Background: an optimization exercise with open tools, aiming at small area, a short achievable clock period and few clock cycles per item. Do not read the settings as production practice.
Where RTL was checked, it was by simulation tests only, not by an equivalence proof against the original.
Not every run is shown, and edits may drop behaviour that the tests do not exercise.
Only the layout flow was run in runs 5 to 9; the RTL was not checked for function there.
Treat power and IR drop as tool artefacts here; the default activity estimate runs too high for this design.

**design/flow/config.mk**
```make
export PLATFORM = sky130hd
export DESIGN_NAME = lpc_decoder
export DESIGN_NICKNAME = lpc_decoder
export VERILOG_FILES = /design/flow/design.v
export SDC_FILE = /design/flow/constraint.sdc
export NUM_CORES = 4
export LEC_CHECK = 0
export CAP_MARGIN = 20
export CORE_MARGIN = 2
export CORE_UTILIZATION = 40
export SLEW_MARGIN = 20
```
**design/flow/constraint.sdc**
```tcl
create_clock -name core_clock -period 5.0 [get_ports {ACLK}]
set_input_delay 1.0000 -clock core_clock [delete_from_list [all_inputs] [get_ports {ACLK}]]
set_output_delay 1.0000 -clock core_clock [all_outputs]
set_load 0.01 [all_outputs]
```
**design/flow/design.v**
```verilog
module lpc_decoder(
			input wire ACLK,
			input wire ARESET_N,
			input wire[79:0] TDATA,
			input wire TVALID,
			output wire TREADY,
			input wire EN,
			input wire TUSER,
			input wire TLAST,
			output wire[15:0] OUT_DECODED,
			output wire OUT_VALID,
			input wire OUT_READY,
			output wire OUT_LAST,
			output wire OUT_USER
		);
	localparam RECEIVE_STATE=3'b000;
	localparam SYNDROME_STATE=3'b001;
	localparam CORRECTION_STATE=3'b010;
	localparam APPLY_STATE=3'b011;
	localparam TRANSMIT_STATE=3'b100;
	reg[79:0] data_reg, data_nxt;
	reg ready_reg, ready_nxt;
	reg valid_reg, valid_nxt;
	reg[3:0] state_reg, state_nxt;
	reg[7:0] ph_reg, ph_nxt;
	reg[7:0] pv_reg, pv_nxt;
	reg[3:0] cnt_reg, cnt_nxt;
	reg [3:0] out_last_reg, out_last_nxt;
	reg [3:0] out_user_reg, out_user_nxt;
	reg[3:0] idx;
	reg[4:0] err_pos_row_reg, err_pos_row_nxt;
	reg[4:0] err_pos_col_reg, err_pos_col_nxt;
	always@(posedge ACLK or negedge ARESET_N)begin
		if(~ARESET_N)begin
			data_reg<=0;
			ready_reg<=1;
			valid_reg<=0;
			state_reg<=RECEIVE_STATE;
			pv_reg<=0;
			ph_reg<=0;
			err_pos_row_reg<=8;
			err_pos_col_reg<=8;
			cnt_reg<=0;
			out_last_reg<=0;
			out_user_reg<=0;
		end else begin
			data_reg<=data_nxt;
			ready_reg<=ready_nxt;
			valid_reg<=valid_nxt;
			state_reg<=state_nxt;
			pv_reg<=pv_nxt;
			ph_reg<=ph_nxt;
			err_pos_row_reg<=err_pos_row_nxt;
			err_pos_col_reg<=err_pos_col_nxt;
			cnt_reg<=cnt_nxt;
			out_last_reg<=out_last_nxt;
			out_user_reg<=out_user_nxt;
		end
	end
	always@(*)begin
		data_nxt=data_reg;
		ready_nxt=ready_reg;
		valid_nxt=valid_reg;
		state_nxt=state_reg;
		pv_nxt=pv_reg;
		ph_nxt=ph_reg;
		err_pos_row_nxt=err_pos_row_reg;
		err_pos_col_nxt=err_pos_col_reg;
		cnt_nxt=cnt_reg;
		out_last_nxt=out_last_reg;
		out_user_nxt=out_user_reg;
		case(state_reg)
			RECEIVE_STATE: begin
				if(TREADY&TVALID)begin
					data_nxt=TDATA;
					out_last_nxt={TLAST, 3'b0};
					out_user_nxt={3'b0, TUSER};
					ready_nxt=0;
					valid_nxt=0;
					pv_nxt=0;
					ph_nxt=0;
					err_pos_col_nxt=8;
					err_pos_row_nxt=8;
					if(EN)begin
						state_nxt=SYNDROME_STATE;
					end else begin
						state_nxt=TRANSMIT_STATE;
						valid_nxt=1;
					end
				end
			end
			SYNDROME_STATE: begin
				for(idx=0; idx<8; idx=idx+1)begin
					pv_nxt[idx]=^data_reg[8*idx+:8];
				end
				ph_nxt[0]=data_reg[0]^data_reg[8]^data_reg[16]^data_reg[24]^data_reg[32]^data_reg[40]^data_reg[48]^data_reg[56];
				ph_nxt[1]=data_reg[1]^data_reg[9]^data_reg[17]^data_reg[25]^data_reg[33]^data_reg[41]^data_reg[49]^data_reg[57];
				ph_nxt[2]=data_reg[2]^data_reg[10]^data_reg[18]^data_reg[26]^data_reg[34]^data_reg[42]^data_reg[50]^data_reg[58];
				ph_nxt[3]=data_reg[3]^data_reg[11]^data_reg[19]^data_reg[27]^data_reg[35]^data_reg[43]^data_reg[51]^data_reg[59];
				ph_nxt[4]=data_reg[4]^data_reg[12]^data_reg[20]^data_reg[28]^data_reg[36]^data_reg[44]^data_reg[52]^data_reg[60];
				ph_nxt[5]=data_reg[5]^data_reg[13]^data_reg[21]^data_reg[29]^data_reg[37]^data_reg[45]^data_reg[53]^data_reg[61];
				ph_nxt[6]=data_reg[6]^data_reg[14]^data_reg[22]^data_reg[30]^data_reg[38]^data_reg[46]^data_reg[54]^data_reg[62];
				ph_nxt[7]=data_reg[7]^data_reg[15]^data_reg[23]^data_reg[31]^data_reg[39]^data_reg[47]^data_reg[55]^data_reg[63];
				ready_nxt=0;
				valid_nxt=0;
				state_nxt=CORRECTION_STATE;
				err_pos_col_nxt=8;
				err_pos_row_nxt=8;
			end
			CORRECTION_STATE: begin
				ready_nxt=0;
				valid_nxt=0;
				for(idx=0; idx<8; idx=idx+1)begin
					if(pv_reg[idx]!=data_reg[64+idx])begin
						err_pos_row_nxt=idx;
					end
				end
				for(idx=0; idx<8; idx=idx+1)begin
					if(ph_reg[idx]!=data_reg[72+idx])begin
						err_pos_col_nxt=idx;
					end
				end
				state_nxt=APPLY_STATE;
			end
			APPLY_STATE: 	begin
				if(err_pos_col_reg!=8 && err_pos_row_reg!=8)begin
					data_nxt[err_pos_row_reg*8+err_pos_col_reg]= ~data_reg[err_pos_row_reg*8+err_pos_col_reg];
				end
				valid_nxt=1;
				state_nxt=TRANSMIT_STATE;
			end
			TRANSMIT_STATE: begin
				if(OUT_VALID&OUT_READY)begin
					if(cnt_reg==3)begin
						valid_nxt=0;
						ready_nxt=1;
						cnt_nxt=0;
						state_nxt=RECEIVE_STATE;
						err_pos_row_nxt=8;
						err_pos_col_nxt=8;
						ph_nxt=0;
						pv_nxt=0;
						data_nxt=0;
						out_last_nxt=0;
					end else begin
						valid_nxt=1;
						ready_nxt=0;
						cnt_nxt=cnt_reg+1;
						state_nxt=TRANSMIT_STATE;
						data_nxt=data_reg>>16;
						out_last_nxt=out_last_reg>>1;
						out_user_nxt=out_user_reg>>1;
					end
				end
			end
		endcase
	end
assign TREADY=ready_reg;
assign OUT_VALID=valid_reg;
assign OUT_DECODED= {data_reg[7:0],data_reg[15:8]};
assign OUT_LAST = out_last_reg[0];
assign OUT_USER = out_user_reg[0];
endmodule
```
**design/flow/run.sh**
```bash
#!/bin/bash
# synth_recipe.tcl (not shown) runs the flow's synth.tcl, then flattens the netlist and writes it again
# the make line also repeats each setting of config.mk as NAME=value (left out here)
make -C /OpenROAD-flow-scripts/flow DESIGN_CONFIG=/design/flow/config.mk WORK_HOME=/design/flow/orfs CLKGATE_MAP_FILE= SYNTH_SCRIPT=/design/flow/synth_recipe.tcl finish
```
**Run 1: gate-type map**

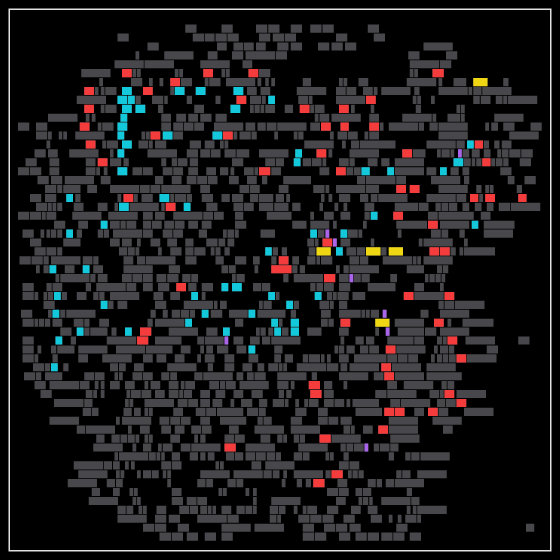
| family | colour | cells |
|---|---|---|
| AND and OR gates | cyan | 61 |
| adder and majority cells | yellow | 5 |
| AND-OR and OR-AND gates | red | 65 |
| inverters | purple | 8 |

**Run 1: routed clock nets over the placement**

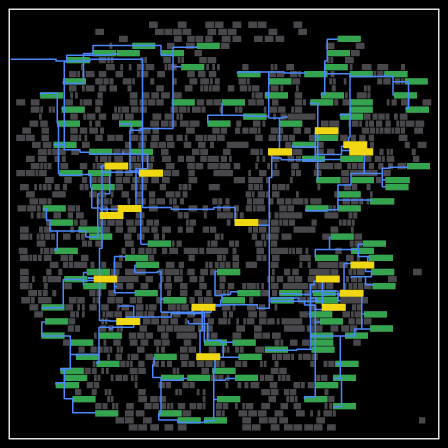
[clock wires] blue | length: 2060 um
[cells driving clock nets] yellow | count: 17
[flip-flops] green | count: 118
flops lie: spread over the die

==> reports/summary.txt, run 1 <==
Fraction of layout cells with a size suffix above 1 -> 0.0957
Post-synthesis sequential element count -> 118
Std cell rows -> 58
Area occupied by multi-input gates -> 6630 um^2
Share of synthesized registers carrying an async set or reset -> 1.00
Min Clock Period, post-route -> 4.08 ns
Type of the worst setup path -> flop to flop
Setup Total Neg Slack -> 0 ns
Horizontal extent of the die -> 165 um
Post-route DRC violation count -> 0
Post-cts resize count -> 0
Post-synth top flop -> dfrtp_1
Max reg flops -> 80
Post-DRT Antenna Nets -> 0
Via count of the first global-routing pass -> 9264
Starting DRT DRC Count -> 1166
Core Region -> 25300 um^2
Slew at the pin closest to its max-slew limit -> 1.06 ns
Leading cell type in the layout, fill and taps excluded -> nor2_1
Antenna violations before repair -> 2
Share of the yosys chip area belonging to registers -> 0.286
Arrival time at the worst endpoint -> 4.40 ns
Wire length of the first global-routing pass -> 60.2 mm
Commonest cells after routing, fill and taps aside -> 136 x nor2_1, 114 x dfrtp_1, 109 x xnor2_1, 105 x clkdlybuf4s50_1, 87 x nand2_1
Number of hold-repair buffers added at the cts stage -> 0
RePlAce Congestion -> 1.01
Final sequential cell count -> 118
CP Capture Type -> flop
Final clock skew -> 0.0173 ns
Clock latency of the later-clocked register in the worst-skew pair -> 0.44 ns
Average vias per placed instance -> 6.40
EDFF count, synth -> 0
Cell group occupying the most layout area -> multi-input combinational cells
Result of the run -> complete, no violations
Relative area of non-clock buffer cells in the final design -> 0.108
Clk cell area share -> 0.0508
Height of the chip -> 165 um
I/O pin count -> 107
Area growth from synthesis to layout -> 15.4%
Number of clock buffers in the layout -> 19
Slowest cell on the critical path -> nor2_1
Number of sinks handled by clock tree synthesis -> 118
Fraction of area in multi-input gates -> 0.556
Synthesized cell area -> 10300 um^2
FF/Latch Area -> 2960 um^2
Routed wire length -> 40.0 mm
Fraction of standard cell area that is sequential -> 0.248
Testbench counts for the RTL of run 1, summed over its fixed seeds: cycles 24,394, items 3,200.
**Run 1: IR drop map**

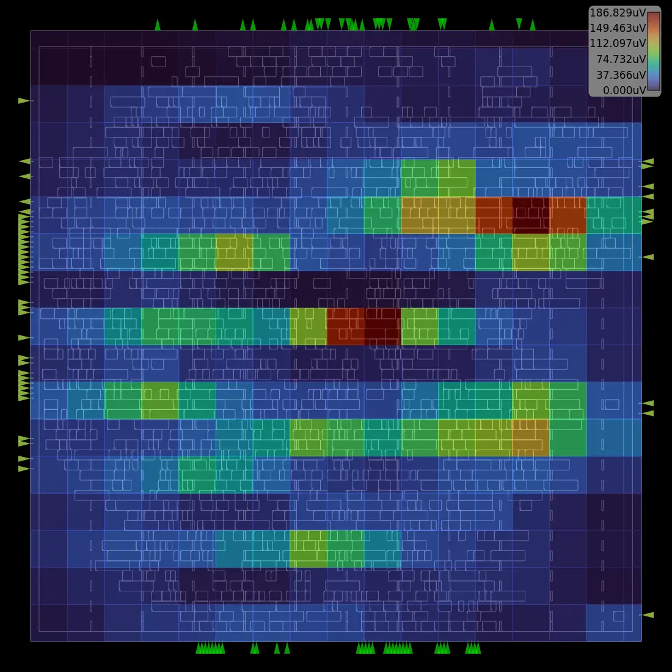

## run 1: logic make-up after synthesis
group / share of synthesized area
buffers and inverters: 0.0766
AND/OR/NAND/NOR: 0.196
adder cells (fa/ha/maj): 0.00605
multiplexers: 0.0662
flip-flops: 0.286
XOR/XNOR: 0.118
AO/OA/AOI/OAI: 0.251
## run 1: synth_stat cells, types with 9 or more instances
library cell / n / area (um^2)
nor2_1: 139 / 522
dfrtp_1: 115 / 2880
xnor2_1: 109 / 955
nand2_1: 87 / 327
clkbuf_1: 74 / 278
a221oi_1: 68 / 596
o21ai_0: 48 / 240
mux2i_1: 47 / 470
buf_2: 34 / 170
nand3_1: 34 / 170
a31oi_1: 32 / 200
o31ai_1: 26 / 195
xor2_1: 24 / 210
a211o_1: 23 / 201
a21oi_1: 23 / 115
a22o_1: 23 / 201
and3_1: 22 / 138
buf_4: 22 / 165
a22oi_1: 16 / 120
and4_1: 15 / 131
and2_1: 12 / 75.1
buf_1: 10 / 37.5
o22ai_1: 10 / 62.6
a221o_1: 9 / 90.1
a41oi_1: 9 / 78.8
nand2b_1: 9 / 56.3
nor2b_1: 9 / 56.3
## run 1: layer usage
layer,routed length (um),track usage,part of all wire
met5,0,0,0
met4,2000,0.139,0.050
met3,3500,0.0517,0.087
met2,17600,0.455,0.44
met1,16900,0.415,0.42
## run 1: worst max-delay path, delay by kind of cell, from the launching register on
family                   cells  cell delay, ns
AO/OA/AOI/OAI                2            0.52
adder cells (fa/ha/maj)      3            0.75
buffers and inverters        2            0.28
flip-flops                   1            0.58
multiplexers                 1            0.16
AND/OR/NAND/NOR              4            1.69
## run 1: per-stage QoR
step	area, um^2	setup slack (ns)	std cells	util	hold slack (ns)
after global routing	11900	0.743	1553	0.472	0.529
after floorplan	10300	1.75	1202	-	0.438
after CTS	11900	1.01	1553	0.472	0.478
after global placement	11300	1.03	1521	0.448	0.457
final	11900	0.922	1554	0.472	0.480
after detailed placement	11300	1.03	1521	0.448	0.459
## run 1: worst paths after layout
check,endpoint,slack (ns),depth (start not counted),startpoint
max,data_reg[9],0.92,12,err_pos_col_reg[3]
min,out_last_reg[1],0.48,2,out_last_reg[1]
max reg2reg,data_reg[9],0.92,12,err_pos_col_reg[3]
min reg2reg,out_last_reg[1],0.48,2,out_last_reg[1]
max in group asynchronous,data_reg[65],3.30,2,ARESET_N
min in group asynchronous,data_reg[72],0.64,1,ARESET_N
## Run 2: what changed since run 1
==> design/flow/design.v (replaced) <==
module lpc_decoder(
			input wire ACLK,
			input wire ARESET_N,
			input wire[79:0] TDATA,
			input wire TVALID,
			output wire TREADY,
			input wire EN,
			input wire TUSER,
			input wire TLAST,
			output wire[15:0] OUT_DECODED,
			output wire OUT_VALID,
			input wire OUT_READY,
			output wire OUT_LAST,
			output wire OUT_USER
		);
	reg        rdy;        
	reg        r_full;     
	reg        r_half;     
	reg [63:0] r_d;
	reg [7:0]  r_rm;       
	reg [7:0]  r_cm;       
	reg        r_en, r_user, r_last;
	reg [15:0] o_lo, o_hi;
	reg        o_v, o_hv;
	reg        o_user, o_last, o_hi_last;
	integer i, j;
	reg [7:0] rm, cm;
	always @(*) begin
		for (i = 0; i < 8; i = i + 1)
			rm[i] = ^TDATA[8*i +: 8] ^ TDATA[64+i];
		for (j = 0; j < 8; j = j + 1) begin
			cm[j] = TDATA[72+j];
			for (i = 0; i < 8; i = i + 1)
				cm[j] = cm[j] ^ TDATA[8*i+j];
		end
	end
	reg [7:0] rh, ch;
	always @(*) begin
		for (i = 0; i < 8; i = i + 1) begin
			rh[i] = r_rm[i] & ~|(r_rm >> (i+1));
			ch[i] = r_cm[i] & ~|(r_cm >> (i+1));
		end
	end
	wire [31:0] pd  = r_half ? r_d[63:32] : r_d[31:0];
	wire [3:0]  prh = r_half ? rh[7:4] : rh[3:0];
	reg  [31:0] cp;
	always @(*) begin
		for (i = 0; i < 4; i = i + 1)
			for (j = 0; j < 8; j = j + 1)
				cp[8*i+j] = pd[8*i+j] ^ (r_en & prh[i] & ch[j]);
	end
	wire xfer   = o_v & OUT_READY;
	wire o_free = ~o_v | (OUT_READY & ~o_hv);
	wire load   = r_full & o_free;
	wire acc    = rdy & TVALID;
	always @(posedge ACLK or negedge ARESET_N) begin
		if (~ARESET_N) begin
			rdy    <= 1'b1;
			r_full <= 1'b0;
			r_half <= 1'b0;
			o_v    <= 1'b0;
			o_hv   <= 1'b0;
		end else begin
			if (acc) begin
				rdy    <= 1'b0;
				r_full <= 1'b1;
				r_half <= 1'b0;
			end else if (load) begin
				r_half <= 1'b1;
				if (r_half) begin
					r_full <= 1'b0;
					rdy    <= 1'b1;
				end
			end
			if (load) begin
				o_v  <= 1'b1;
				o_hv <= 1'b1;
			end else if (xfer) begin
				o_v  <= o_hv;
				o_hv <= 1'b0;
			end
		end
	end
	always @(posedge ACLK) begin
		if (rdy) begin
			r_d    <= TDATA[63:0];
			r_rm   <= rm;
			r_cm   <= cm;
			r_en   <= EN;
			r_user <= TUSER;
			r_last <= TLAST;
		end
		if (load) begin
			o_lo      <= {cp[7:0], cp[15:8]};
			o_hi      <= {cp[23:16], cp[31:24]};
			o_user    <= ~r_half & r_user;
			o_last    <= 1'b0;
			o_hi_last <= r_half & r_last;
		end else if (xfer) begin
			o_lo      <= o_hi;
			o_user    <= 1'b0;
			o_last    <= o_hi_last;
		end
	end
	assign TREADY      = rdy;
	assign OUT_VALID   = o_v;
	assign OUT_DECODED = o_lo;
	assign OUT_USER    = o_user;
	assign OUT_LAST    = o_last;
endmodule
--- a/design/flow/config.mk
+++ b/design/flow/config.mk
@@ -10,2 +10,3 @@
 export CORE_UTILIZATION = 40
+export SETUP_SLACK_MARGIN = 3.2
 export SLEW_MARGIN = 20
**Run 2: a small window of the routed layout**

Window x 53 to 73, y 79 to 99 um. Cells in grey, sequential cells in the stronger grey; small squares are vias.
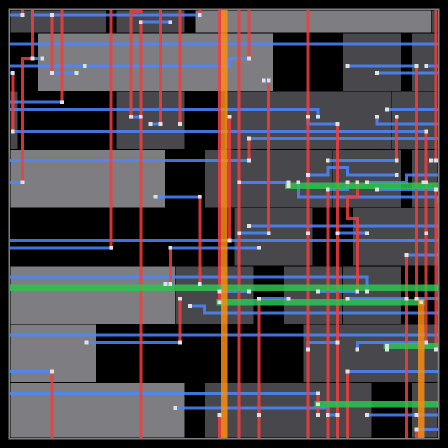
| layer | colour |
|---|---|
| met4 | orange |
| met3 | green |
| met2 | red |
| met1 | blue |
cells with their middle in the window: 16
most frequent: edfxtp_1 (4), buf_4 (3)
sequential cells in the window: 4
netlist names of flops here include: r_d (3), r_rm (1)

**Run 2: I/O nets highlighted**

Bar = 50 um.
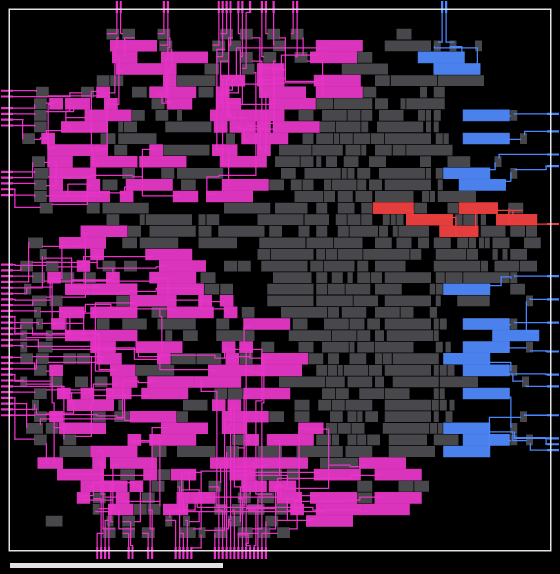
| port | colour | bits | direction | end cells | buffers | wire |
|---|---|---|---|---|---|---|
| ARESET_N | red | 1 | input | 5 | 1 | 42.6 um |
| TDATA | magenta | 80 | input | 144 | 80 | 2970 um |
| OUT_DECODED | blue | 16 | output | 16 | 16 | 223 um |

==> run 2 against run 1 <==
Hold slack got worse by 0.0014 ns. Register-to-register slack improved by 2.0 ns. Still clean on timing, DRC and antenna. Global-route usage decreased by 12 points. Fmax increased by 86%. Cell count decreased by 49%.
==> reports/summary.txt, run 2 <==
Arrival time at the worst endpoint -> 1.19 ns
Share of the synthesized area in the top cell type -> 0.583
Count of endpoints failing hold in the final timing report -> 0
Synthesized cell area -> 6020 um^2
Min-Delay Path Depth -> 2
Height of the chip -> 127 um
Post-synthesis cell type count -> 35
Placed Instance Area -> 7330 um^2
Type of the worst setup path -> flop to output pin
Synth Area in XOR/XNOR -> 0.233
Setup Total Neg Slack -> 0 ns
Starting DRT DRC Count -> 210
R2r setup slk -> 2.97 ns
Final count of negative-setup-slack endpoints -> 0
Core Region -> 14600 um^2
RePlAce Congestion -> 0.763
Worst Min Path Start -> o_last
Post-synthesis compound-gate area fraction -> 0.0307
Slew at the pin closest to its max-slew limit -> 0.575 ns
Router iterations before antenna repair -> 4
Number of placed instances, taps included -> 716
Clk pin slew, worst setup/hold paths -> 0.05 ns
Antenna violations before repair -> 0
Dominant combinational cell family by area after synthesis -> XOR/XNOR gates
Post-route standard cell area excluding fillers -> 8720 um^2
Headroom to the max-slew limit -> 0.615
Synth cell count leaders -> 117 x edfxtp_1, 112 x xnor2_1, 48 x xor2_1
Total stage count of the critical path -> 1
Via count of the first global-routing pass -> 3868
Number of vias after detailed routing -> 3815
Std cell rows -> 44
Net count reported at finish -> 679
Clock latency of the later-clocked register in the worst-skew pair -> 0.42 ns
Worst R2R Start -> r_cm[6]
Count of buffering cells on the critical path with inverters included -> 1
Antenna fix cells -> 0
Clock tree from TritonCTS -> done
EDFF count, synth -> 117
Largest fanout on the critical path -> 2
Wire length of the first global-routing pass -> 21.6 mm
Post-route DRC violation count -> 0
Largest net degree at the start of global routing -> 56
Horizontal extent of the die -> 127 um
Share of synthesized registers carrying an async set or reset -> 0.0407
Post-DRT Antenna Nets -> 0
Area share of fa/ha/maj cells after synthesis -> 0
Slowest cell on the critical path -> dfstp_4
Delay-heaviest family, CP -> flip-flops
Post-synthesis sequential element count -> 123
Multiplexer fraction of the synthesized cell area -> 0.0548
Commonest cells after routing, fill and taps aside -> 117 x edfxtp_1, 73 x xnor2_1, 56 x dlygate4sd2_1, 40 x xor2_1, 39 x xnor2_2
I/O pin count -> 107
Routed wire length -> 14.3 mm
Fraction of layout cells with a size suffix above 1 -> 0.337
CP Capture Type -> output pin
Final clock skew -> 0.00915 ns
Cells on worst reg2reg path -> 5
Number of warnings reported in the yosys synthesis log -> 1
Number of cells in the finished layout apart from fillers -> 789
Post-synthesis simple-gate area fraction -> 0.0642
Die ar. -> 16100 um^2
Average instance area after synthesis -> 13.9 um^2
Maximum root-to-sink buffer count -> 2
Total of fill cells in the finished design -> 1190
Area occupied by multi-input gates -> 2970 um^2
Most common cell in the netlist -> edfxtp_1
Share of the yosys chip area belonging to registers -> 0.607
WHS Endpoint -> o_last
Number of violations of the max-capacitance limit -> 0
Min Clock Period, post-route -> 2.19 ns
Average vias per placed instance -> 4.84
Leading cell type in the layout, fill and taps excluded -> edfxtp_1
Utilization after layout -> 0.596
Max reg flops -> 64
Post-synth net total -> 521
Number of hold-repair buffers added at the cts stage -> 0
Total global routing track utilization -> 0.184
FF/Latch Area -> 3670 um^2
Capture instance of the worst register-to-register path -> o_hi[2]
Result of the run -> complete, no violations
Post-synth top flop -> edfxtp_1
Area growth from synthesis to layout -> 44.8%
Most area-consuming cells after synthesis -> edfxtp_1 58%, xnor2_1 16%, xor2_1 7.0%
Number of sinks handled by clock tree synthesis -> 123
Post-synth top area cell -> edfxtp_1
Cells after synthesis -> 434
Testbench counts for the RTL of run 2, summed over its fixed seeds: cycles 12,816, items 3,200.
**Run 2: IR drop map**

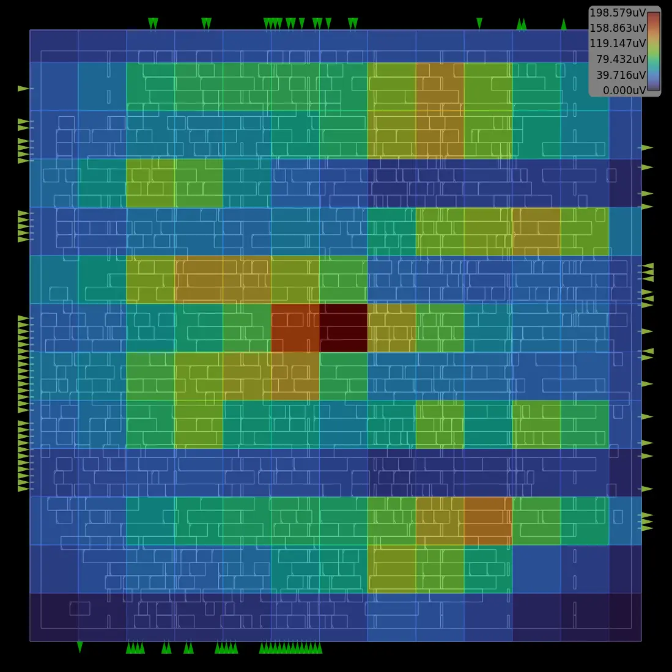

run 2: changes by cell type in the layout (fill, tap and decap cells not counted), moves of 23 or more:
cell / previous run / this run
nor2_1: 136 / 1
edfxtp_1: 0 / 117
dfrtp_1: 114 / 2
clkdlybuf4s50_1: 105 / 6
a221oi_1: 68 / 0
nand2_1: 87 / 27
dlygate4sd2_1: 0 / 56
o21ai_0: 48 / 1
xnor2_2: 0 / 39
xnor2_1: 109 / 73
a31oi_1: 32 / 0
nand3_1: 34 / 2
o31ai_1: 26 / 0
a211o_1: 23 / 0
run 2: logic make-up after synthesis:
kind of cell	after synthesis
compound gates	33
xor+xnor	160
buf+inv	15
flops	123
mux	33
simple gates	70
run 2: worst max-delay path by stage:
| stage | startpoint | endpoint | slack, ns |
|---|---|---|---|
| after floorplan | rdy | TREADY | 2.90 |
| after global placement | OUT_READY | r_full | 2.19 |
| after detailed placement | OUT_READY | r_full | 2.12 |
| after CTS | rdy | TREADY | 2.79 |
| after global routing | rdy | TREADY | 2.79 |
| final | rdy | TREADY | 2.81 |
run 2: metal layers:
layer | GRT usage | up-vias | share of wire
met5 | 0 | - | 0
met4 | 0.0659 | 0 | 0.019
met3 | 0.0485 | 26 | 0.054
met2 | 0.294 | 117 | 0.48
met1 | 0.243 | 1830 | 0.44
li1 | - | 1842 | -
run 2: layout make-up:
class / count / share of cell area
Multi-Input combinational cell: 298 / 0.341
Timing Repair inverter: 2 / 0.00172
Clock inverter: 10 / 0.0115
Tap cell: 184 / 0.0264
Timing Repair Buffer: 145 / 0.145
Inverter: 5 / 0.00344
Sequential cell: 123 / 0.420
Clock buffer: 22 / 0.0509
run 2: through the flow:
stage | setup slack [ns] | hold WS [ns]
after global placement | 2.19 | 0.461
after floorplan | 2.90 | 0.481
after CTS | 2.79 | 0.472
after global routing | 2.79 | 0.516
final | 2.81 | 0.479
after detailed placement | 2.12 | 0.459
run 2: timing repair:
action,CTS,global route
setup buffers,22,13
pin swaps,92,57
gates cloned,5,1
resized for setup,241,92
setup endpoints to repair,163,140
endpoints found under the hold margin,0,0
## Run 3: what changed since run 2
--- a/design/flow/config.mk
+++ b/design/flow/config.mk
@@ -10,3 +10,3 @@
 export CORE_UTILIZATION = 40
-export SETUP_SLACK_MARGIN = 3.2
+export SETUP_SLACK_MARGIN = 2.5
 export SLEW_MARGIN = 20
**Run 3: IR drop map**

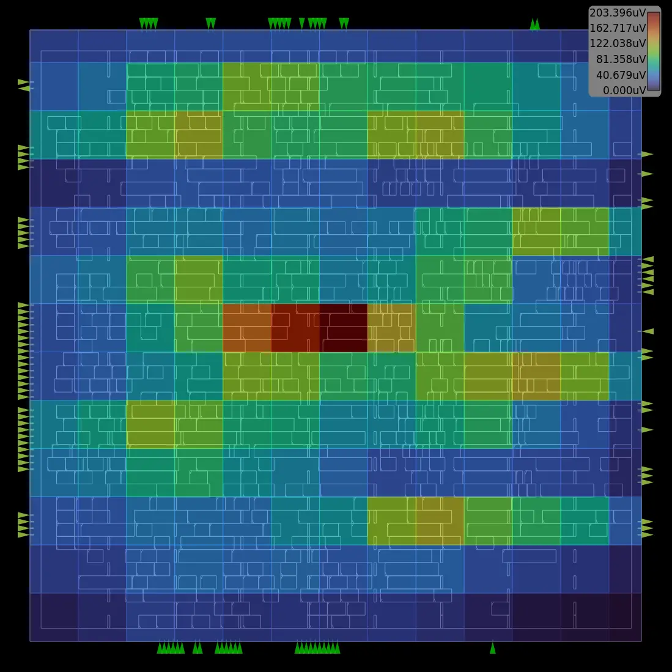

**Run 3: I/O nets highlighted**

Bar = 50 um.
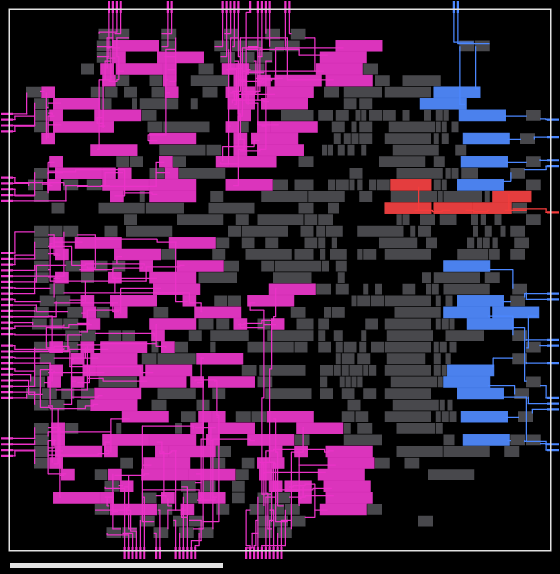
| port | colour | bits | direction | end cells | buffers | wire |
|---|---|---|---|---|---|---|
| OUT_DECODED | blue | 16 | output | 16 | 16 | 221 um |
| ARESET_N | red | 1 | input | 5 | 1 | 38.8 um |
| TDATA | magenta | 80 | input | 144 | 80 | 2690 um |

==> run 3 against run 2 <==
Still clean on timing, DRC and antenna. Cell area decreased by 9.4%. Synthesized area unchanged. Largest cell class unchanged. Highest routed layer unchanged.
==> reports/summary.txt, run 3 <==
Worst R2R Start -> r_half
Number of hold-repair buffers added at the cts stage -> 0
Initial cell density of the core -> 0.411
Horizontal extent of the die -> 127 um
Number of warnings reported in the yosys synthesis log -> 1
Post-route DRC violation count -> 0
Post-synth net total -> 521
Maximum root-to-sink buffer count -> 2
Area growth from synthesis to layout -> 31.2%
I/O pin count -> 107
Clock tree from TritonCTS -> done
Final-report max-slew violation count -> 0
Post-synth top area cell -> edfxtp_1
Antenna violations before repair -> 0
Max reg flops -> 64
Height of the chip -> 127 um
Total global routing track utilization -> 0.168
Clock root buffer -> clkbuf_16
Critical path launch point type -> input pin
RePlAce Congestion -> 0.798
Antenna fix cells -> 0
Via count of the first global-routing pass -> 3546
Capture instance of the worst register-to-register path -> o_lo[4]
Synthesized cell area -> 6020 um^2
Final clock skew -> 0.00520 ns
Placed Instance Area -> 7300 um^2
Utilization after layout -> 0.540
Share of synthesized registers carrying an async set or reset -> 0.0407
Share of the synthesized area in the top cell type -> 0.583
Leading cell type in the layout, fill and taps excluded -> edfxtp_1
Net count reported at finish -> 641
Highest Clock Rate -> 0.426 GHz
Min-Delay Path Depth -> 2
Post-DR wirelength/cell -> 16.9 um
Worst-case hold slack -> 0.456 ns
Largest net degree at the start of global routing -> 75
Number of cells in the finished layout apart from fillers -> 751
Die ar. -> 16100 um^2
IO Port Bufs -> 106
Number of sinks handled by clock tree synthesis -> 123
Wire length of the first global-routing pass -> 19.8 mm
Count of endpoints failing hold in the final timing report -> 0
Num CTS Buffers -> 17
Slowest cell on the critical path -> clkdlybuf4s50_1
R2r setup slk -> 2.82 ns
Slew at the pin closest to its max-slew limit -> 0.922 ns
Headroom to the max-slew limit -> 0.385
Worst Min Path Start -> o_last
Share of the yosys chip area belonging to registers -> 0.607
Cells after synthesis -> 434
Setup Total Neg Slack -> 0 ns
Synth cell count leaders -> 117 x edfxtp_1, 112 x xnor2_1, 48 x xor2_1
Maximum level of the CTS H-tree -> 4
Post-route standard cell area excluding fillers -> 7900 um^2
Type of the worst setup path -> input pin to flop
Leftover overflow at the end of global routing -> 0
Clk pin slew, worst setup/hold paths -> 0.05 ns
Delay-heaviest family, CP -> buffers and inverters
Fraction of layout cells with a size suffix above 1 -> 0.0776
Number of placed instances, taps included -> 717
Router iterations before antenna repair -> 4
Core Region -> 14600 um^2
Commonest cells after routing, fill and taps aside -> 117 x edfxtp_1, 112 x xnor2_1, 105 x clkdlybuf4s50_1, 48 x xor2_1, 37 x nand2_1
Most common cell in the netlist -> edfxtp_1
Number of violations of the max-capacitance limit -> 0
Worst hold path type -> flop to flop
CP Capture Type -> flop
Biggest cell delay along the critical path -> 0.49 ns
Cells on worst reg2reg path -> 6
Post-synth top flop -> edfxtp_1
EDFF count, synth -> 117
Std cell rows -> 44
WHS Endpoint -> o_last
Starting DRT DRC Count -> 209
Post-synthesis cell type count -> 35
HPWL after detailed placement -> 9.59 mm
Period Utilization, post-route -> 0.470
Most area-consuming cells after synthesis -> edfxtp_1 58%, xnor2_1 16%, xor2_1 7.0%
Final count of negative-setup-slack endpoints -> 0
Setup repair after global routing missed its margin -> false
Required time reported for the critical path endpoint -> 5.29 ns
Average vias per placed instance -> 4.61
Crit-path cells -> clkdlybuf4s50_1 -> inv_1 -> o21ai_1 -> nand2_4 -> clkinvlp_4 -> nand2_1 -> a22o_1
Count of buffering cells on the critical path with inverters included -> 3
Routed wire length -> 12.7 mm
Result of the run -> complete, no violations
Average instance area after synthesis -> 13.9 um^2
Number of vias after detailed routing -> 3462
Worst Slack Setup Final -> 2.65 ns
Post-DRT Antenna Nets -> 0
Largest fanout on the critical path -> 36
Arrival time at the worst endpoint -> 2.64 ns
Placement Setup Slack -> 1.41 ns
Min Clock Period, post-route -> 2.35 ns
Post-synthesis sequential element count -> 123
**Run 3: routed clock nets over the placement**

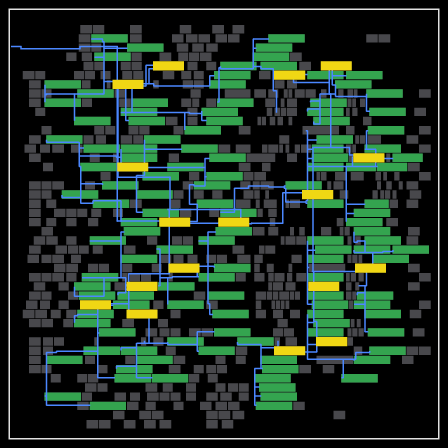
clock latency of the later-clocked register in the worst-skew pair: 0.40 ns

==> run 3: cell types whose count changed in the layout (fill, tap and decap cells not counted), sizes merged <==
cell           change
nand2              -2
dlygate4sd2       -55
bufinv             +1
clkdlybuf4s50     +99
clkbuf            -13
buf               -57
clkinvlp           -2
clkdlybuf4s15      -9
==> run 3: final cells by class <==
cell class,count,area (um^2)
well taps,184,230
repair inverters,1,7.51
clock buffers,22,444
multi-input cells,296,2320
flip-flops and latches,123,3660
inverters,5,22.5
repair buffers,110,1090
clock inverters,10,124
fillers,1257,6740
==> run 3: worst reg2reg max path: stages, from the launching register on <==
cell and delay, ns:
dfrtp_2 0.35, buf_6 0.40, nor4bb_1 0.38, a31o_2 0.28
nand3_1 0.12, xnor2_1 0.25, o21ai_0 0.12
==> run 3: per-layer routing <==
metal / wire, um / part of all wire / global-route usage
met3: 656 / 0.052 / 0.0426
met2: 5810 / 0.46 / 0.248
met5: 0 / 0 / 0
met1: 6050 / 0.48 / 0.239
met4: 146 / 0.012 / 0.0621
==> run 3: what timing repair did <==
action                                  in CTS  in global routing
endpoints found under the setup margin      31                 24
gates resized for setup                      5                  2
cloned                                       1                  0
setup buffers                                1                  0
hold endpoints to repair                     0                  0
==> run 3: worst max path at each step <==
stage	startpoint	to	slack, ns	depth (start not counted)
after global routing	OUT_READY	r_full	2.53	7
after floorplan	rdy	TREADY	2.50	0
after CTS	OUT_READY	r_full	2.47	7
final	OUT_READY	r_full	2.65	7
after global placement	OUT_READY	r_full	1.53	7
after detailed placement	OUT_READY	r_full	1.41	7
==> run 3: logic make-up (layout without fill, tap and decap cells) <==
| logic type | after synthesis | count (layout) | share of synthesized area |
|---|---|---|---|
| xor gates and xnor gates | 160 | 160 | 0.233 |
| and+or+nand+nor | 70 | 70 | 0.0642 |
| buffers and inverters | 15 | 148 | 0.0102 |
| AOI/OAI and AO/OA | 33 | 33 | 0.0307 |
| muxes | 33 | 33 | 0.0548 |
| DFF | 123 | 123 | 0.607 |
## Run 4: what changed since run 3
--- a/design/flow/config.mk
+++ b/design/flow/config.mk
@@ -10,3 +10,2 @@
 export CORE_UTILIZATION = 40
-export SETUP_SLACK_MARGIN = 2.5
 export SLEW_MARGIN = 20
**Run 4: a small window of the routed layout**

Window x 53 to 73, y 79 to 99 um. Cells in grey, sequential cells in the stronger grey; small squares are vias.
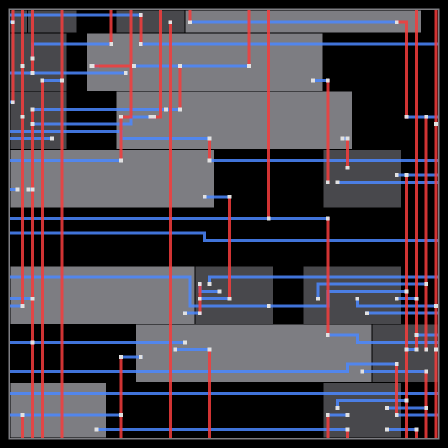
| layer | colour |
|---|---|
| met1 | blue |
| met2 | red |
most frequent: edfxtp_1 (5), mux2i_1 (2), xnor2_1 (2)
cells with their middle in the window: 11
netlist names of flops here include: r_d (4), r_rm (1)
sequential cells in the window: 5

**Run 4: gate-type map**

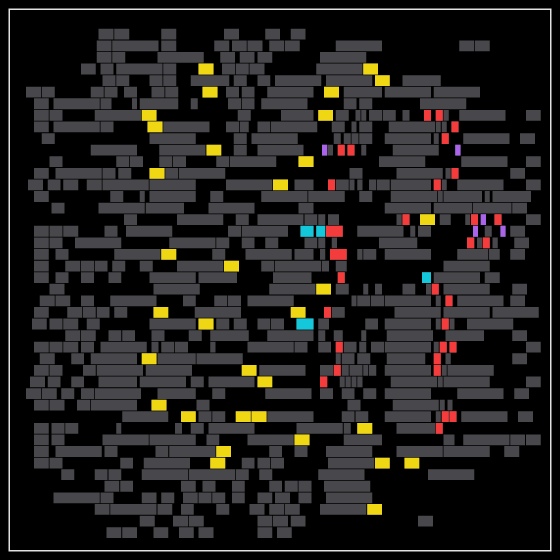
| family | colour | cells |
|---|---|---|
| inverting AOI/OAI gates | red | 31 |
| multiplexers | yellow | 33 |
| AND and OR gates | cyan | 4 |
| inverters | purple | 5 |

==> run 4 against run 3 <==
Critical path depth did not move. Routed wire length decreased by 1.9%. Still clean on timing, DRC and antenna. Fmax decreased by 24%. Synthesized cell count is the same. Register-to-register slack worse by 0.42 ns. First-iteration DRC count shrank 11%. Clock skew is 0.0041 ns higher. Cell count down 0.27%.
==> reports/summary.txt, run 4 <==
Result of the run -> complete, no violations
Post-synth top area cell -> edfxtp_1
Final clock skew -> 0.00925 ns
Most common cell in the netlist -> edfxtp_1
Die ar. -> 16100 um^2
Height of the chip -> 127 um
Worst R2R Start -> r_half
Post-synth net total -> 521
Clock tree from TritonCTS -> done
Number of cells in the finished layout apart from fillers -> 749
Router iterations before antenna repair -> 5
Total global routing track utilization -> 0.165
Number of hold-repair buffers added at the cts stage -> 0
Area growth from synthesis to layout -> 30.6%
Leftover overflow at the end of global routing -> 0
Initial cell density of the core -> 0.411
Largest net degree at the start of global routing -> 75
Setup Total Neg Slack -> 0 ns
Number of warnings reported in the yosys synthesis log -> 1
Total of fill cells in the finished design -> 1258
Clock latency of the later-clocked register in the worst-skew pair -> 0.41 ns
Antenna violations before repair -> 0
Most area-consuming cells after synthesis -> edfxtp_1 58%, xnor2_1 16%, xor2_1 7.0%
WHS Endpoint -> o_last
Post-CTS setup buffer count -> 0
Setup repair after global routing missed its margin -> false
Min-Delay Path Depth -> 2
Share of synthesized registers carrying an async set or reset -> 0.0407
Required time reported for the critical path endpoint -> 5.29 ns
RePlAce Congestion -> 0.798
Num CTS Buffers -> 17
Leading cell type in the layout, fill and taps excluded -> edfxtp_1
Count of buffering cells on the critical path with inverters included -> 3
Count of endpoints failing hold in the final timing report -> 0
Via count of the first global-routing pass -> 3530
Horizontal extent of the die -> 127 um
Post-DRT Antenna Nets -> 0
Slew at the pin closest to its max-slew limit -> 0.927 ns
Net count reported at finish -> 639
Commonest cells after routing, fill and taps aside -> 117 x edfxtp_1, 112 x xnor2_1, 106 x clkdlybuf4s50_1, 48 x xor2_1, 38 x nand2_1
Post-DR wirelength/cell -> 16.6 um
Cells on worst reg2reg path -> 6
Crit-path cells -> clkdlybuf4s50_1 -> inv_1 -> o21ai_1 -> nand2_1 -> inv_1 -> nand2_1 -> a22o_1
Number of sinks handled by clock tree synthesis -> 123
Slowest cell on the critical path -> inv_1
Max reg flops -> 64
Fraction of layout cells with a size suffix above 1 -> 0.0690
Share of the yosys chip area belonging to registers -> 0.607
Post-cts resize count -> 0
Final-report max-slew violation count -> 0
Number of placed instances, taps included -> 717
I/O pin count -> 107
Post-synthesis cell type count -> 35
Share of the synthesized area in the top cell type -> 0.583
Maximum level of the CTS H-tree -> 4
Critical path launch point type -> input pin
Antenna fix cells -> 0
Largest fanout on the critical path -> 35
Arrival time at the worst endpoint -> 3.40 ns
Capture instance of the worst register-to-register path -> o_lo[13]
Wire length of the first global-routing pass -> 19.6 mm
Average vias per placed instance -> 4.62
Number of violations of the max-capacitance limit -> 0
Post-synthesis sequential element count -> 123
Starting DRT DRC Count -> 187
HPWL after detailed placement -> 9.59 mm
Std cell rows -> 44
Clk pin slew, worst setup/hold paths -> 0.05 ns
R2r setup slk -> 2.40 ns
Post-route DRC violation count -> 0
Period Utilization, post-route -> 0.622
Headroom to the max-slew limit -> 0.382
Post-synth top flop -> edfxtp_1
Core Region -> 14600 um^2
Final count of negative-setup-slack endpoints -> 0
**Run 4: routed clock nets over the placement**

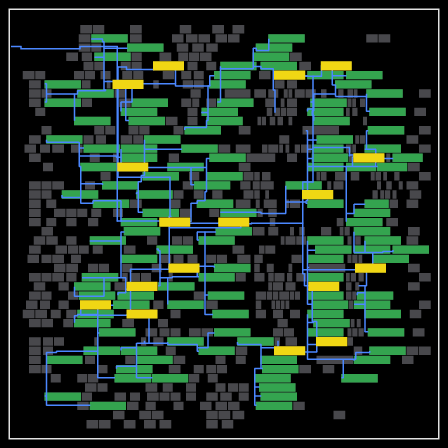
[flip-flops] green | count: 123
[cells driving clock nets] yellow | count: 17
[clock wires] blue | length: 1490 um
routed clock nets: 18
flops lie: spread over the die

run 4: kinds of logic after synthesis:
kind of cell,synth area share
xor gates and xnor gates,0.233
DFF,0.607
and+or+nand+nor,0.0642
AOI/OAI and AO/OA,0.0307
muxes,0.0548
buffers and inverters,0.0102
run 4: per-layer routing:
| layer | vias up | track usage | routed length [um] |
|---|---|---|---|
| li1 | 1764 | - | - |
| met1 | 1579 | 0.236 | 6050 |
| met2 | 107 | 0.244 | 5660 |
| met3 | 9 | 0.0426 | 572 |
| met4 | 0 | 0.0621 | 143 |
| met5 | - | 0 | 0 |
run 4: metrics by stage:
stage	hold slack (ns)	instance area, um^2	utilization	setup slack [ns]
floorplan	0.460	6020	-	2.50
global placement	0.461	7300	0.499	1.53
detailed placement	0.454	7300	0.499	1.41
CTS	0.461	7870	0.537	1.84
global route	0.494	7870	0.537	1.61
finish	0.456	7870	0.537	1.89
run 4: worst max-delay path by stage:
stage	startpoint	endpoint	depth (start not counted)
floorplan	rdy	TREADY	0
global placement	OUT_READY	r_full	7
detailed placement	OUT_READY	r_full	7
CTS	OUT_READY	r_full	7
global route	OUT_READY	r_full	7
finish	OUT_READY	r_full	7
run 4: layout make-up:
type | instances | area [um^2] | share of cell area
Clock inverter | 10 | 124 | 0.0157
Timing Repair Buffer | 109 | 1080 | 0.138
Inverter | 5 | 18.8 | 0.00239
Multi-Input combinational cell | 296 | 2300 | 0.293
Tap cell | 184 | 230 | 0.0293
Sequential cell | 123 | 3660 | 0.466
Clock buffer | 22 | 444 | 0.0564
run 4: worst min-delay path, stage by stage (launching register included):
cell	delay [ns]
dfxtp_1	0.31
nand2_1	0.05
a21oi_1	0.05
## Run 5: what changed since run 4
==> design/flow/design.v (replaced) <==
module lpc_decoder(
			input wire ACLK,
			input wire ARESET_N,
			input wire[79:0] TDATA,
			input wire TVALID,
			output wire TREADY,
			input wire EN,
			input wire TUSER,
			input wire TLAST,
			output wire[15:0] OUT_DECODED,
			output wire OUT_VALID,
			input wire OUT_READY,
			output wire OUT_LAST,
			output wire OUT_USER
		);
	integer i, j;
	reg [7:0] rm, cm;
	always @(*) begin
		for (i = 0; i < 8; i = i + 1)
			rm[i] = ^TDATA[8*i +: 8] ^ TDATA[64+i];
		for (j = 0; j < 8; j = j + 1) begin
			cm[j] = TDATA[72+j];
			for (i = 0; i < 8; i = i + 1)
				cm[j] = cm[j] ^ TDATA[8*i+j];
		end
	end
	reg [7:0] y_rm, y_cm;
	always @(posedge ACLK) begin
		y_rm <= rm;
		y_cm <= cm;
	end
	reg [7:0] rh, ch;
	reg [2:0] rn, cn;
	always @(*) begin
		for (i = 0; i < 8; i = i + 1) begin
			rh[i] = y_rm[i] & ~|(y_rm >> (i+1));
			ch[i] = y_cm[i] & ~|(y_cm >> (i+1));
		end
		rn = {|rh[7:4], |{rh[7:6], rh[3:2]}, |{rh[7], rh[5], rh[3], rh[1]}};
		cn = {|ch[7:4], |{ch[7:6], ch[3:2]}, |{ch[7], ch[5], ch[3], ch[1]}};
	end
	reg        rdy;        
	reg        r_busy;     
	reg [1:0]  k;          
	reg [63:0] r_d;
	reg        r_user, r_last;
	reg        f_v;        
	reg [2:0]  f_row, f_col;    
	reg [15:0] o_d;
	reg        o_v, o_user, o_last;
	wire acc    = rdy & TVALID;
	wire o_free = ~o_v | OUT_READY;
	wire mv     = r_busy & o_free;             
	wire byp    = acc & o_free;                
	wire r_busy_n = acc ? 1'b1 : (mv ? (k != 2'd3) : r_busy);
	wire [15:0] beat_r = k == 2'd0 ? r_d[15:0] : k == 2'd1 ? r_d[31:16] :
	                     k == 2'd2 ? r_d[47:32] : r_d[63:48];
	wire [15:0] beat   = acc ? TDATA[15:0] : beat_r;
	wire        s_v    = acc ? (EN & |y_rm & |y_cm) : f_v;
	wire [2:0]  s_row  = acc ? rn : f_row;
	wire [2:0]  s_col  = acc ? cn : f_col;
	wire [1:0]  s_k    = acc ? 2'd0 : k;
	reg  [15:0] flip;
	always @(*) begin
		for (j = 0; j < 8; j = j + 1) begin
			flip[j]   = s_v & (s_row == {s_k, 1'b0}) & (s_col == j);
			flip[8+j] = s_v & (s_row == {s_k, 1'b1}) & (s_col == j);
		end
	end
	wire [15:0] beat_c = beat ^ flip;           
	always @(posedge ACLK or negedge ARESET_N) begin
		if (~ARESET_N) begin
			rdy    <= 1'b0;
			r_busy <= 1'b0;
			k      <= 2'd0;
			o_v    <= 1'b0;
		end else begin
			rdy <= TVALID & ~acc & ~r_busy_n;
			if (acc) begin
				r_busy <= 1'b1;
				k      <= byp ? 2'd1 : 2'd0;
			end else if (mv) begin
				k <= k + 2'd1;
				if (k == 2'd3)
					r_busy <= 1'b0;
			end
			if (byp | mv)
				o_v <= 1'b1;
			else if (OUT_READY)
				o_v <= 1'b0;
		end
	end
	always @(posedge ACLK) begin
		if (acc) begin
			r_d    <= TDATA[63:0];
			r_user <= TUSER;
			r_last <= TLAST;
			f_v    <= EN & |y_rm & |y_cm;
			f_row  <= rn;
			f_col  <= cn;
		end
		if (byp | mv) begin
			o_d    <= {beat_c[7:0], beat_c[15:8]};
			o_user <= acc ? TUSER : (k == 2'd0) & r_user;
			o_last <= acc ? 1'b0 : (k == 2'd3) & r_last;
		end
	end
	assign TREADY      = rdy;
	assign OUT_VALID   = o_v;
	assign OUT_DECODED = o_d;
	assign OUT_USER    = o_user;
	assign OUT_LAST    = o_last;
endmodule
--- a/design/flow/config.mk
+++ b/design/flow/config.mk
@@ -10,2 +10,3 @@
 export CORE_UTILIZATION = 40
+export SETUP_SLACK_MARGIN = 3.0
 export SLEW_MARGIN = 20
**Run 5: I/O nets highlighted**

Bar = 20 um.
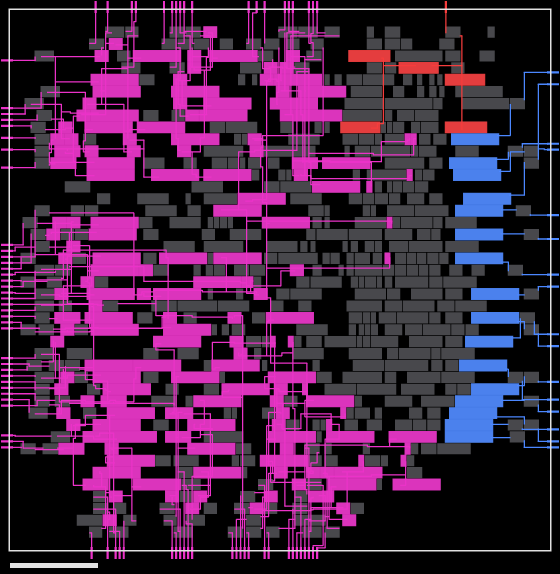
I/O pin count: 107
IO Port Bufs: 106

**Run 5: routed clock nets over the placement**

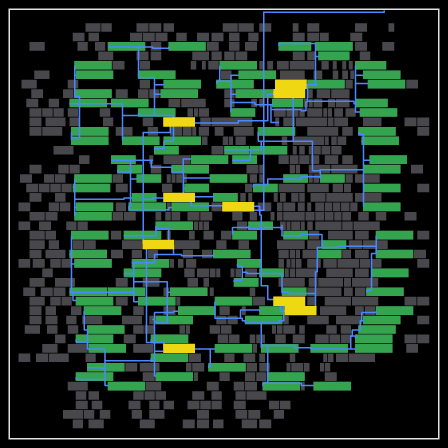
[cells driving clock nets] yellow | count: 9
[clock wires] blue | length: 1300 um
[flip-flops] green | count: 112
flops lie: spread over the die

==> run 5 against run 4 <==
Critical path depth is 1 higher. Sequential share of layout area shrank 8.4 points. Largest cell class unchanged. Synthesized cell count up 6.5%. Hold slack better by 0.054 ns. Clock-buffer cell count shrank 10. Critical path type unchanged. Core utilization rose by 4.9 points. First-iteration DRC count grew 24%.
==> reports/summary.txt, run 5 <==
Slew at the pin closest to its max-slew limit -> 0.378 ns
Clock tree from TritonCTS -> done
Std cell rows -> 43
Cells on worst reg2reg path -> 5
Placed Instance Area -> 7000 um^2
Router iterations before antenna repair -> 7
Number of hold-repair buffers added at the cts stage -> 0
Post-route DRC violation count -> 0
Setup repair after global routing missed its margin -> true
Share of the synthesized area in the top cell type -> 0.442
Met1 GRT Util -> 0.245
Commonest cells after routing, fill and taps aside -> 86 x xnor2_1, 84 x edfxtp_1, 57 x clkdlybuf4s50_1, 44 x xor2_1, 38 x nand2_1
Worst hold path type -> flop to flop
Headroom to the max-slew limit -> 0.747
Setup Total Neg Slack -> 0 ns
Final clock skew -> 0.00739 ns
Fraction of layout cells with a size suffix above 1 -> 0.194
Net count reported at finish -> 698
Post-DRT Antenna Nets -> 0
Critical path launch point type -> input pin
Post-synth net total -> 553
Clk pin slew, worst setup/hold paths -> 0.07 ns
Final-report max-slew violation count -> 0
Post-route standard cell area excluding fillers -> 8140 um^2
Maximum level of the CTS H-tree -> 3
Cells after synthesis -> 462
Routed wire length -> 13.7 mm
Number of sinks handled by clock tree synthesis -> 112
Core Region -> 13900 um^2
Number of cells in the finished layout apart from fillers -> 792
Type of the worst setup path -> input pin to flop
Average vias per placed instance -> 4.92
Starting DRT DRC Count -> 231
Clock root buffer -> clkbuf_16
Number of placed instances, taps included -> 734
Largest net degree at the start of global routing -> 34
Leftover overflow at the end of global routing -> 0
Antenna fix cells -> 0
Peak-usage layer in the global routing report -> met2
Wire length on met2 -> 6.86 mm
Arrival time at the worst endpoint -> 2.11 ns
Biggest cell delay along the critical path -> 0.30 ns
Met1 routed wirelength after detailed routing -> 6.05 mm
Post-synthesis sequential element count -> 112
Count of endpoints failing hold in the final timing report -> 0
Capture instance of the worst register-to-register path -> o_d[10]
Period Utilization, post-route -> 0.405
Met3 Track Usage GR -> 0.0235
Required time reported for the critical path endpoint -> 5.08 ns
Die ar. -> 15200 um^2
Post-synth top flop -> edfxtp_1
Max Used Layer -> met4
Total of fill cells in the finished design -> 1111
Worst R2R Start -> k[0]
Result of the run -> complete, no violations
Share of synthesized registers carrying an async set or reset -> 0.0446
Final count of negative-setup-slack endpoints -> 0
Post-DR wirelength/cell -> 17.3 um
Met3 routed WL -> 602 um
R2r setup slk -> 3.00 ns
Height of the chip -> 123 um
Source of the critical timing path -> TVALID
Area growth from synthesis to layout -> 42.8%
Initial cell density of the core -> 0.411
Antenna violations before repair -> 0
Number of violations of the max-capacitance limit -> 0
Slowest cell on the critical path -> nor4_4
Via count of the first global-routing pass -> 3849
**Run 5: gate-type map**

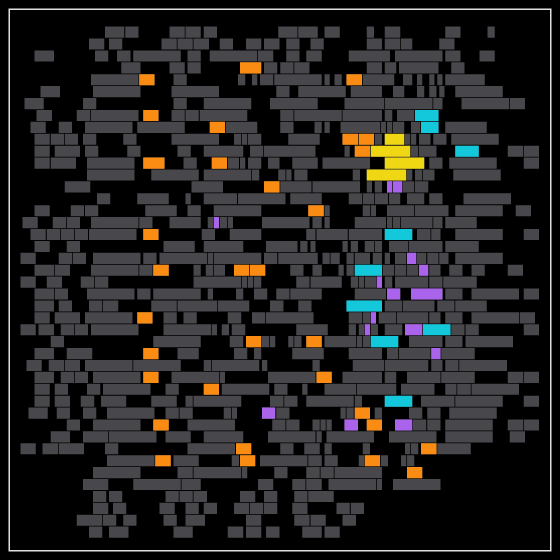
| family | colour | cells |
|---|---|---|
| inverters | purple | 15 |
| multiplexers | orange | 32 |
| adder and majority cells | yellow | 4 |
| AND-OR and OR-AND gates | cyan | 9 |

## run 5: cell count changes after synthesis, sizes merged, moves of 3 or more
cell,previous run,this run
a21oi,2,5
buf,4,7
dfxtp,1,23
edfxtp,117,84
ha,0,4
inv,5,10
nand3,10,7
nand4,0,7
nor2,3,13
nor4,2,14
o21ai,27,38
xnor2,112,102
xor2,48,44
## run 5: logic make-up (layout without fill, tap and decap cells)
family	after synthesis	count (layout)	synth area share
fa+ha+maj	4	4	0.00878
mux	32	32	0.0562
flops	112	112	0.545
xor+xnor	146	146	0.224
compound gates	57	59	0.0586
buf+inv	25	172	0.0211
simple gates	86	87	0.0858
## run 5: per-stage QoR
| stage | utilization | setup WS (ns) |
|---|---|---|
| after floorplan | - | 2.83 |
| after global placement | 0.504 | 1.40 |
| after detailed placement | 0.504 | 1.38 |
| after CTS | 0.569 | 2.98 |
| after global routing | 0.586 | 2.93 |
| final | 0.586 | 2.97 |
## run 5: repair_timing
item	4_1_cts	5_1_grt
cloned	10	0
pin swaps	25	27
setup endpoints to repair	136	60
setup buffers	27	5
resized for setup	101	59
## run 5: worst max-delay path, delay by kind of cell
kind | cells | cell delay (ns)
simple gates | 3 | 0.43
compound gates | 1 | 0.24
buf+inv | 3 | 0.34
xor+xnor | 1 | 0.09
## run 5: final cells by class
type,count,area [um^2],share of cell area
Clock buffer,12,246,0.0303
Clock inverter,4,20.0,0.00246
Inverter,10,73.8,0.00907
Multi-Input combinational cell,328,2930,0.360
Sequential cell,112,3110,0.382
Tap cell,180,225,0.0277
Timing Repair Buffer,141,1500,0.184
Timing Repair inverter,5,38.8,0.00477
## run 5: worst min-delay path by stage
stage / to / from / slack [ns]
2_1_floorplan: f_row[1] / f_row[1] / 0.48
3_3_place_gp: f_row[2] / f_row[2] / 0.49
3_5_place_dp: f_row[2] / f_row[2] / 0.49
4_1_cts: f_row[2] / f_row[2] / 0.51
5_1_grt: f_row[1] / f_row[1] / 0.53
6_report: f_row[2] / f_row[2] / 0.51
## Run 6: what changed since run 5
--- a/design/flow/config.mk
+++ b/design/flow/config.mk
@@ -10,3 +10,2 @@
 export CORE_UTILIZATION = 40
-export SETUP_SLACK_MARGIN = 3.0
 export SLEW_MARGIN = 20
**Run 6: routed clock nets over the placement**

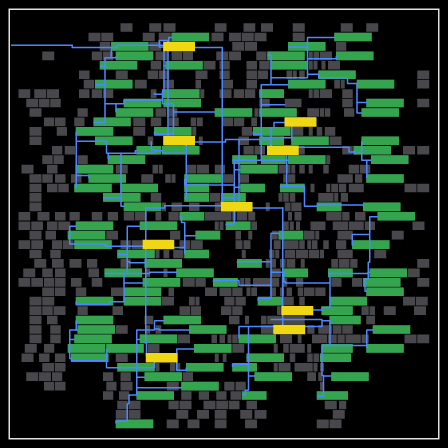
[clock wires] blue | length: 1350 um
[flip-flops] green | count: 112
[cells driving clock nets] yellow | count: 9
routed clock nets: 10

**Run 6: IR drop map**

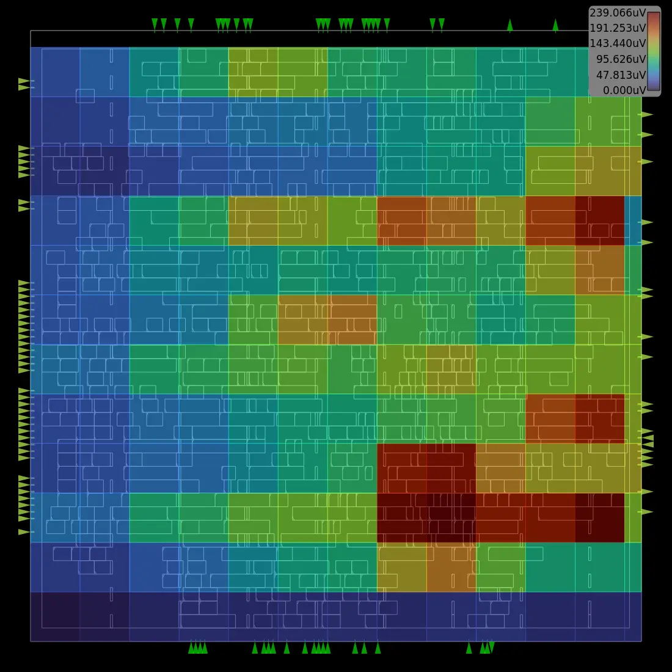

==> run 6 against run 5 <==
Routed wire length down 9.8%. First-iteration DRC count down 15%. Critical path type unchanged. Synthesized cell count is the same. Largest cell class unchanged. Highest routed layer unchanged. Non-clock buffer count shrank 33.
==> reports/summary.txt, run 6 <==
Result of the run -> complete, no violations
IO Port Bufs -> 106
Final-report max-slew violation count -> 0
Fraction of layout cells with a size suffix above 1 -> 0.0630
Final clock skew -> 0.00899 ns
Setup Total Neg Slack -> 0 ns
Final count of negative-setup-slack endpoints -> 0
Worst-case hold slack -> 0.501 ns
Setup repair after global routing missed its margin -> false
Maximum level of the CTS H-tree -> 3
Required time reported for the critical path endpoint -> 5.09 ns
Leftover overflow at the end of global routing -> 0
Headroom to the max-slew limit -> 0.269
Cells on worst reg2reg path -> 7
Post-cts resize count -> 0
Post-synth net total -> 553
I/O pin count -> 107
Die ar. -> 15200 um^2
EDFF count, synth -> 84
Core Region -> 13900 um^2
Synth cell count leaders -> 102 x xnor2_1, 84 x edfxtp_1, 44 x xor2_1
Clk pin slew, worst setup/hold paths -> 0.07 ns
Post-DRT Antenna Nets -> 0
Post-synthesis sequential element count -> 112
Antenna violations before repair -> 0
Most area-consuming cells after synthesis -> edfxtp_1 44%, xnor2_1 16%, dfxtp_1 8.1%
Number of warnings reported in the yosys synthesis log -> 1
Share of the yosys chip area belonging to registers -> 0.545
Type of the worst setup path -> input pin to flop
Std cell rows -> 43
Largest net degree at the start of global routing -> 67
Clock latency of the later-clocked register in the worst-skew pair -> 0.35 ns
Post-route DRC violation count -> 0
Wire length of the first global-routing pass -> 19.4 mm
Highest Clock Rate -> 0.316 GHz
Horizontal extent of the die -> 123 um
Average vias per placed instance -> 4.85
Synth Area in XOR/XNOR -> 0.224
Max reg flops -> 64
Synthesized cell area -> 5700 um^2
Post-synthesis compound-gate area fraction -> 0.0586
Post-route standard cell area excluding fillers -> 7210 um^2
Largest fanout on the critical path -> 28
Net count reported at finish -> 657
Post-synth top flop -> edfxtp_1
Num CTS Buffers -> 9
Post-synthesis cell type count -> 40
Cells after synthesis -> 462
Number of violations of the max-capacitance limit -> 0
Via count of the first global-routing pass -> 3636
Area growth from synthesis to layout -> 26.6%
Number of placed instances, taps included -> 735
Number of vias after detailed routing -> 3643
Share of the synthesized area in the top cell type -> 0.442
Post-CTS setup buffer count -> 0
Maximum root-to-sink buffer count -> 2
Number of hold-repair buffers added at the cts stage -> 0
CP Capture Type -> flop
Total global routing track utilization -> 0.172
**Run 6: I/O nets highlighted**

Bar = 20 um.
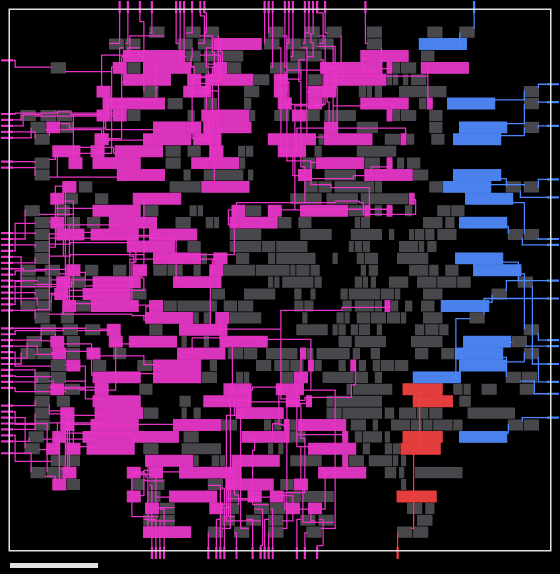
| port | colour | bits | direction | end cells | buffers | wire |
|---|---|---|---|---|---|---|
| OUT_DECODED | blue | 16 | output | 16 | 16 | 227 um |
| ARESET_N | red | 1 | input | 5 | 1 | 38.5 um |
| TDATA | magenta | 80 | input | 160 | 80 | 3250 um |

==> run 6: cell count changes in the layout (fill, tap and decap cells not counted), sizes merged, moves of 2 or more <==
cell / change
clkdlybuf4s50: +49
buf: -33
clkdlybuf4s15: -19
dlymetal6s2s: -19
dlygate4sd2: -8
inv: -6
clkbuf: -2
==> run 6: per-layer routing <==
layer | GRT usage | vias up | routed length [um]
li1 | - | 1821 | -
met1 | 0.235 | 1708 | 5720
met2 | 0.275 | 102 | 5840
met3 | 0.0314 | 12 | 588
met4 | 0.0589 | 0 | 171
met5 | 0 | - | 0
==> run 6: kinds of logic after synthesis <==
kind of cell             after synthesis
AO/OA/AOI/OAI                         57
XOR/XNOR                             146
adder cells (fa/ha/maj)                4
buffers and inverters                 25
flip-flops                           112
multiplexers                          32
AND/OR/NAND/NOR                       86
==> run 6: layout make-up <==
type	count	area (um^2)
well taps	180	225
multi-input cells	325	2470
clock inverters	4	45.0
repair buffers	108	1080
inverters	10	38.8
flip-flops and latches	112	3110
clock buffers	12	246
fillers	1258	6670
==> run 6: path summary, 6_finish.rpt <==
path                       startpoint      end  slack [ns]
setup / recovery               TVALID  o_d[14]        1.84
hold / removal                    rdy      rdy        0.50
setup reg to reg                 k[0]   o_d[4]        2.30
hold reg to reg                   rdy      rdy        0.50
max in group asynchronous    ARESET_N      rdy        3.95
min in group asynchronous    ARESET_N     k[0]        0.87
==> run 6: worst max-delay path, cell delays in order <==
cell             delay [ns]
clkdlybuf4s50_1        0.45
nand2_2                0.20
clkinv_2               0.34
nor2_1                 0.18
a31o_1                 0.39
inv_2                  0.19
nor4_1                 0.37
xor2_1                 0.12
==> run 6: per-stage QoR <==
stage	util	setup WS [ns]
6_report	0.520	1.84
3_5_place_dp	0.499	1.48
5_1_grt	0.520	1.62
3_3_place_gp	0.499	1.54
2_1_floorplan	-	1.17
4_1_cts	0.520	1.84
## Run 7: what changed since run 6
==> design/flow/flow/run.sh (new file) <==
#!/bin/bash
# The standard layout (standard.sh: ORFS synthesis to finish) with three
# changes: port buffers are buf_1 cells instead of the delay cells ORFS picks,
# clock tree synthesis adds no dummy loads, and it may use smaller clock buffers.
# Each make run writes its full output to a log file in this folder.
set -euo pipefail
here=$(pwd)
CTS="-sink_clustering_enable -repair_clock_nets -dont_use_dummy_load"
bash standard.sh \
  BUFFER_PORTS_ARGS="-buffer_cell sky130_fd_sc_hd__buf_1" \
  CTS_ARGS="$CTS" \
  finish > "$here/standard_make.log" 2>&1
==> design/flow/standard.sh (new file) <==
#!/bin/bash
# synth_recipe.tcl (not shown) runs the flow's synth.tcl, then flattens the netlist and writes it again
# the make line also repeats each setting of config.mk as NAME=value (left out here)
make -C /OpenROAD-flow-scripts/flow DESIGN_CONFIG=/design/flow/config.mk WORK_HOME=/design/flow/orfs CLKGATE_MAP_FILE= SYNTH_SCRIPT=/design/flow/synth_recipe.tcl "${@:-finish}"
removed: design/flow/run.sh
**Run 7: routed clock nets over the placement**

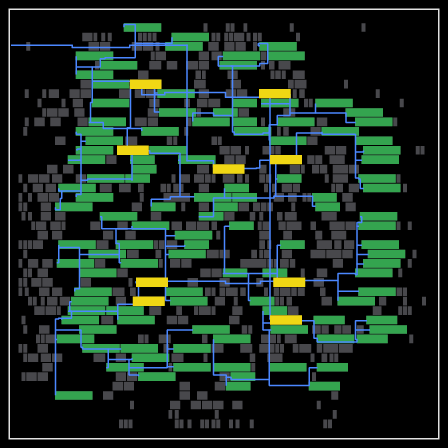
final clock skew: 0.0106 ns

**Run 7: gate-type map**

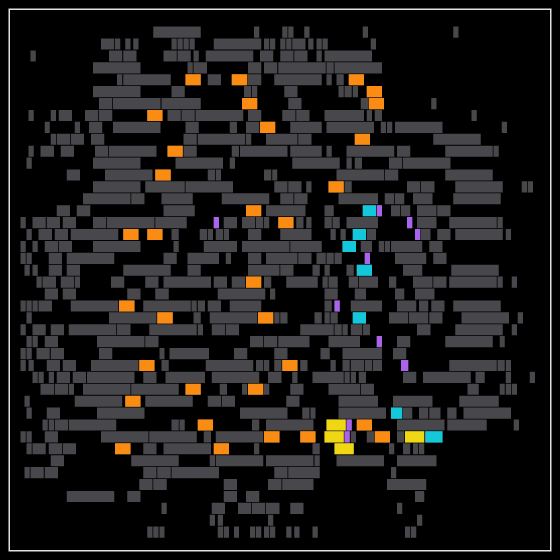
fraction of area in multi-input gates: 0.381
leading cell type in the layout, fill and taps excluded: buf_1
number of cells in the finished layout apart from fillers: 744

==> run 7 against run 6 <==
Critical path depth stayed put. Cell area is 10% lower. Routed wire length is 3.5% lower. Hold slack better by 0.0048 ns. Cell count is 0.93% lower. Setup slack better by 0.054 ns. Non-clock buffer count stayed put. Critical path type unchanged. Largest cell class unchanged.
==> reports/summary.txt, run 7 <==
Via count of the first global-routing pass -> 3570
Maximum root-to-sink buffer count -> 2
Clock tree from TritonCTS -> done
Placement Setup Slack -> 1.53 ns
Number of warnings reported in the yosys synthesis log -> 1
Router iterations before antenna repair -> 4
Critical path launch point type -> input pin
Slew at the pin closest to its max-slew limit -> 1.06 ns
Synth cell count leaders -> 102 x xnor2_1, 84 x edfxtp_1, 44 x xor2_1
Average vias per placed instance -> 4.85
Max reg flops -> 64
Routed wire length -> 11.9 mm
Final-report max-slew violation count -> 0
Die ar. -> 15200 um^2
Height of the chip -> 123 um
Antenna violations before repair -> 0
Number of violations of the max-capacitance limit -> 0
Arrival time at the worst endpoint -> 3.18 ns
Clock root buffer -> clkbuf_16
Most area-consuming cells after synthesis -> edfxtp_1 44%, xnor2_1 16%, dfxtp_1 8.1%
Post-DRT Antenna Nets -> 0
Clock latency of the later-clocked register in the worst-skew pair -> 0.34 ns
Average instance area after synthesis -> 12.3 um^2
Total of fill cells in the finished design -> 1339
Area growth from synthesis to layout -> 13.7%
Required time reported for the critical path endpoint -> 5.07 ns
Number of vias after detailed routing -> 3612
Post-synth top flop -> edfxtp_1
Share of synthesized registers carrying an async set or reset -> 0.0446
Horizontal extent of the die -> 123 um
Count of endpoints failing hold in the final timing report -> 0
Setup Total Neg Slack -> 0 ns
Post-synth top area cell -> edfxtp_1
Worst hold path type -> input pin to asynchronous set/reset pin
Std cell rows -> 43
Type of the worst setup path -> input pin to flop
EDFF count, synth -> 84
Post-DR wirelength/cell -> 16.0 um
Net count reported at finish -> 657
Final count of negative-setup-slack endpoints -> 0
Result of the run -> complete, no violations
Worst Slack Setup Final -> 1.89 ns
Maximum level of the CTS H-tree -> 3
Initial cell density of the core -> 0.411
IO Port Bufs -> 106
Clk pin slew, worst setup/hold paths -> 0.06 ns
Share of the synthesized area in the top cell type -> 0.442
Total global routing track utilization -> 0.166
RePlAce Congestion -> 0.894
Post-synth net total -> 553
Min Clock Period, post-route -> 3.11 ns
Most common cell in the netlist -> xnor2_1
Post-synthesis cell type count -> 40
Fraction of layout cells with a size suffix above 1 -> 0.0532
I/O pin count -> 107
Wire length of the first global-routing pass -> 18.7 mm
Starting DRT DRC Count -> 210
Period Utilization, post-route -> 0.622
Post-CTS setup buffer count -> 0
Post-route DRC violation count -> 0
Antenna fix cells -> 0
Commonest cells after routing, fill and taps aside -> 106 x buf_1, 102 x xnor2_1, 84 x edfxtp_1, 44 x xor2_1, 38 x nand2_1
Post-synthesis sequential element count -> 112
Cells after synthesis -> 462
Post-cts resize count -> 0
R2r setup slk -> 2.26 ns
Leftover overflow at the end of global routing -> 0
Share of the yosys chip area belonging to registers -> 0.545
Number of hold-repair buffers added at the cts stage -> 0
Highest Clock Rate -> 0.321 GHz
Largest net degree at the start of global routing -> 61
Setup repair after global routing missed its margin -> false
Headroom to the max-slew limit -> 0.294
CP Capture Type -> flop
Num CTS Buffers -> 9
Largest fanout on the critical path -> 48
Core Region -> 13900 um^2
Number of sinks handled by clock tree synthesis -> 112
HPWL after detailed placement -> 9.31 mm
Synthesized cell area -> 5700 um^2
**Run 7: IR drop map**

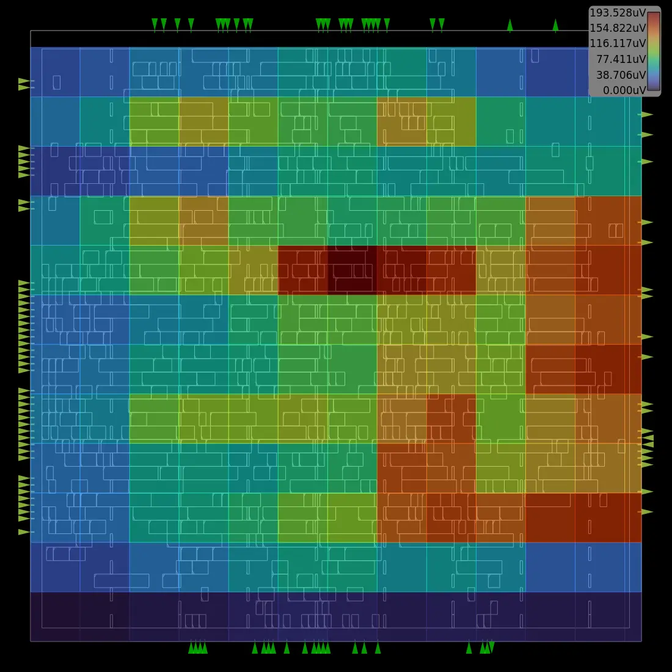

[run 7: cell counts after synthesis]
Identical to the previous run, type by type.
[run 7: final timing paths]
check	start	end	cells past startpoint
setup / recovery	TVALID	o_d[12]	8
hold / removal	ARESET_N	o_v	1
setup reg to reg	k[0]	o_d[4]	7
hold reg to reg	f_col[2]	f_col[2]	2
max in group asynchronous	ARESET_N	r_busy	1
min in group core_clock	f_col[2]	f_col[2]	2
[run 7: cells by family (layout without fill, tap and decap cells)]
logic type / Yosys count / count (layout) / synth area share
xor gates and xnor gates: 146 / 146 / 0.224
DFF: 112 / 112 / 0.545
and+or+nand+nor: 86 / 86 / 0.0858
AOI/OAI and AO/OA: 57 / 57 / 0.0586
muxes: 32 / 32 / 0.0562
buffers and inverters: 25 / 127 / 0.0211
adders and majority gates: 4 / 4 / 0.00878
[run 7: metal layers]
metal | routed length (um) | vias to the layer above | GRT usage
met5 | 0 | - | 0
li1 | - | 1812 | -
met1 | 5540 | 1693 | 0.230
met3 | 552 | 14 | 0.0309
met2 | 5600 | 93 | 0.264
met4 | 196 | 0 | 0.0504
[run 7: area by class of cell]
class	instances	area, um^2	share of cell area
Sequential cell	112	3110	0.479
Clock buffer	9	225	0.0347
Timing Repair Buffer	108	413	0.0637
Multi-Input combinational cell	325	2470	0.381
Inverter	10	38.8	0.00598
Tap cell	180	225	0.0347
[run 7: through the flow]
step	std cells	cell area (um^2)	util	hold WS, ns
after floorplan	462	5700	-	0.478
after global placement	735	6260	0.451	0.490
after detailed placement	735	6260	0.451	0.497
after CTS	744	6480	0.467	0.506
after global routing	744	6480	0.467	0.521
final	744	6480	0.467	0.506
[run 7: worst max-delay path: stages]
cell,delay [ns]
buf_1,0.14
nand2_2,0.17
clkinv_2,0.19
buf_4,0.47
a31o_1,0.51
inv_2,0.18
nor4_1,0.39
xor2_1,0.12
## Run 8: what changed since run 7
--- a/design/flow/design.v
+++ b/design/flow/design.v
@@ -50,3 +50,3 @@
 	reg        o_v, o_user, o_last;
-	wire acc    = rdy & TVALID;
+	wire acc    = rdy;                         
 	wire o_free = ~o_v | OUT_READY;
--- a/design/flow/config.mk
+++ b/design/flow/config.mk
@@ -10,2 +10,3 @@
 export CORE_UTILIZATION = 40
+export SETUP_SLACK_MARGIN = 3.2
 export SLEW_MARGIN = 20
**Run 8: gate-type map**

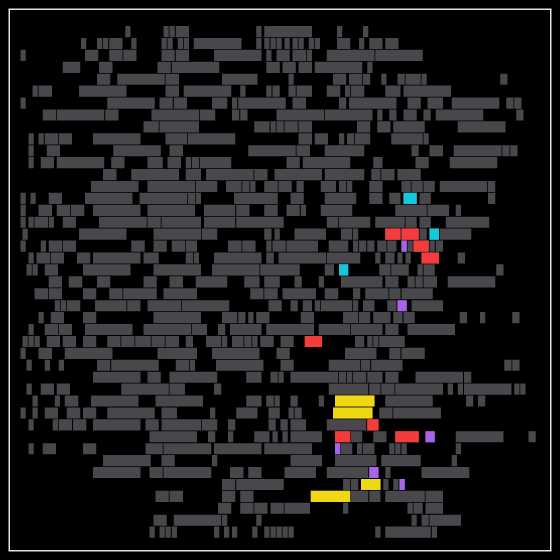
| family | colour | cells |
|---|---|---|
| inverters | purple | 6 |
| AND-OR and OR-AND gates | red | 8 |
| AND and OR gates | cyan | 3 |
| adder and majority cells | yellow | 4 |

**Run 8: IR drop map**

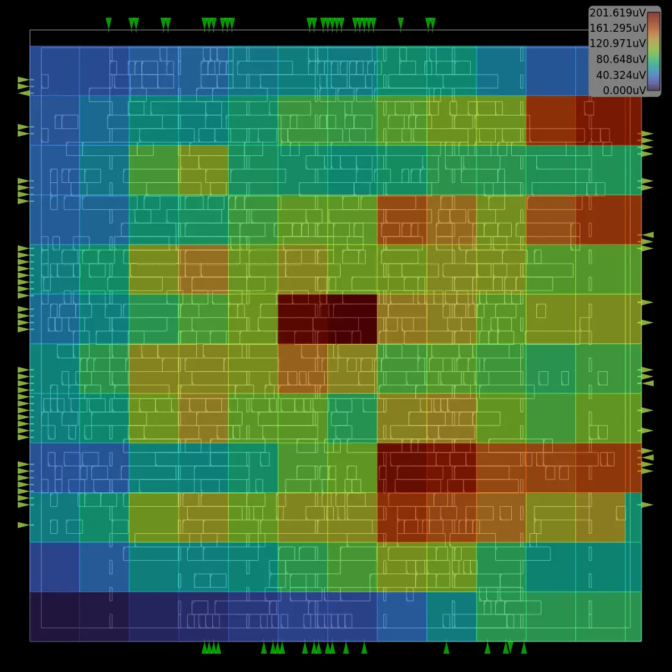

==> run 8 against run 7 <==
Via count up 6.0%. Clock-buffer cell count unchanged. Fmax up 52%. Synthesized area down 0.22%. Hold slack worse by 0.018 ns. Highest routed layer unchanged.
==> reports/summary.txt, run 8 <==
Result of the run -> complete, no violations
Number of hold-repair buffers added at the cts stage -> 0
Die ar. -> 15200 um^2
Router iterations before antenna repair -> 4
Share of synthesized registers carrying an async set or reset -> 0.0446
Number of cells in the finished layout apart from fillers -> 777
Leading cell type in the layout, fill and taps excluded -> xnor2_1
Initial cell density of the core -> 0.410
Clk pin slew, worst setup/hold paths -> 0.06 ns
Cells after synthesis -> 465
EDFF count, synth -> 84
IO Port Bufs -> 106
Share of the yosys chip area belonging to registers -> 0.546
Number of violations of the max-capacitance limit -> 0
Post-synth top flop -> edfxtp_1
HPWL after detailed placement -> 9.58 mm
Synthesized cell area -> 5690 um^2
Core Region -> 13900 um^2
Number of warnings reported in the yosys synthesis log -> 1
Min Clock Period, post-route -> 2.05 ns
Post-synthesis cell type count -> 42
Net count reported at finish -> 690
I/O pin count -> 107
Total of fill cells in the finished design -> 1291
Std cell rows -> 43
Fraction of layout cells with a size suffix above 1 -> 0.162
Maximum level of the CTS H-tree -> 3
Number of vias after detailed routing -> 3827
Final count of negative-setup-slack endpoints -> 0
Setup repair after global routing missed its margin -> true
Antenna violations before repair -> 0
Maximum root-to-sink buffer count -> 2
Routed wire length -> 13.8 mm
Headroom to the max-slew limit -> 0.700
Antenna fix cells -> 0
RePlAce Congestion -> 0.852
Via count of the first global-routing pass -> 3738
Share of the synthesized area in the top cell type -> 0.443
Period Utilization, post-route -> 0.410
Total global routing track utilization -> 0.188
Max reg flops -> 64
FF/Latch Area -> 3120 um^2
Slowest cell on the critical path -> dfrtp_4
Area growth from synthesis to layout -> 23.8%
Post-synth top area cell -> edfxtp_1
Type of the worst setup path -> flop to output pin
Num CTS Buffers -> 9
Most area-consuming cells after synthesis -> edfxtp_1 44%, xnor2_1 18%, dfxtp_1 8.1%
Wire length of the first global-routing pass -> 20.9 mm
Starting DRT DRC Count -> 213
Crit-path cells -> buf_6
Slew at the pin closest to its max-slew limit -> 0.450 ns
Largest fanout on the critical path -> 5
Critical path launch point type -> flop
Largest net degree at the start of global routing -> 54
Post-synth net total -> 556
Worst hold path type -> flop to flop
Biggest cell delay along the critical path -> 0.56 ns
Clock root buffer -> clkbuf_16
Commonest cells after routing, fill and taps aside -> 113 x xnor2_1, 87 x buf_1, 84 x edfxtp_1, 44 x nand2_1, 32 x xor2_1
Clock tree from TritonCTS -> done
Highest Clock Rate -> 0.488 GHz
Delay-heaviest family, CP -> flip-flops
Leftover overflow at the end of global routing -> 0
Number of sinks handled by clock tree synthesis -> 112
Setup Total Neg Slack -> 0 ns
Count of endpoints failing hold in the final timing report -> 0
Average instance area after synthesis -> 12.2 um^2
Horizontal extent of the die -> 123 um
Arrival time at the worst endpoint -> 1.05 ns
Post-DRT Antenna Nets -> 0
Count of buffering cells on the critical path with inverters included -> 1
Final-report max-slew violation count -> 0
**Run 8: routed clock nets over the placement**

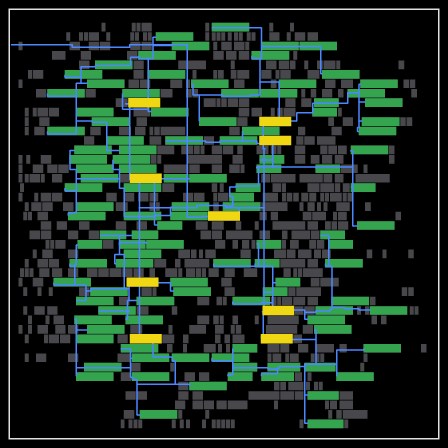
clock latency of the later-clocked register in the worst-skew pair: 0.34 ns
final clock skew: 0.0123 ns

run 8: cell count changes after synthesis, moves of 3 or more:
cell and delta:
a32o_1 +4, nand2_1 +6, nor3_1 +3, nor4_1 -3, nor4_2 -9, o2111ai_1 +6
o21ai_0 -6, o21ai_1 +3, xnor2_1 +12, xor2_1 -12
run 8: per-layer routing:
| layer | global-route usage | share of wire |
|---|---|---|
| met3 | 0.0295 | 0.049 |
| met1 | 0.256 | 0.45 |
| met2 | 0.299 | 0.47 |
| met5 | 0 | 0 |
| met4 | 0.0774 | 0.028 |
run 8: area by class of cell:
| cell class | instances | share of cell area |
|---|---|---|
| Inverter | 6 | 0.00426 |
| Multi-Input combinational cell | 332 | 0.378 |
| Sequential cell | 112 | 0.443 |
| Timing Repair Buffer | 138 | 0.111 |
| Clock buffer | 9 | 0.0320 |
| Tap cell | 180 | 0.0320 |
run 8: what timing repair did:
action | in CTS | in global routing
cloned | 2 | 0
endpoints found under the setup margin | 82 | 36
buffers inserted | 19 | 11
pin swaps | 11 | 6
gates resized for setup | 32 | 42
run 8: final timing paths:
kind,startpoint,to,slack [ns],cells after the start
min in group asynchronous,ARESET_N,rdy,0.50,1
worst max register to register,rdy,o_d[11],3.05,6
worst min register to register,f_row[2],f_row[2],0.49,2
worst min-delay path,f_row[2],f_row[2],0.49,2
worst max-delay path,rdy,TREADY,2.95,1
max in group asynchronous,ARESET_N,rdy,4.27,1
run 8: per-stage QoR:
step	hold slack, ns	area (um^2)	util	setup WS (ns)
after CTS	0.486	6860	0.494	2.93
after global placement	0.478	6250	0.450	2.43
final	0.488	7040	0.507	2.95
after detailed placement	0.475	6250	0.450	2.37
after global routing	0.515	7040	0.507	2.94
after floorplan	0.457	5710	-	2.79
run 8: logic make-up (layout without fill, tap and decap cells):
kind of cell / Yosys count / in the layout / share of synthesized area
XOR/XNOR: 146 / 146 / 0.225
flip-flops: 112 / 112 / 0.546
multiplexers: 32 / 32 / 0.0563
AND/OR/NAND/NOR: 86 / 86 / 0.0728
adder cells (fa/ha/maj): 4 / 4 / 0.00880
buffers and inverters: 22 / 153 / 0.0180
AO/OA/AOI/OAI: 63 / 64 / 0.0728
## Run 9: what changed since run 8
--- a/design/flow/config.mk
+++ b/design/flow/config.mk
@@ -10,3 +10,3 @@
 export CORE_UTILIZATION = 40
-export SETUP_SLACK_MARGIN = 3.2
+export SETUP_SLACK_MARGIN = 2.5
 export SLEW_MARGIN = 20
**Run 9: gate-type map**

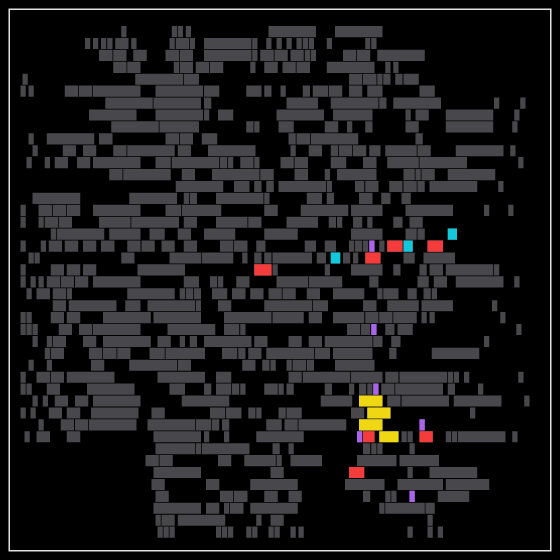
| family | colour | cells |
|---|---|---|
| inverters | purple | 6 |
| AND-OR and OR-AND gates | red | 7 |
| adder and majority cells | yellow | 4 |
| AND and OR gates | cyan | 3 |

**Run 9: I/O nets highlighted**

Bar = 20 um.
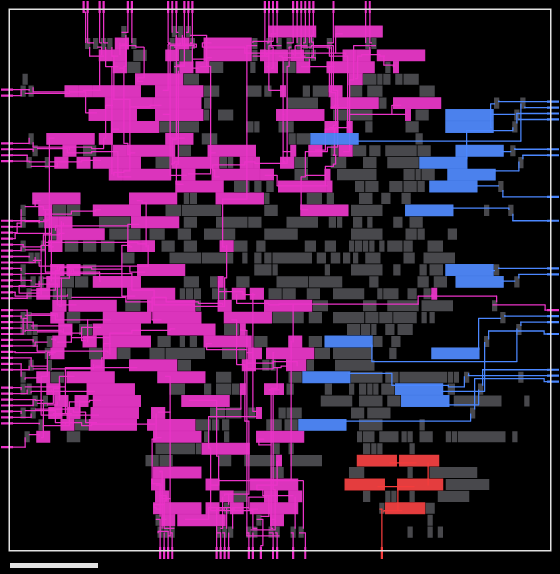

==> run 9 against run 8 <==
Global-route usage decreased by 1.6 points. Fmax decreased by 12%. Sequential share of layout area increased by 3.4 points. Core utilization decreased by 3.7 points. Cell count decreased by 3.9%. Register-to-register slack got worse by 0.38 ns. Critical endpoint is now o_d[11].
==> reports/summary.txt, run 9 <==
Average vias per placed instance -> 4.88
Placed Instance Area -> 6240 um^2
Crit-path cells -> inv_2 -> a2111o_1 -> a211oi_4 -> o2111ai_1 -> xnor2_1
Result of the run -> complete, no violations
Number of hold-repair buffers added at the cts stage -> 0
Clk pin slew, worst setup/hold paths -> 0.07 ns
Starting DRT DRC Count -> 191
Net count reported at finish -> 660
Number of violations of the max-capacitance limit -> 0
Critical path launch point type -> flop
Die ar. -> 15200 um^2
Largest net degree at the start of global routing -> 47
Final count of negative-setup-slack endpoints -> 0
Post-route DRC violation count -> 0
Slew at the pin closest to its max-slew limit -> 0.600 ns
Final clock skew -> 0.0126 ns
Post-synth net total -> 556
Maximum root-to-sink buffer count -> 2
Final-report max-slew violation count -> 0
Post-route standard cell area excluding fillers -> 6530 um^2
Share of the yosys chip area belonging to registers -> 0.546
Antenna fix cells -> 0
Post-DRT Antenna Nets -> 0
Synth cell count leaders -> 114 x xnor2_1, 84 x edfxtp_1, 44 x nand2_1
Std cell rows -> 43
IO Port Bufs -> 106
Post-DR wirelength/cell -> 17.0 um
Count of buffering cells on the critical path with inverters included -> 1
Headroom to the max-slew limit -> 0.600
Share of the synthesized area in the top cell type -> 0.443
Via count of the first global-routing pass -> 3479
Slowest cell on the critical path -> dfrtp_4
Largest fanout on the critical path -> 22
Period Utilization, post-route -> 0.467
Total global routing track utilization -> 0.172
Number of warnings reported in the yosys synthesis log -> 1
Clock root buffer -> clkbuf_16
Clock tree from TritonCTS -> done
Num CTS Buffers -> 9
I/O pin count -> 107
Max reg flops -> 64
Required time reported for the critical path endpoint -> 5.08 ns
Number of sinks handled by clock tree synthesis -> 112
**Run 9: a small window of the routed layout**

Window x 52 to 72, y 76 to 96 um. Cells in grey, sequential cells in the stronger grey; small squares are vias.
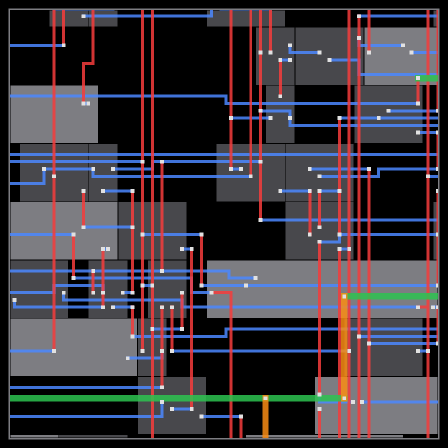
| layer | colour |
|---|---|
| met4 | orange |
| met1 | blue |
| met3 | green |
| met2 | red |
netlist names of flops here include: r_d (3)
sequential cells in the window: 3
most frequent: xnor2_1 (6), nand2_1 (3), edfxtp_1 (3)
cells with their middle in the window: 19

## run 9: cell count changes in the layout (fill, tap and decap cells not counted), moves of 4 or more
cell | previous run | this run
buf_4 | 20 | 1
mux2i_1 | 28 | 32
clkbuf_2 | 18 | 0
buf_6 | 6 | 0
buf_1 | 87 | 106
o21ai_0 | 10 | 18
o21ai_1 | 25 | 17
buf_12 | 6 | 1
## run 9: area by class of cell
cell class,count,area (um^2)
Tap cell,180,225
Fill cell,1292,7350
Inverter,6,22.5
Timing Repair Buffer,109,453
Clock buffer,9,225
Multi-Input combinational cell,331,2490
Sequential cell,112,3110
## run 9: metrics by stage
stage / setup slack [ns] / cells
2_1_floorplan: 2.54 / 465
3_3_place_gp: 2.22 / 736
3_5_place_dp: 2.16 / 736
4_1_cts: 2.51 / 746
5_1_grt: 2.53 / 747
6_report: 2.67 / 747
## run 9: worst reg2reg max path, delay by kind of cell (launching register included)
| family | cells | cell delay, ns |
|---|---|---|
| buf+inv | 1 | 0.19 |
| xor+xnor | 1 | 0.20 |
| flops | 1 | 0.65 |
| compound gates | 3 | 1.03 |
## run 9: cells by family (layout without fill, tap and decap cells)
kind of cell / count (synthesis) / in the layout / synth area share
fa+ha+maj: 4 / 4 / 0.00880
mux: 32 / 32 / 0.0563
xor+xnor: 146 / 146 / 0.225
simple gates: 86 / 86 / 0.0728
buf+inv: 22 / 124 / 0.0180
flops: 112 / 112 / 0.546
compound gates: 63 / 63 / 0.0728
## run 9: path summary, 6_finish.rpt
kind,startpoint,end,slack (ns),cells past startpoint
setup / recovery,rdy,o_d[11],2.67,5
hold / removal,ARESET_N,o_v,0.49,1
setup reg to reg,rdy,o_d[11],2.67,5
hold reg to reg,f_row[2],f_row[2],0.49,2
max in group asynchronous,ARESET_N,rdy,4.28,1
min in group core_clock,f_row[2],f_row[2],0.49,2
## run 9: layer usage
layer	vias up	share of wire	global-route usage
met5	-	0	0
met4	0	0.0094	0.0447
met3	13	0.048	0.0304
met2	102	0.46	0.268
met1	1700	0.48	0.248
li1	1827	-	-
## run 9: what timing repair did
item,in CTS,in global routing
buffers inserted,1,1
resized for setup,3,1
endpoints found under the setup margin,17,11
endpoints found under the hold margin,0,0
## Run 10: what changed since run 9
--- a/design/flow/design.v
+++ b/design/flow/design.v
@@ -72,3 +72,2 @@
 		if (~ARESET_N) begin
-			rdy    <= 1'b0;
 			r_busy <= 1'b0;
@@ -77,3 +76,2 @@
 		end else begin
-			rdy <= TVALID & ~acc & ~r_busy_n;
 			if (acc) begin
@@ -92,2 +90,4 @@
 	end
+	always @(posedge ACLK)
+		rdy <= TVALID & ~acc & ~r_busy_n;
 	always @(posedge ACLK) begin
--- a/design/flow/config.mk
+++ b/design/flow/config.mk
@@ -10,3 +10,3 @@
 export CORE_UTILIZATION = 40
-export SETUP_SLACK_MARGIN = 2.5
+export SETUP_SLACK_MARGIN = 3.25
 export SLEW_MARGIN = 20
**Run 10: gate-type map**

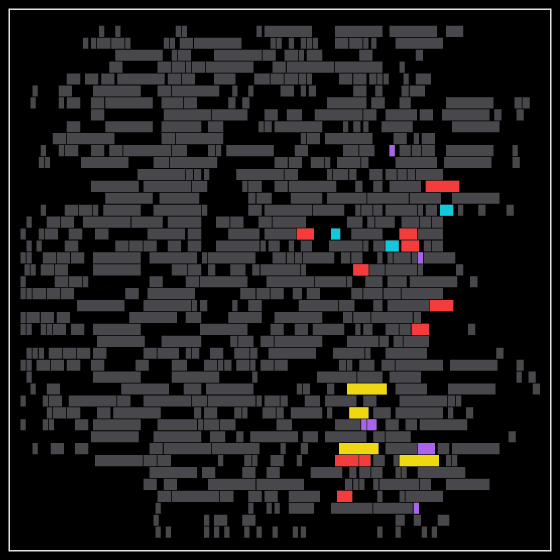
fraction of area in multi-input gates: 0.391
leading cell type in the layout, fill and taps excluded: xnor2_1
number of cells in the finished layout apart from fillers: 778

**Run 10: a small window of the routed layout**

Window x 52 to 72, y 76 to 96 um. Cells in grey, sequential cells in the stronger grey; small squares are vias.
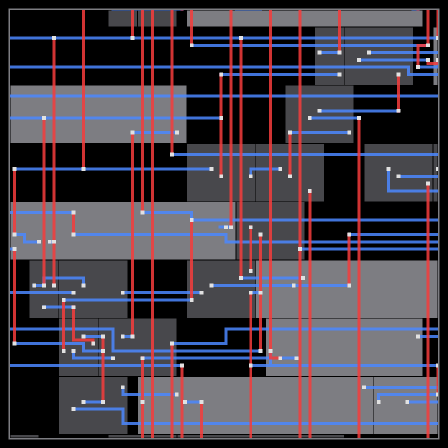

==> run 10 against run 9 <==
Sequential cell count unchanged. Cell count up 4.1%. Die area about the same. Hold slack worse by 0.011 ns. Largest cell class unchanged. Clock-buffer cell count unchanged. Cell area up 10%. Non-clock buffer count up 28. Critical path type unchanged. Register-to-register slack better by 0.38 ns. Routed wire length up 14%.
==> reports/summary.txt, run 10 <==
Average instance area after synthesis -> 12.2 um^2
Max reg flops -> 64
Commonest cells after routing, fill and taps aside -> 110 x xnor2_1, 87 x buf_1, 84 x edfxtp_1, 44 x nand2_1, 32 x xor2_1
Worst-case hold slack -> 0.479 ns
Number of sinks handled by clock tree synthesis -> 112
Result of the run -> complete, no violations
R2r setup slk -> 3.05 ns
Setup repair after global routing missed its margin -> true
I/O pin count -> 107
Worst R2R Start -> y_rm[5]
Slowest cell on the critical path -> a2111o_1
Post-route DRC violation count -> 0
Critical path launch point type -> flop
Num CTS Buffers -> 9
Post-DRT Antenna Nets -> 0
Maximum root-to-sink buffer count -> 2
Final-report max-slew violation count -> 0
Largest fanout on the critical path -> 4
Most area-consuming cells after synthesis -> edfxtp_1 44%, xnor2_1 18%, dfxtp_1 8.5%
Share of synthesized registers carrying an async set or reset -> 0.0357
Slew at the pin closest to its max-slew limit -> 0.457 ns
Worst Slack Setup Final -> 3.05 ns
Cells after synthesis -> 465
Fraction of layout cells with a size suffix above 1 -> 0.187
Horizontal extent of the die -> 123 um
Post-synth top area cell -> edfxtp_1
Router iterations before antenna repair -> 4
Required time reported for the critical path endpoint -> 5.07 ns
Clk pin slew, worst setup/hold paths -> 0.07 ns
Number of vias after detailed routing -> 3933
Period Utilization, post-route -> 0.391
Utilization after layout -> 0.518
Maximum level of the CTS H-tree -> 3
Post-synthesis cell type count -> 42
Share of the yosys chip area belonging to registers -> 0.546
Number of placed instances, taps included -> 736
Source of the critical timing path -> y_rm[5]
Post-DR wirelength/cell -> 18.6 um
Largest net degree at the start of global routing -> 77
IO Port Bufs -> 106
Via count of the first global-routing pass -> 3932
Number of warnings reported in the yosys synthesis log -> 1
Post-synth net total -> 556
Capture instance of the worst register-to-register path -> o_d[10]
Net count reported at finish -> 691
Post-synth top flop -> edfxtp_1
Placed Instance Area -> 6250 um^2
Worst hold path type -> input pin to asynchronous set/reset pin
Area growth from synthesis to layout -> 26.6%
Count of endpoints failing hold in the final timing report -> 0
Total of fill cells in the finished design -> 1260
Core Region -> 13900 um^2
Routed wire length -> 14.5 mm
Post-route standard cell area excluding fillers -> 7200 um^2
Final clock skew -> 0.0166 ns
Synthesized cell area -> 5680 um^2
CP Capture Type -> flop
Placement Setup Slack -> 2.38 ns
HPWL after detailed placement -> 9.59 mm
Clock latency of the later-clocked register in the worst-skew pair -> 0.34 ns
Headroom to the max-slew limit -> 0.694
Die ar. -> 15200 um^2
Average vias per placed instance -> 5.06
Cells on worst reg2reg path -> 7
Initial cell density of the core -> 0.409
Antenna violations before repair -> 0
Starting DRT DRC Count -> 184
Antenna fix cells -> 0
Clock root buffer -> clkbuf_16
Final count of negative-setup-slack endpoints -> 0
Biggest cell delay along the critical path -> 0.37 ns
Type of the worst setup path -> flop to flop
EDFF count, synth -> 84
Wire length of the first global-routing pass -> 21.9 mm
Min Clock Period, post-route -> 1.95 ns
Crit-path cells -> buf_4 -> nor2b_1 -> a2111o_1 -> a211oi_4 -> buf_6 -> o2111ai_2 -> xnor2_1
Leftover overflow at the end of global routing -> 0
Share of the synthesized area in the top cell type -> 0.444
Clock tree from TritonCTS -> done
Total global routing track utilization -> 0.195
Highest Clock Rate -> 0.512 GHz
RePlAce Congestion -> 0.883
Setup Total Neg Slack -> 0 ns
Post-synthesis sequential element count -> 112
Most common cell in the netlist -> xnor2_1
Number of violations of the max-capacitance limit -> 0
Height of the chip -> 123 um
Std cell rows -> 43
Arrival time at the worst endpoint -> 2.03 ns
Synth cell count leaders -> 114 x xnor2_1, 84 x edfxtp_1, 44 x nand2_1
Endpoint of the worst setup timing path -> o_d[10]
Testbench counts for the RTL of run 10, summed over its fixed seeds: cycles 12,816, items 3,200.
**Run 10: IR drop map**

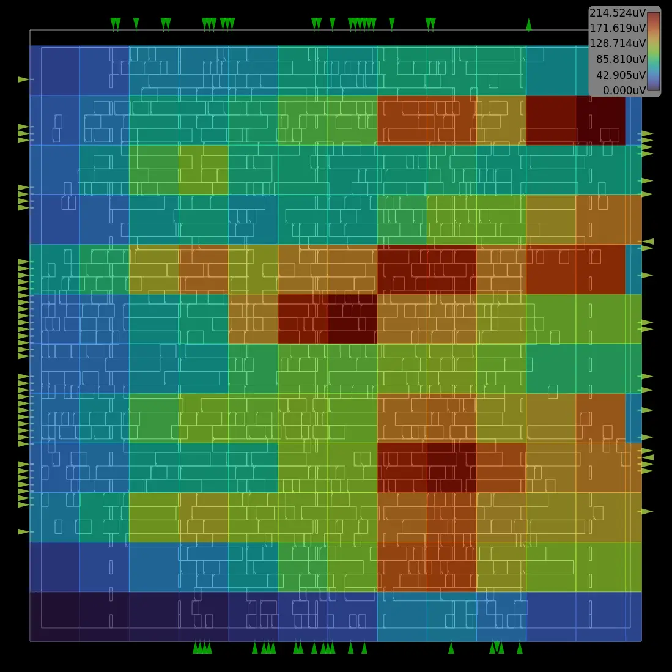

[run 10: cell types whose count changed after synthesis, sizes merged]
cell / previous run / this run
dfrtp: 5 / 4
dfxtp: 23 / 24
[run 10: repair_timing]
item                       4_1_cts  5_1_grt
cloned                           3        1
gates resized for setup         70       29
pin swaps                       31       20
setup endpoints to repair      113       55
hold buffers                     0        0
setup buffers                   25        4
[run 10: critical path: cells and delay by family, from the launching register on]
kind                   cells  cell delay (ns)
AO/OA/AOI/OAI              3             0.72
flip-flops                 1             0.36
buffers and inverters      2             0.30
XOR/XNOR                   1             0.17
AND/OR/NAND/NOR            1             0.12
[run 10: final cells by class]
| type | instances | area [um^2] | share of cell area |
|---|---|---|---|
| Clock buffer | 9 | 225 | 0.0313 |
| Multi-Input combinational cell | 334 | 2810 | 0.391 |
| Sequential cell | 112 | 3120 | 0.433 |
| Timing Repair Buffer | 137 | 782 | 0.109 |
| Tap cell | 180 | 225 | 0.0313 |
| Inverter | 6 | 32.5 | 0.00452 |
[run 10: metal layers]
layer  track usage  part of all wire  up-vias  wire length (um)
met5             0                 0        -                 0
met2         0.315              0.48      145              6950
met1         0.264              0.44     1860              6360
met4        0.0661             0.023        0               329
li1              -                 -     1898                 -
met3        0.0374             0.059       30               852
[run 10: worst min-delay path by stage]
stage             start       end  slack (ns)
3_5_place_dp   f_row[2]  f_row[2]        0.48
4_1_cts        ARESET_N       o_v        0.47
6_report       ARESET_N    r_busy        0.48
3_3_place_gp   f_row[2]  f_row[2]        0.47
2_1_floorplan  f_col[1]  f_col[1]        0.46
5_1_grt        ARESET_N    r_busy        0.48
[run 10: kinds of logic after synthesis]
kind of cell             share of synthesized area
flip-flops                                   0.546
multiplexers                                0.0564
XOR/XNOR                                     0.225
adder cells (fa/ha/maj)                    0.00881
buffers and inverters                       0.0181
AND/OR/NAND/NOR                             0.0729
AO/OA/AOI/OAI                               0.0729
## Run 11: what changed since run 10
--- a/design/flow/config.mk
+++ b/design/flow/config.mk
@@ -10,3 +10,3 @@
 export CORE_UTILIZATION = 40
-export SETUP_SLACK_MARGIN = 3.25
+export SETUP_SLACK_MARGIN = 3.0
 export SLEW_MARGIN = 20
**Run 11: a small window of the routed layout**

Window x 52 to 72, y 76 to 96 um. Cells in grey, sequential cells in the stronger grey; small squares are vias.
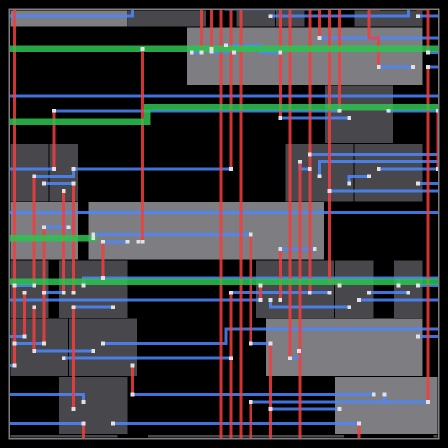
| layer | colour |
|---|---|
| met2 | red |
| met1 | blue |
| met3 | green |
netlist names of flops here include: r_d (2), y_cm (1)
sequential cells in the window: 3
most frequent: xnor2_1 (5)
cells with their middle in the window: 16

**Run 11: routed clock nets over the placement**

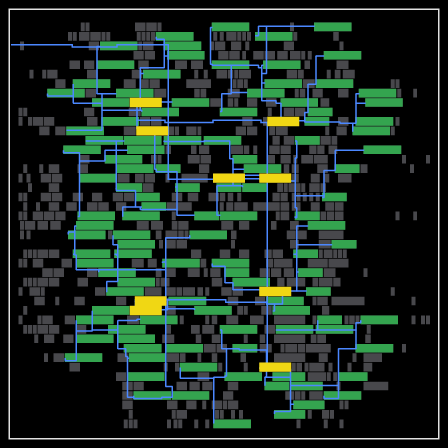
final clock skew: 0.0217 ns

==> run 11 against run 10 <==
Still clean. Critical path type unchanged. Register-to-register slack worse by 0.02 ns. Hold slack got worse by 0.0084 ns. Fmax fell by 0.84%. Highest routed layer unchanged. Synthesized cell count stayed put. Clock skew increased by 0.0052 ns. Non-clock buffer count fell by 3. Clock-buffer cell count is the same.
==> reports/summary.txt, run 11 <==
Router iterations before antenna repair -> 4
Average vias per placed instance -> 4.95
Number of warnings reported in the yosys synthesis log -> 1
Critical path launch point type -> flop
Routed wire length -> 13.5 mm
Post-synth net total -> 556
Type of the worst setup path -> flop to flop
Synth cell count leaders -> 114 x xnor2_1, 84 x edfxtp_1, 44 x nand2_1
Share of the yosys chip area belonging to registers -> 0.546
Required time reported for the critical path endpoint -> 5.07 ns
Maximum level of the CTS H-tree -> 3
Area growth from synthesis to layout -> 20.5%
Wire length of the first global-routing pass -> 20.0 mm
Highest Clock Rate -> 0.508 GHz
Post-DR wirelength/cell -> 17.5 um
Final-report max-slew violation count -> 0
Starting DRT DRC Count -> 183
Number of sinks handled by clock tree synthesis -> 112
HPWL after detailed placement -> 9.63 mm
Capture instance of the worst register-to-register path -> o_d[10]
Headroom to the max-slew limit -> 0.653
Std cell rows -> 43
EDFF count, synth -> 84
Final count of negative-setup-slack endpoints -> 0
Clock root buffer -> clkbuf_16
Most common cell in the netlist -> xnor2_1
Height of the chip -> 123 um
Number of vias after detailed routing -> 3820
Area occupied by multi-input gates -> 2570 um^2
Net count reported at finish -> 685
FF/Latch Area -> 3110 um^2
Number of violations of the max-capacitance limit -> 0
Fraction of layout cells with a size suffix above 1 -> 0.103
Total global routing track utilization -> 0.179
Number of hold-repair buffers added at the cts stage -> 0
Core Region -> 13900 um^2
Post-route DRC violation count -> 0
I/O pin count -> 107
Die ar. -> 15200 um^2
Post-synthesis cell type count -> 42
Arrival time at the worst endpoint -> 2.04 ns
Leading cell type in the layout, fill and taps excluded -> xnor2_1
Most area-consuming cells after synthesis -> edfxtp_1 44%, xnor2_1 18%, dfxtp_1 8.5%
Total of fill cells in the finished design -> 1307
Antenna violations before repair -> 0
Largest net degree at the start of global routing -> 62
Post-DRT Antenna Nets -> 0
Via count of the first global-routing pass -> 3678
Post-synthesis sequential element count -> 112
Worst-case hold slack -> 0.471 ns
IO Port Bufs -> 106
Slew at the pin closest to its max-slew limit -> 0.517 ns
Min Clock Period, post-route -> 1.97 ns
Post-synth top flop -> edfxtp_1
RePlAce Congestion -> 0.895
R2r setup slk -> 3.03 ns
Maximum root-to-sink buffer count -> 2
Clk pin slew, worst setup/hold paths -> 0.08 ns
Result of the run -> complete, no violations
Share of synthesized registers carrying an async set or reset -> 0.0357
Post-synth top area cell -> edfxtp_1
Max reg flops -> 64
Commonest cells after routing, fill and taps aside -> 113 x xnor2_1, 106 x buf_1, 84 x edfxtp_1, 44 x nand2_1, 32 x xor2_1
Endpoint of the worst setup timing path -> o_d[10]
Largest fanout on the critical path -> 4
Clock tree from TritonCTS -> done
Average instance area after synthesis -> 12.2 um^2
Share of the synthesized area in the top cell type -> 0.444
Cells on worst reg2reg path -> 6
Horizontal extent of the die -> 123 um
Antenna fix cells -> 0
CP Capture Type -> flop
Source of the critical timing path -> y_rm[5]
Period Utilization, post-route -> 0.394
Worst hold path type -> input pin to asynchronous set/reset pin
Worst R2R Start -> y_rm[5]
Setup repair after global routing missed its margin -> true
Cells after synthesis -> 465
Count of endpoints failing hold in the final timing report -> 0
Num CTS Buffers -> 9
Clock latency of the later-clocked register in the worst-skew pair -> 0.34 ns
Leftover overflow at the end of global routing -> 0
Initial cell density of the core -> 0.409
Setup Total Neg Slack -> 0 ns
Synthesized cell area -> 5680 um^2
**Run 11: IR drop map**

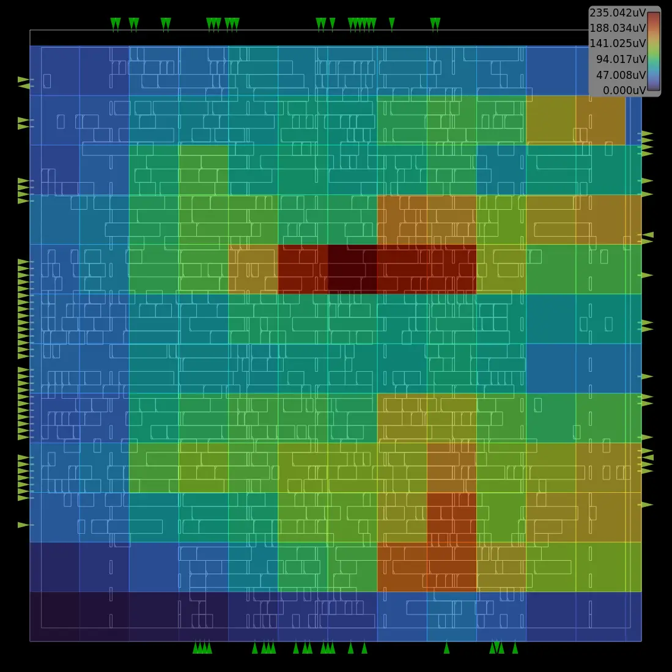

==> run 11: cell counts after synthesis <==
No cell type changed its count.
==> run 11: metrics by stage <==
step | cell area, um^2 | util | setup WS, ns | std cells
6_report | 6850 | 0.493 | 3.03 | 772
5_1_grt | 6850 | 0.493 | 2.97 | 772
2_1_floorplan | 5700 | - | 2.86 | 465
3_5_place_dp | 6250 | 0.450 | 2.36 | 736
3_3_place_gp | 6250 | 0.450 | 2.46 | 736
4_1_cts | 6710 | 0.484 | 3.00 | 764
==> run 11: area by class of cell <==
class | instances | area share
well taps | 180 | 0.0329
flip-flops and latches | 112 | 0.454
multi-input cells | 331 | 0.376
inverters | 6 | 0.00402
clock buffers | 9 | 0.0329
repair buffers | 134 | 0.0996
==> run 11: timing repair <==
item	4_1_cts	5_1_grt
gates resized for setup	13	16
pin swaps	3	9
buffers inserted	19	8
setup endpoints to repair	17	17
==> run 11: cell families after synthesis <==
| group | count (synthesis) | synth area share |
|---|---|---|
| XOR/XNOR | 146 | 0.225 |
| multiplexers | 32 | 0.0564 |
| adder cells (fa/ha/maj) | 4 | 0.00881 |
| buffers and inverters | 22 | 0.0181 |
| AO/OA/AOI/OAI | 63 | 0.0729 |
| flip-flops | 112 | 0.546 |
| AND/OR/NAND/NOR | 86 | 0.0729 |
==> run 11: routing by layer <==
| layer | track usage | wire length, um | up-vias | part of all wire |
|---|---|---|---|---|
| li1 | - | - | 1885 | - |
| met1 | 0.254 | 6100 | 1792 | 0.45 |
| met2 | 0.287 | 6370 | 130 | 0.47 |
| met3 | 0.0295 | 880 | 13 | 0.065 |
| met4 | 0.0419 | 182 | 0 | 0.013 |
| met5 | 0 | 0 | - | 0 |
==> run 11: critical path, cell delays in order (launching register included) <==
cell       delay [ns]
dfxtp_1          0.35
nor2b_1          0.14
a2111o_1         0.46
a211oi_4         0.26
buf_4            0.18
o2111ai_1        0.14
xnor2_1          0.18
## Run 12: what changed since run 11
--- a/design/flow/config.mk
+++ b/design/flow/config.mk
@@ -9,3 +9,3 @@
 export CORE_MARGIN = 2
-export CORE_UTILIZATION = 40
+export CORE_UTILIZATION = 65
 export SETUP_SLACK_MARGIN = 3.0
**Run 12: routed clock nets over the placement**

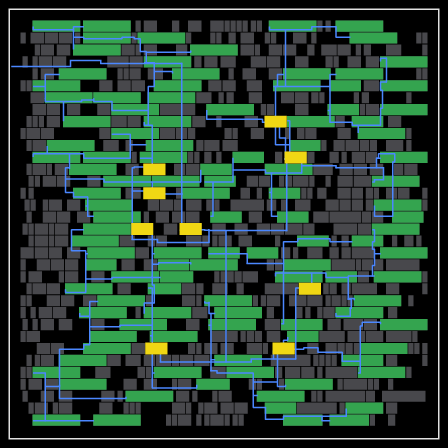
final clock skew: 0.0240 ns
clock latency of the later-clocked register in the worst-skew pair: 0.37 ns

**Run 12: a small window of the routed layout**

Window x 39 to 59, y 58 to 78 um. Cells in grey, sequential cells in the stronger grey; small squares are vias.
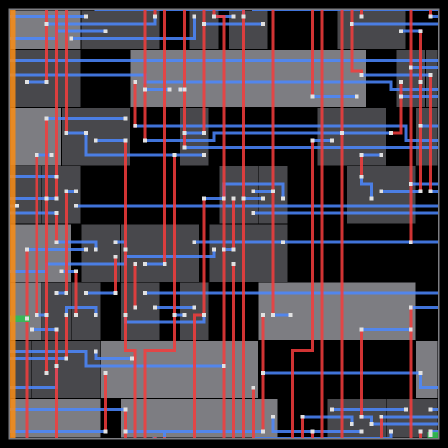

==> run 12 against run 11 <==
Still clean on timing, DRC and antenna. Non-clock buffer count down 2. First-iteration DRC count up 65%. Synthesized cell count unchanged. Sequential cell count unchanged. Sequential share of layout area is 1.3 points higher. Global-route usage grew 8.9 points. Setup slack worse by 0.031 ns. Clock-buffer cell count stayed put. Clock skew is 0.0023 ns higher. Routed wire length shrank 1.7%. Critical path type unchanged. Critical endpoint is now o_d[4]. Highest routed layer unchanged.
==> reports/summary.txt, run 12 <==
Result of the run -> complete, no violations
Max reg flops -> 64
Commonest cells after routing, fill and taps aside -> 112 x xnor2_1, 105 x buf_1, 84 x edfxtp_1, 44 x nand2_1, 32 x xor2_1
Antenna fix cells -> 0
Num CTS Buffers -> 9
Number of sinks handled by clock tree synthesis -> 112
Share of the synthesized area in the top cell type -> 0.444
Largest net degree at the start of global routing -> 78
Average vias per placed instance -> 5.67
Count of buffering cells on the critical path with inverters included -> 3
Post-route DRC violation count -> 0
Arrival time at the worst endpoint -> 2.11 ns
Most common cell in the netlist -> xnor2_1
Crit-path cells -> inv_4 -> ha_4 -> buf_12 -> buf_4 -> mux2i_1 -> o21ai_1 -> mux2i_1 -> o21ai_0 -> xnor2_1
Number of vias after detailed routing -> 3966
Post-synth net total -> 556
Maximum level of the CTS H-tree -> 3
HPWL after detailed placement -> 8.96 mm
Initial cell density of the core -> 0.661
Number of warnings reported in the yosys synthesis log -> 1
Antenna violations before repair -> 0
Setup repair after global routing missed its margin -> true
R2r setup slk -> 3.00 ns
Final-report max-slew violation count -> 0
Required time reported for the critical path endpoint -> 5.11 ns
I/O pin count -> 107
Synth cell count leaders -> 114 x xnor2_1, 84 x edfxtp_1, 44 x nand2_1
Delay-heaviest family, CP -> compound AO/OA/AOI/OAI gates
Clock root buffer -> clkbuf_8
Fraction of layout cells with a size suffix above 1 -> 0.117
Share of synthesized registers carrying an async set or reset -> 0.0357
Cells after synthesis -> 465
Final count of negative-setup-slack endpoints -> 0
Most prevalent standard cell on the critical path -> mux2i_1
Total stage count of the critical path -> 9
Post-DRT Antenna Nets -> 0
Core Region -> 8590 um^2
RePlAce Congestion -> 0.830
Worst hold path type -> input pin to asynchronous set/reset pin
Min Clock Period, post-route -> 2.00 ns
Leftover overflow at the end of global routing -> 0
Worst R2R Start -> k[0]
EDFF count, synth -> 84
Area growth from synthesis to layout -> 17.3%
Starting DRT DRC Count -> 302
Net count reported at finish -> 685
Number of hold-repair buffers added at the cts stage -> 0
Critical path launch point type -> flop
Highest Clock Rate -> 0.500 GHz
IO Port Bufs -> 106
Average instance area after synthesis -> 12.2 um^2
Type of the worst setup path -> flop to flop
Setup Total Neg Slack -> 0 ns
Count of endpoints failing hold in the final timing report -> 0
Post-synth top flop -> edfxtp_1
Number of placed instances, taps included -> 664
Height of the chip -> 97.5 um
Router iterations before antenna repair -> 5
Routed wire length -> 13.3 mm
Post-DR wirelength/cell -> 19.0 um
Clk pin slew, worst setup/hold paths -> 0.10 ns
Largest fanout on the critical path -> 6
Horizontal extent of the die -> 97.5 um
**Run 12: IR drop map**

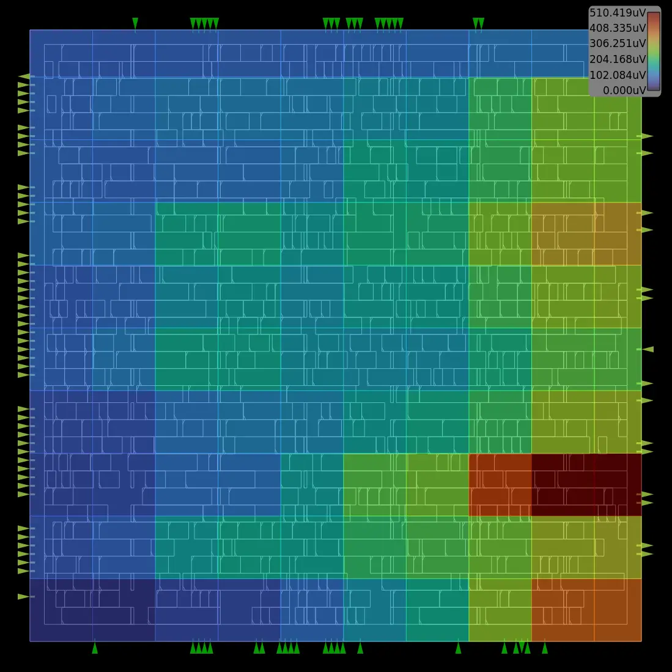

-- run 12: worst max-delay path by stage --
| stage | startpoint | endpoint | slack (ns) |
|---|---|---|---|
| CTS | k[0] | o_d[9] | 2.98 |
| global placement | k[0] | o_d[6] | 2.41 |
| detailed placement | k[0] | o_d[1] | 2.31 |
| floorplan | rdy | o_d[10] | 2.86 |
| finish | k[0] | o_d[4] | 3.00 |
| global route | y_cm[5] | o_d[13] | 2.95 |
-- run 12: final cells by class --
cell class,count,area [um^2]
multi-input combinational,333,2630
inverter,6,27.5
tap,108,135
clock buffer,9,124
fill,570,1930
timing repair buffer,132,638
sequential,112,3110
-- run 12: worst reg2reg max path, cell delays in order, from the launching register on --
cell and delay, ns:
dfrtp_2 0.45, inv_4 0.07, ha_4 0.18, buf_12 0.14, buf_4 0.13, mux2i_1 0.11
o21ai_1 0.12, mux2i_1 0.08, o21ai_0 0.35, xnor2_1 0.12
-- run 12: metal layers --
layer / GRT usage / share of wire
met1: 0.367 / 0.42
met2: 0.450 / 0.49
met3: 0.0439 / 0.067
met4: 0.0641 / 0.016
met5: 0 / 0
-- run 12: logic make-up after synthesis --
| logic type | count (synthesis) | synth area share |
|---|---|---|
| AO/OA/AOI/OAI | 63 | 0.0729 |
| XOR/XNOR | 146 | 0.225 |
| adder cells (fa/ha/maj) | 4 | 0.00881 |
| buffers and inverters | 22 | 0.0181 |
| flip-flops | 112 | 0.546 |
| multiplexers | 32 | 0.0564 |
| AND/OR/NAND/NOR | 86 | 0.0729 |
-- run 12: metrics by stage --
step	setup WS (ns)	cell area [um^2]	hold WS, ns	utilization
after floorplan	2.86	5700	0.457	-
after global placement	2.41	6160	0.477	0.717
after detailed placement	2.31	6160	0.478	0.717
after CTS	2.98	6470	0.462	0.753
after global routing	2.95	6670	0.459	0.776
final	3.00	6670	0.454	0.776
-- run 12: what timing repair did --
action,CTS,global route
cloned,0,2
endpoints found under the setup margin,35,17
gates resized for setup,13,27
buffers inserted,14,11
pin swaps,2,7

==> screenshots <==
Routed clock nets over the placement.
Plate I
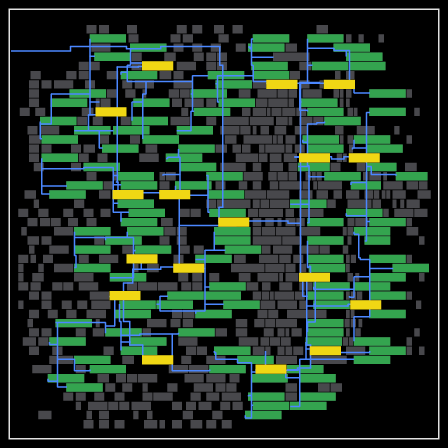
Plate II
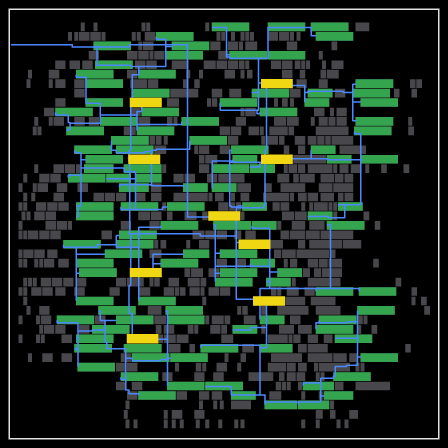
run 10: Plate II
run 2: Plate I


==> layout pictures side by side <==
I/O nets highlighted.
picture 1
Bar = 50 um.
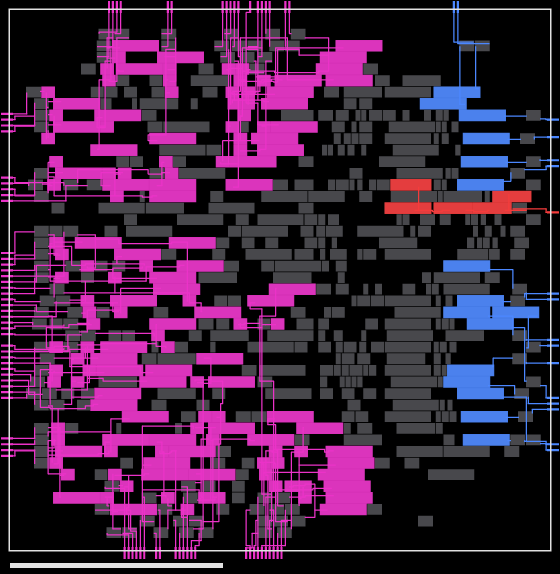
picture 2
Bar = 20 um.
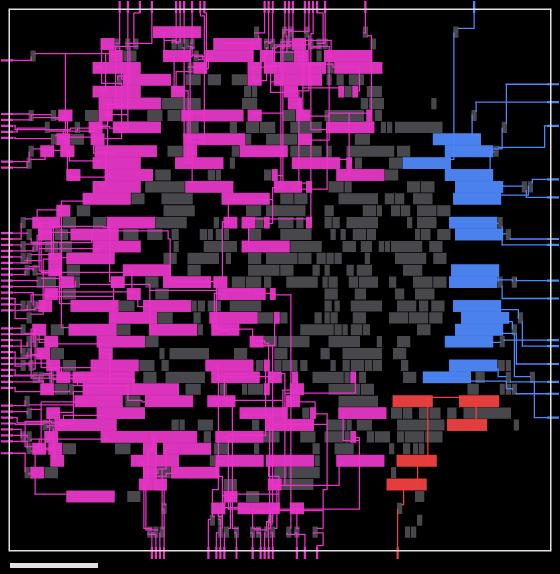
picture 3
Bar = 20 um.
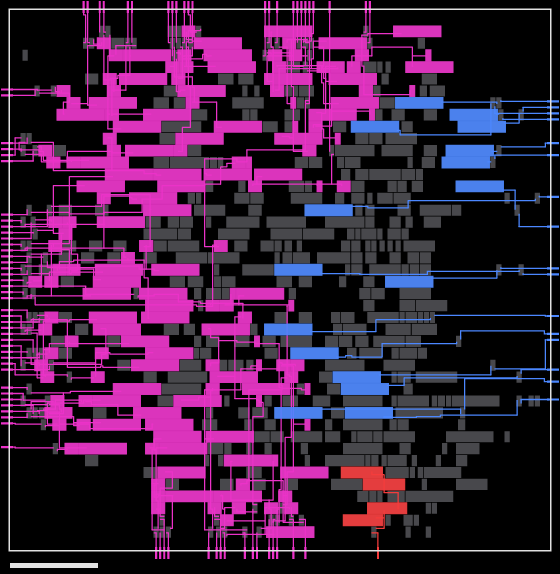
picture 4
Bar = 20 um.
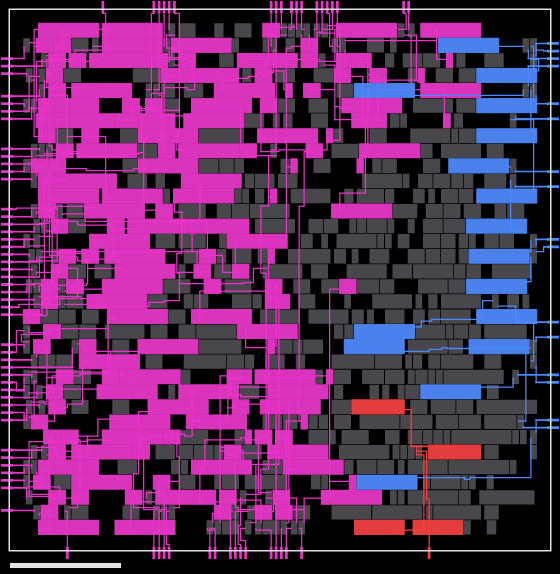
picture 5
Bar = 50 um.
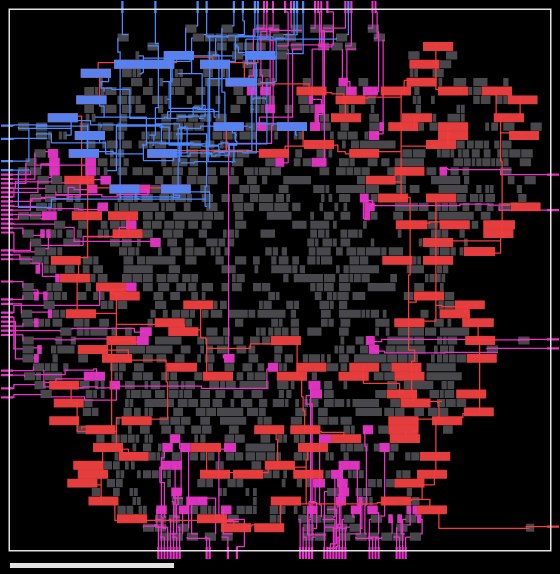
Picture 1 is run 4.
Picture 4 is run 12.
Picture 5 is run 1.
Picture 3 is run 11.
Picture 2 is run 7.
- most cells: picture 5

Key to picture 1:
| port | colour | bits | direction | end cells | buffers | wire |
|---|---|---|---|---|---|---|
| TDATA | magenta | 80 | input | 144 | 80 | 2700 um |
| ARESET_N | red | 1 | input | 5 | 1 | 38.8 um |
| OUT_DECODED | blue | 16 | output | 16 | 16 | 221 um |

-- re-timing with driven ports --
No port has a modelled driver above. Below, the same layouts with a new extraction and two added sets of constraints. Step 1, drivers: a clkbuf_16 drives ACLK and a buf_2 each remaining input, both assumed. Step 2 times the ports against the registers' clock, not the clock port: input delays grow and output delays shrink by t, the midpoint of the rising clock arrivals with the driver on. Three values: ideal ports, drivers, drivers and shift; two values: the first two.
run	t (ns)	setup WS [ns]	latest minus earliest clock arrival (ns)	slew at the worst register clock pin (ns)
run 1	0.481	0.922 / 0.922 / 0.922	0.018 / 0.017	0.07 / 0.07
run 2	0.456	2.811 / 2.769 / 2.768	0.010 / 0.009	0.06 / 0.06
run 3	0.444	2.651 / 2.608 / 2.222	0.006 / 0.006	0.05 / 0.05
run 4	0.445	1.892 / 1.908 / 1.463	0.010 / 0.009	0.06 / 0.06
run 5	0.376	2.973 / 2.938 / 2.562	0.009 / 0.008	0.07 / 0.07
run 6	0.386	1.835 / 1.853 / 1.468	0.009 / 0.009	0.07 / 0.07
run 7	0.376	1.889 / 1.895 / 1.519	0.011 / 0.011	0.07 / 0.07
run 8	0.376	2.949 / 2.909 / 2.765	0.017 / 0.016	0.07 / 0.07
run 9	0.374	2.667 / 2.667 / 2.515	0.013 / 0.013	0.07 / 0.07
run 10	0.371	3.046 / 3.046 / 2.774	0.017 / 0.017	0.07 / 0.07
run 11	0.371	3.030 / 3.009 / 2.742	0.022 / 0.022	0.08 / 0.08
run 12	0.389	2.999 / 2.989 / 2.840	0.028 / 0.028	0.10 / 0.10
After both steps setup and hold are still met in every run listed.
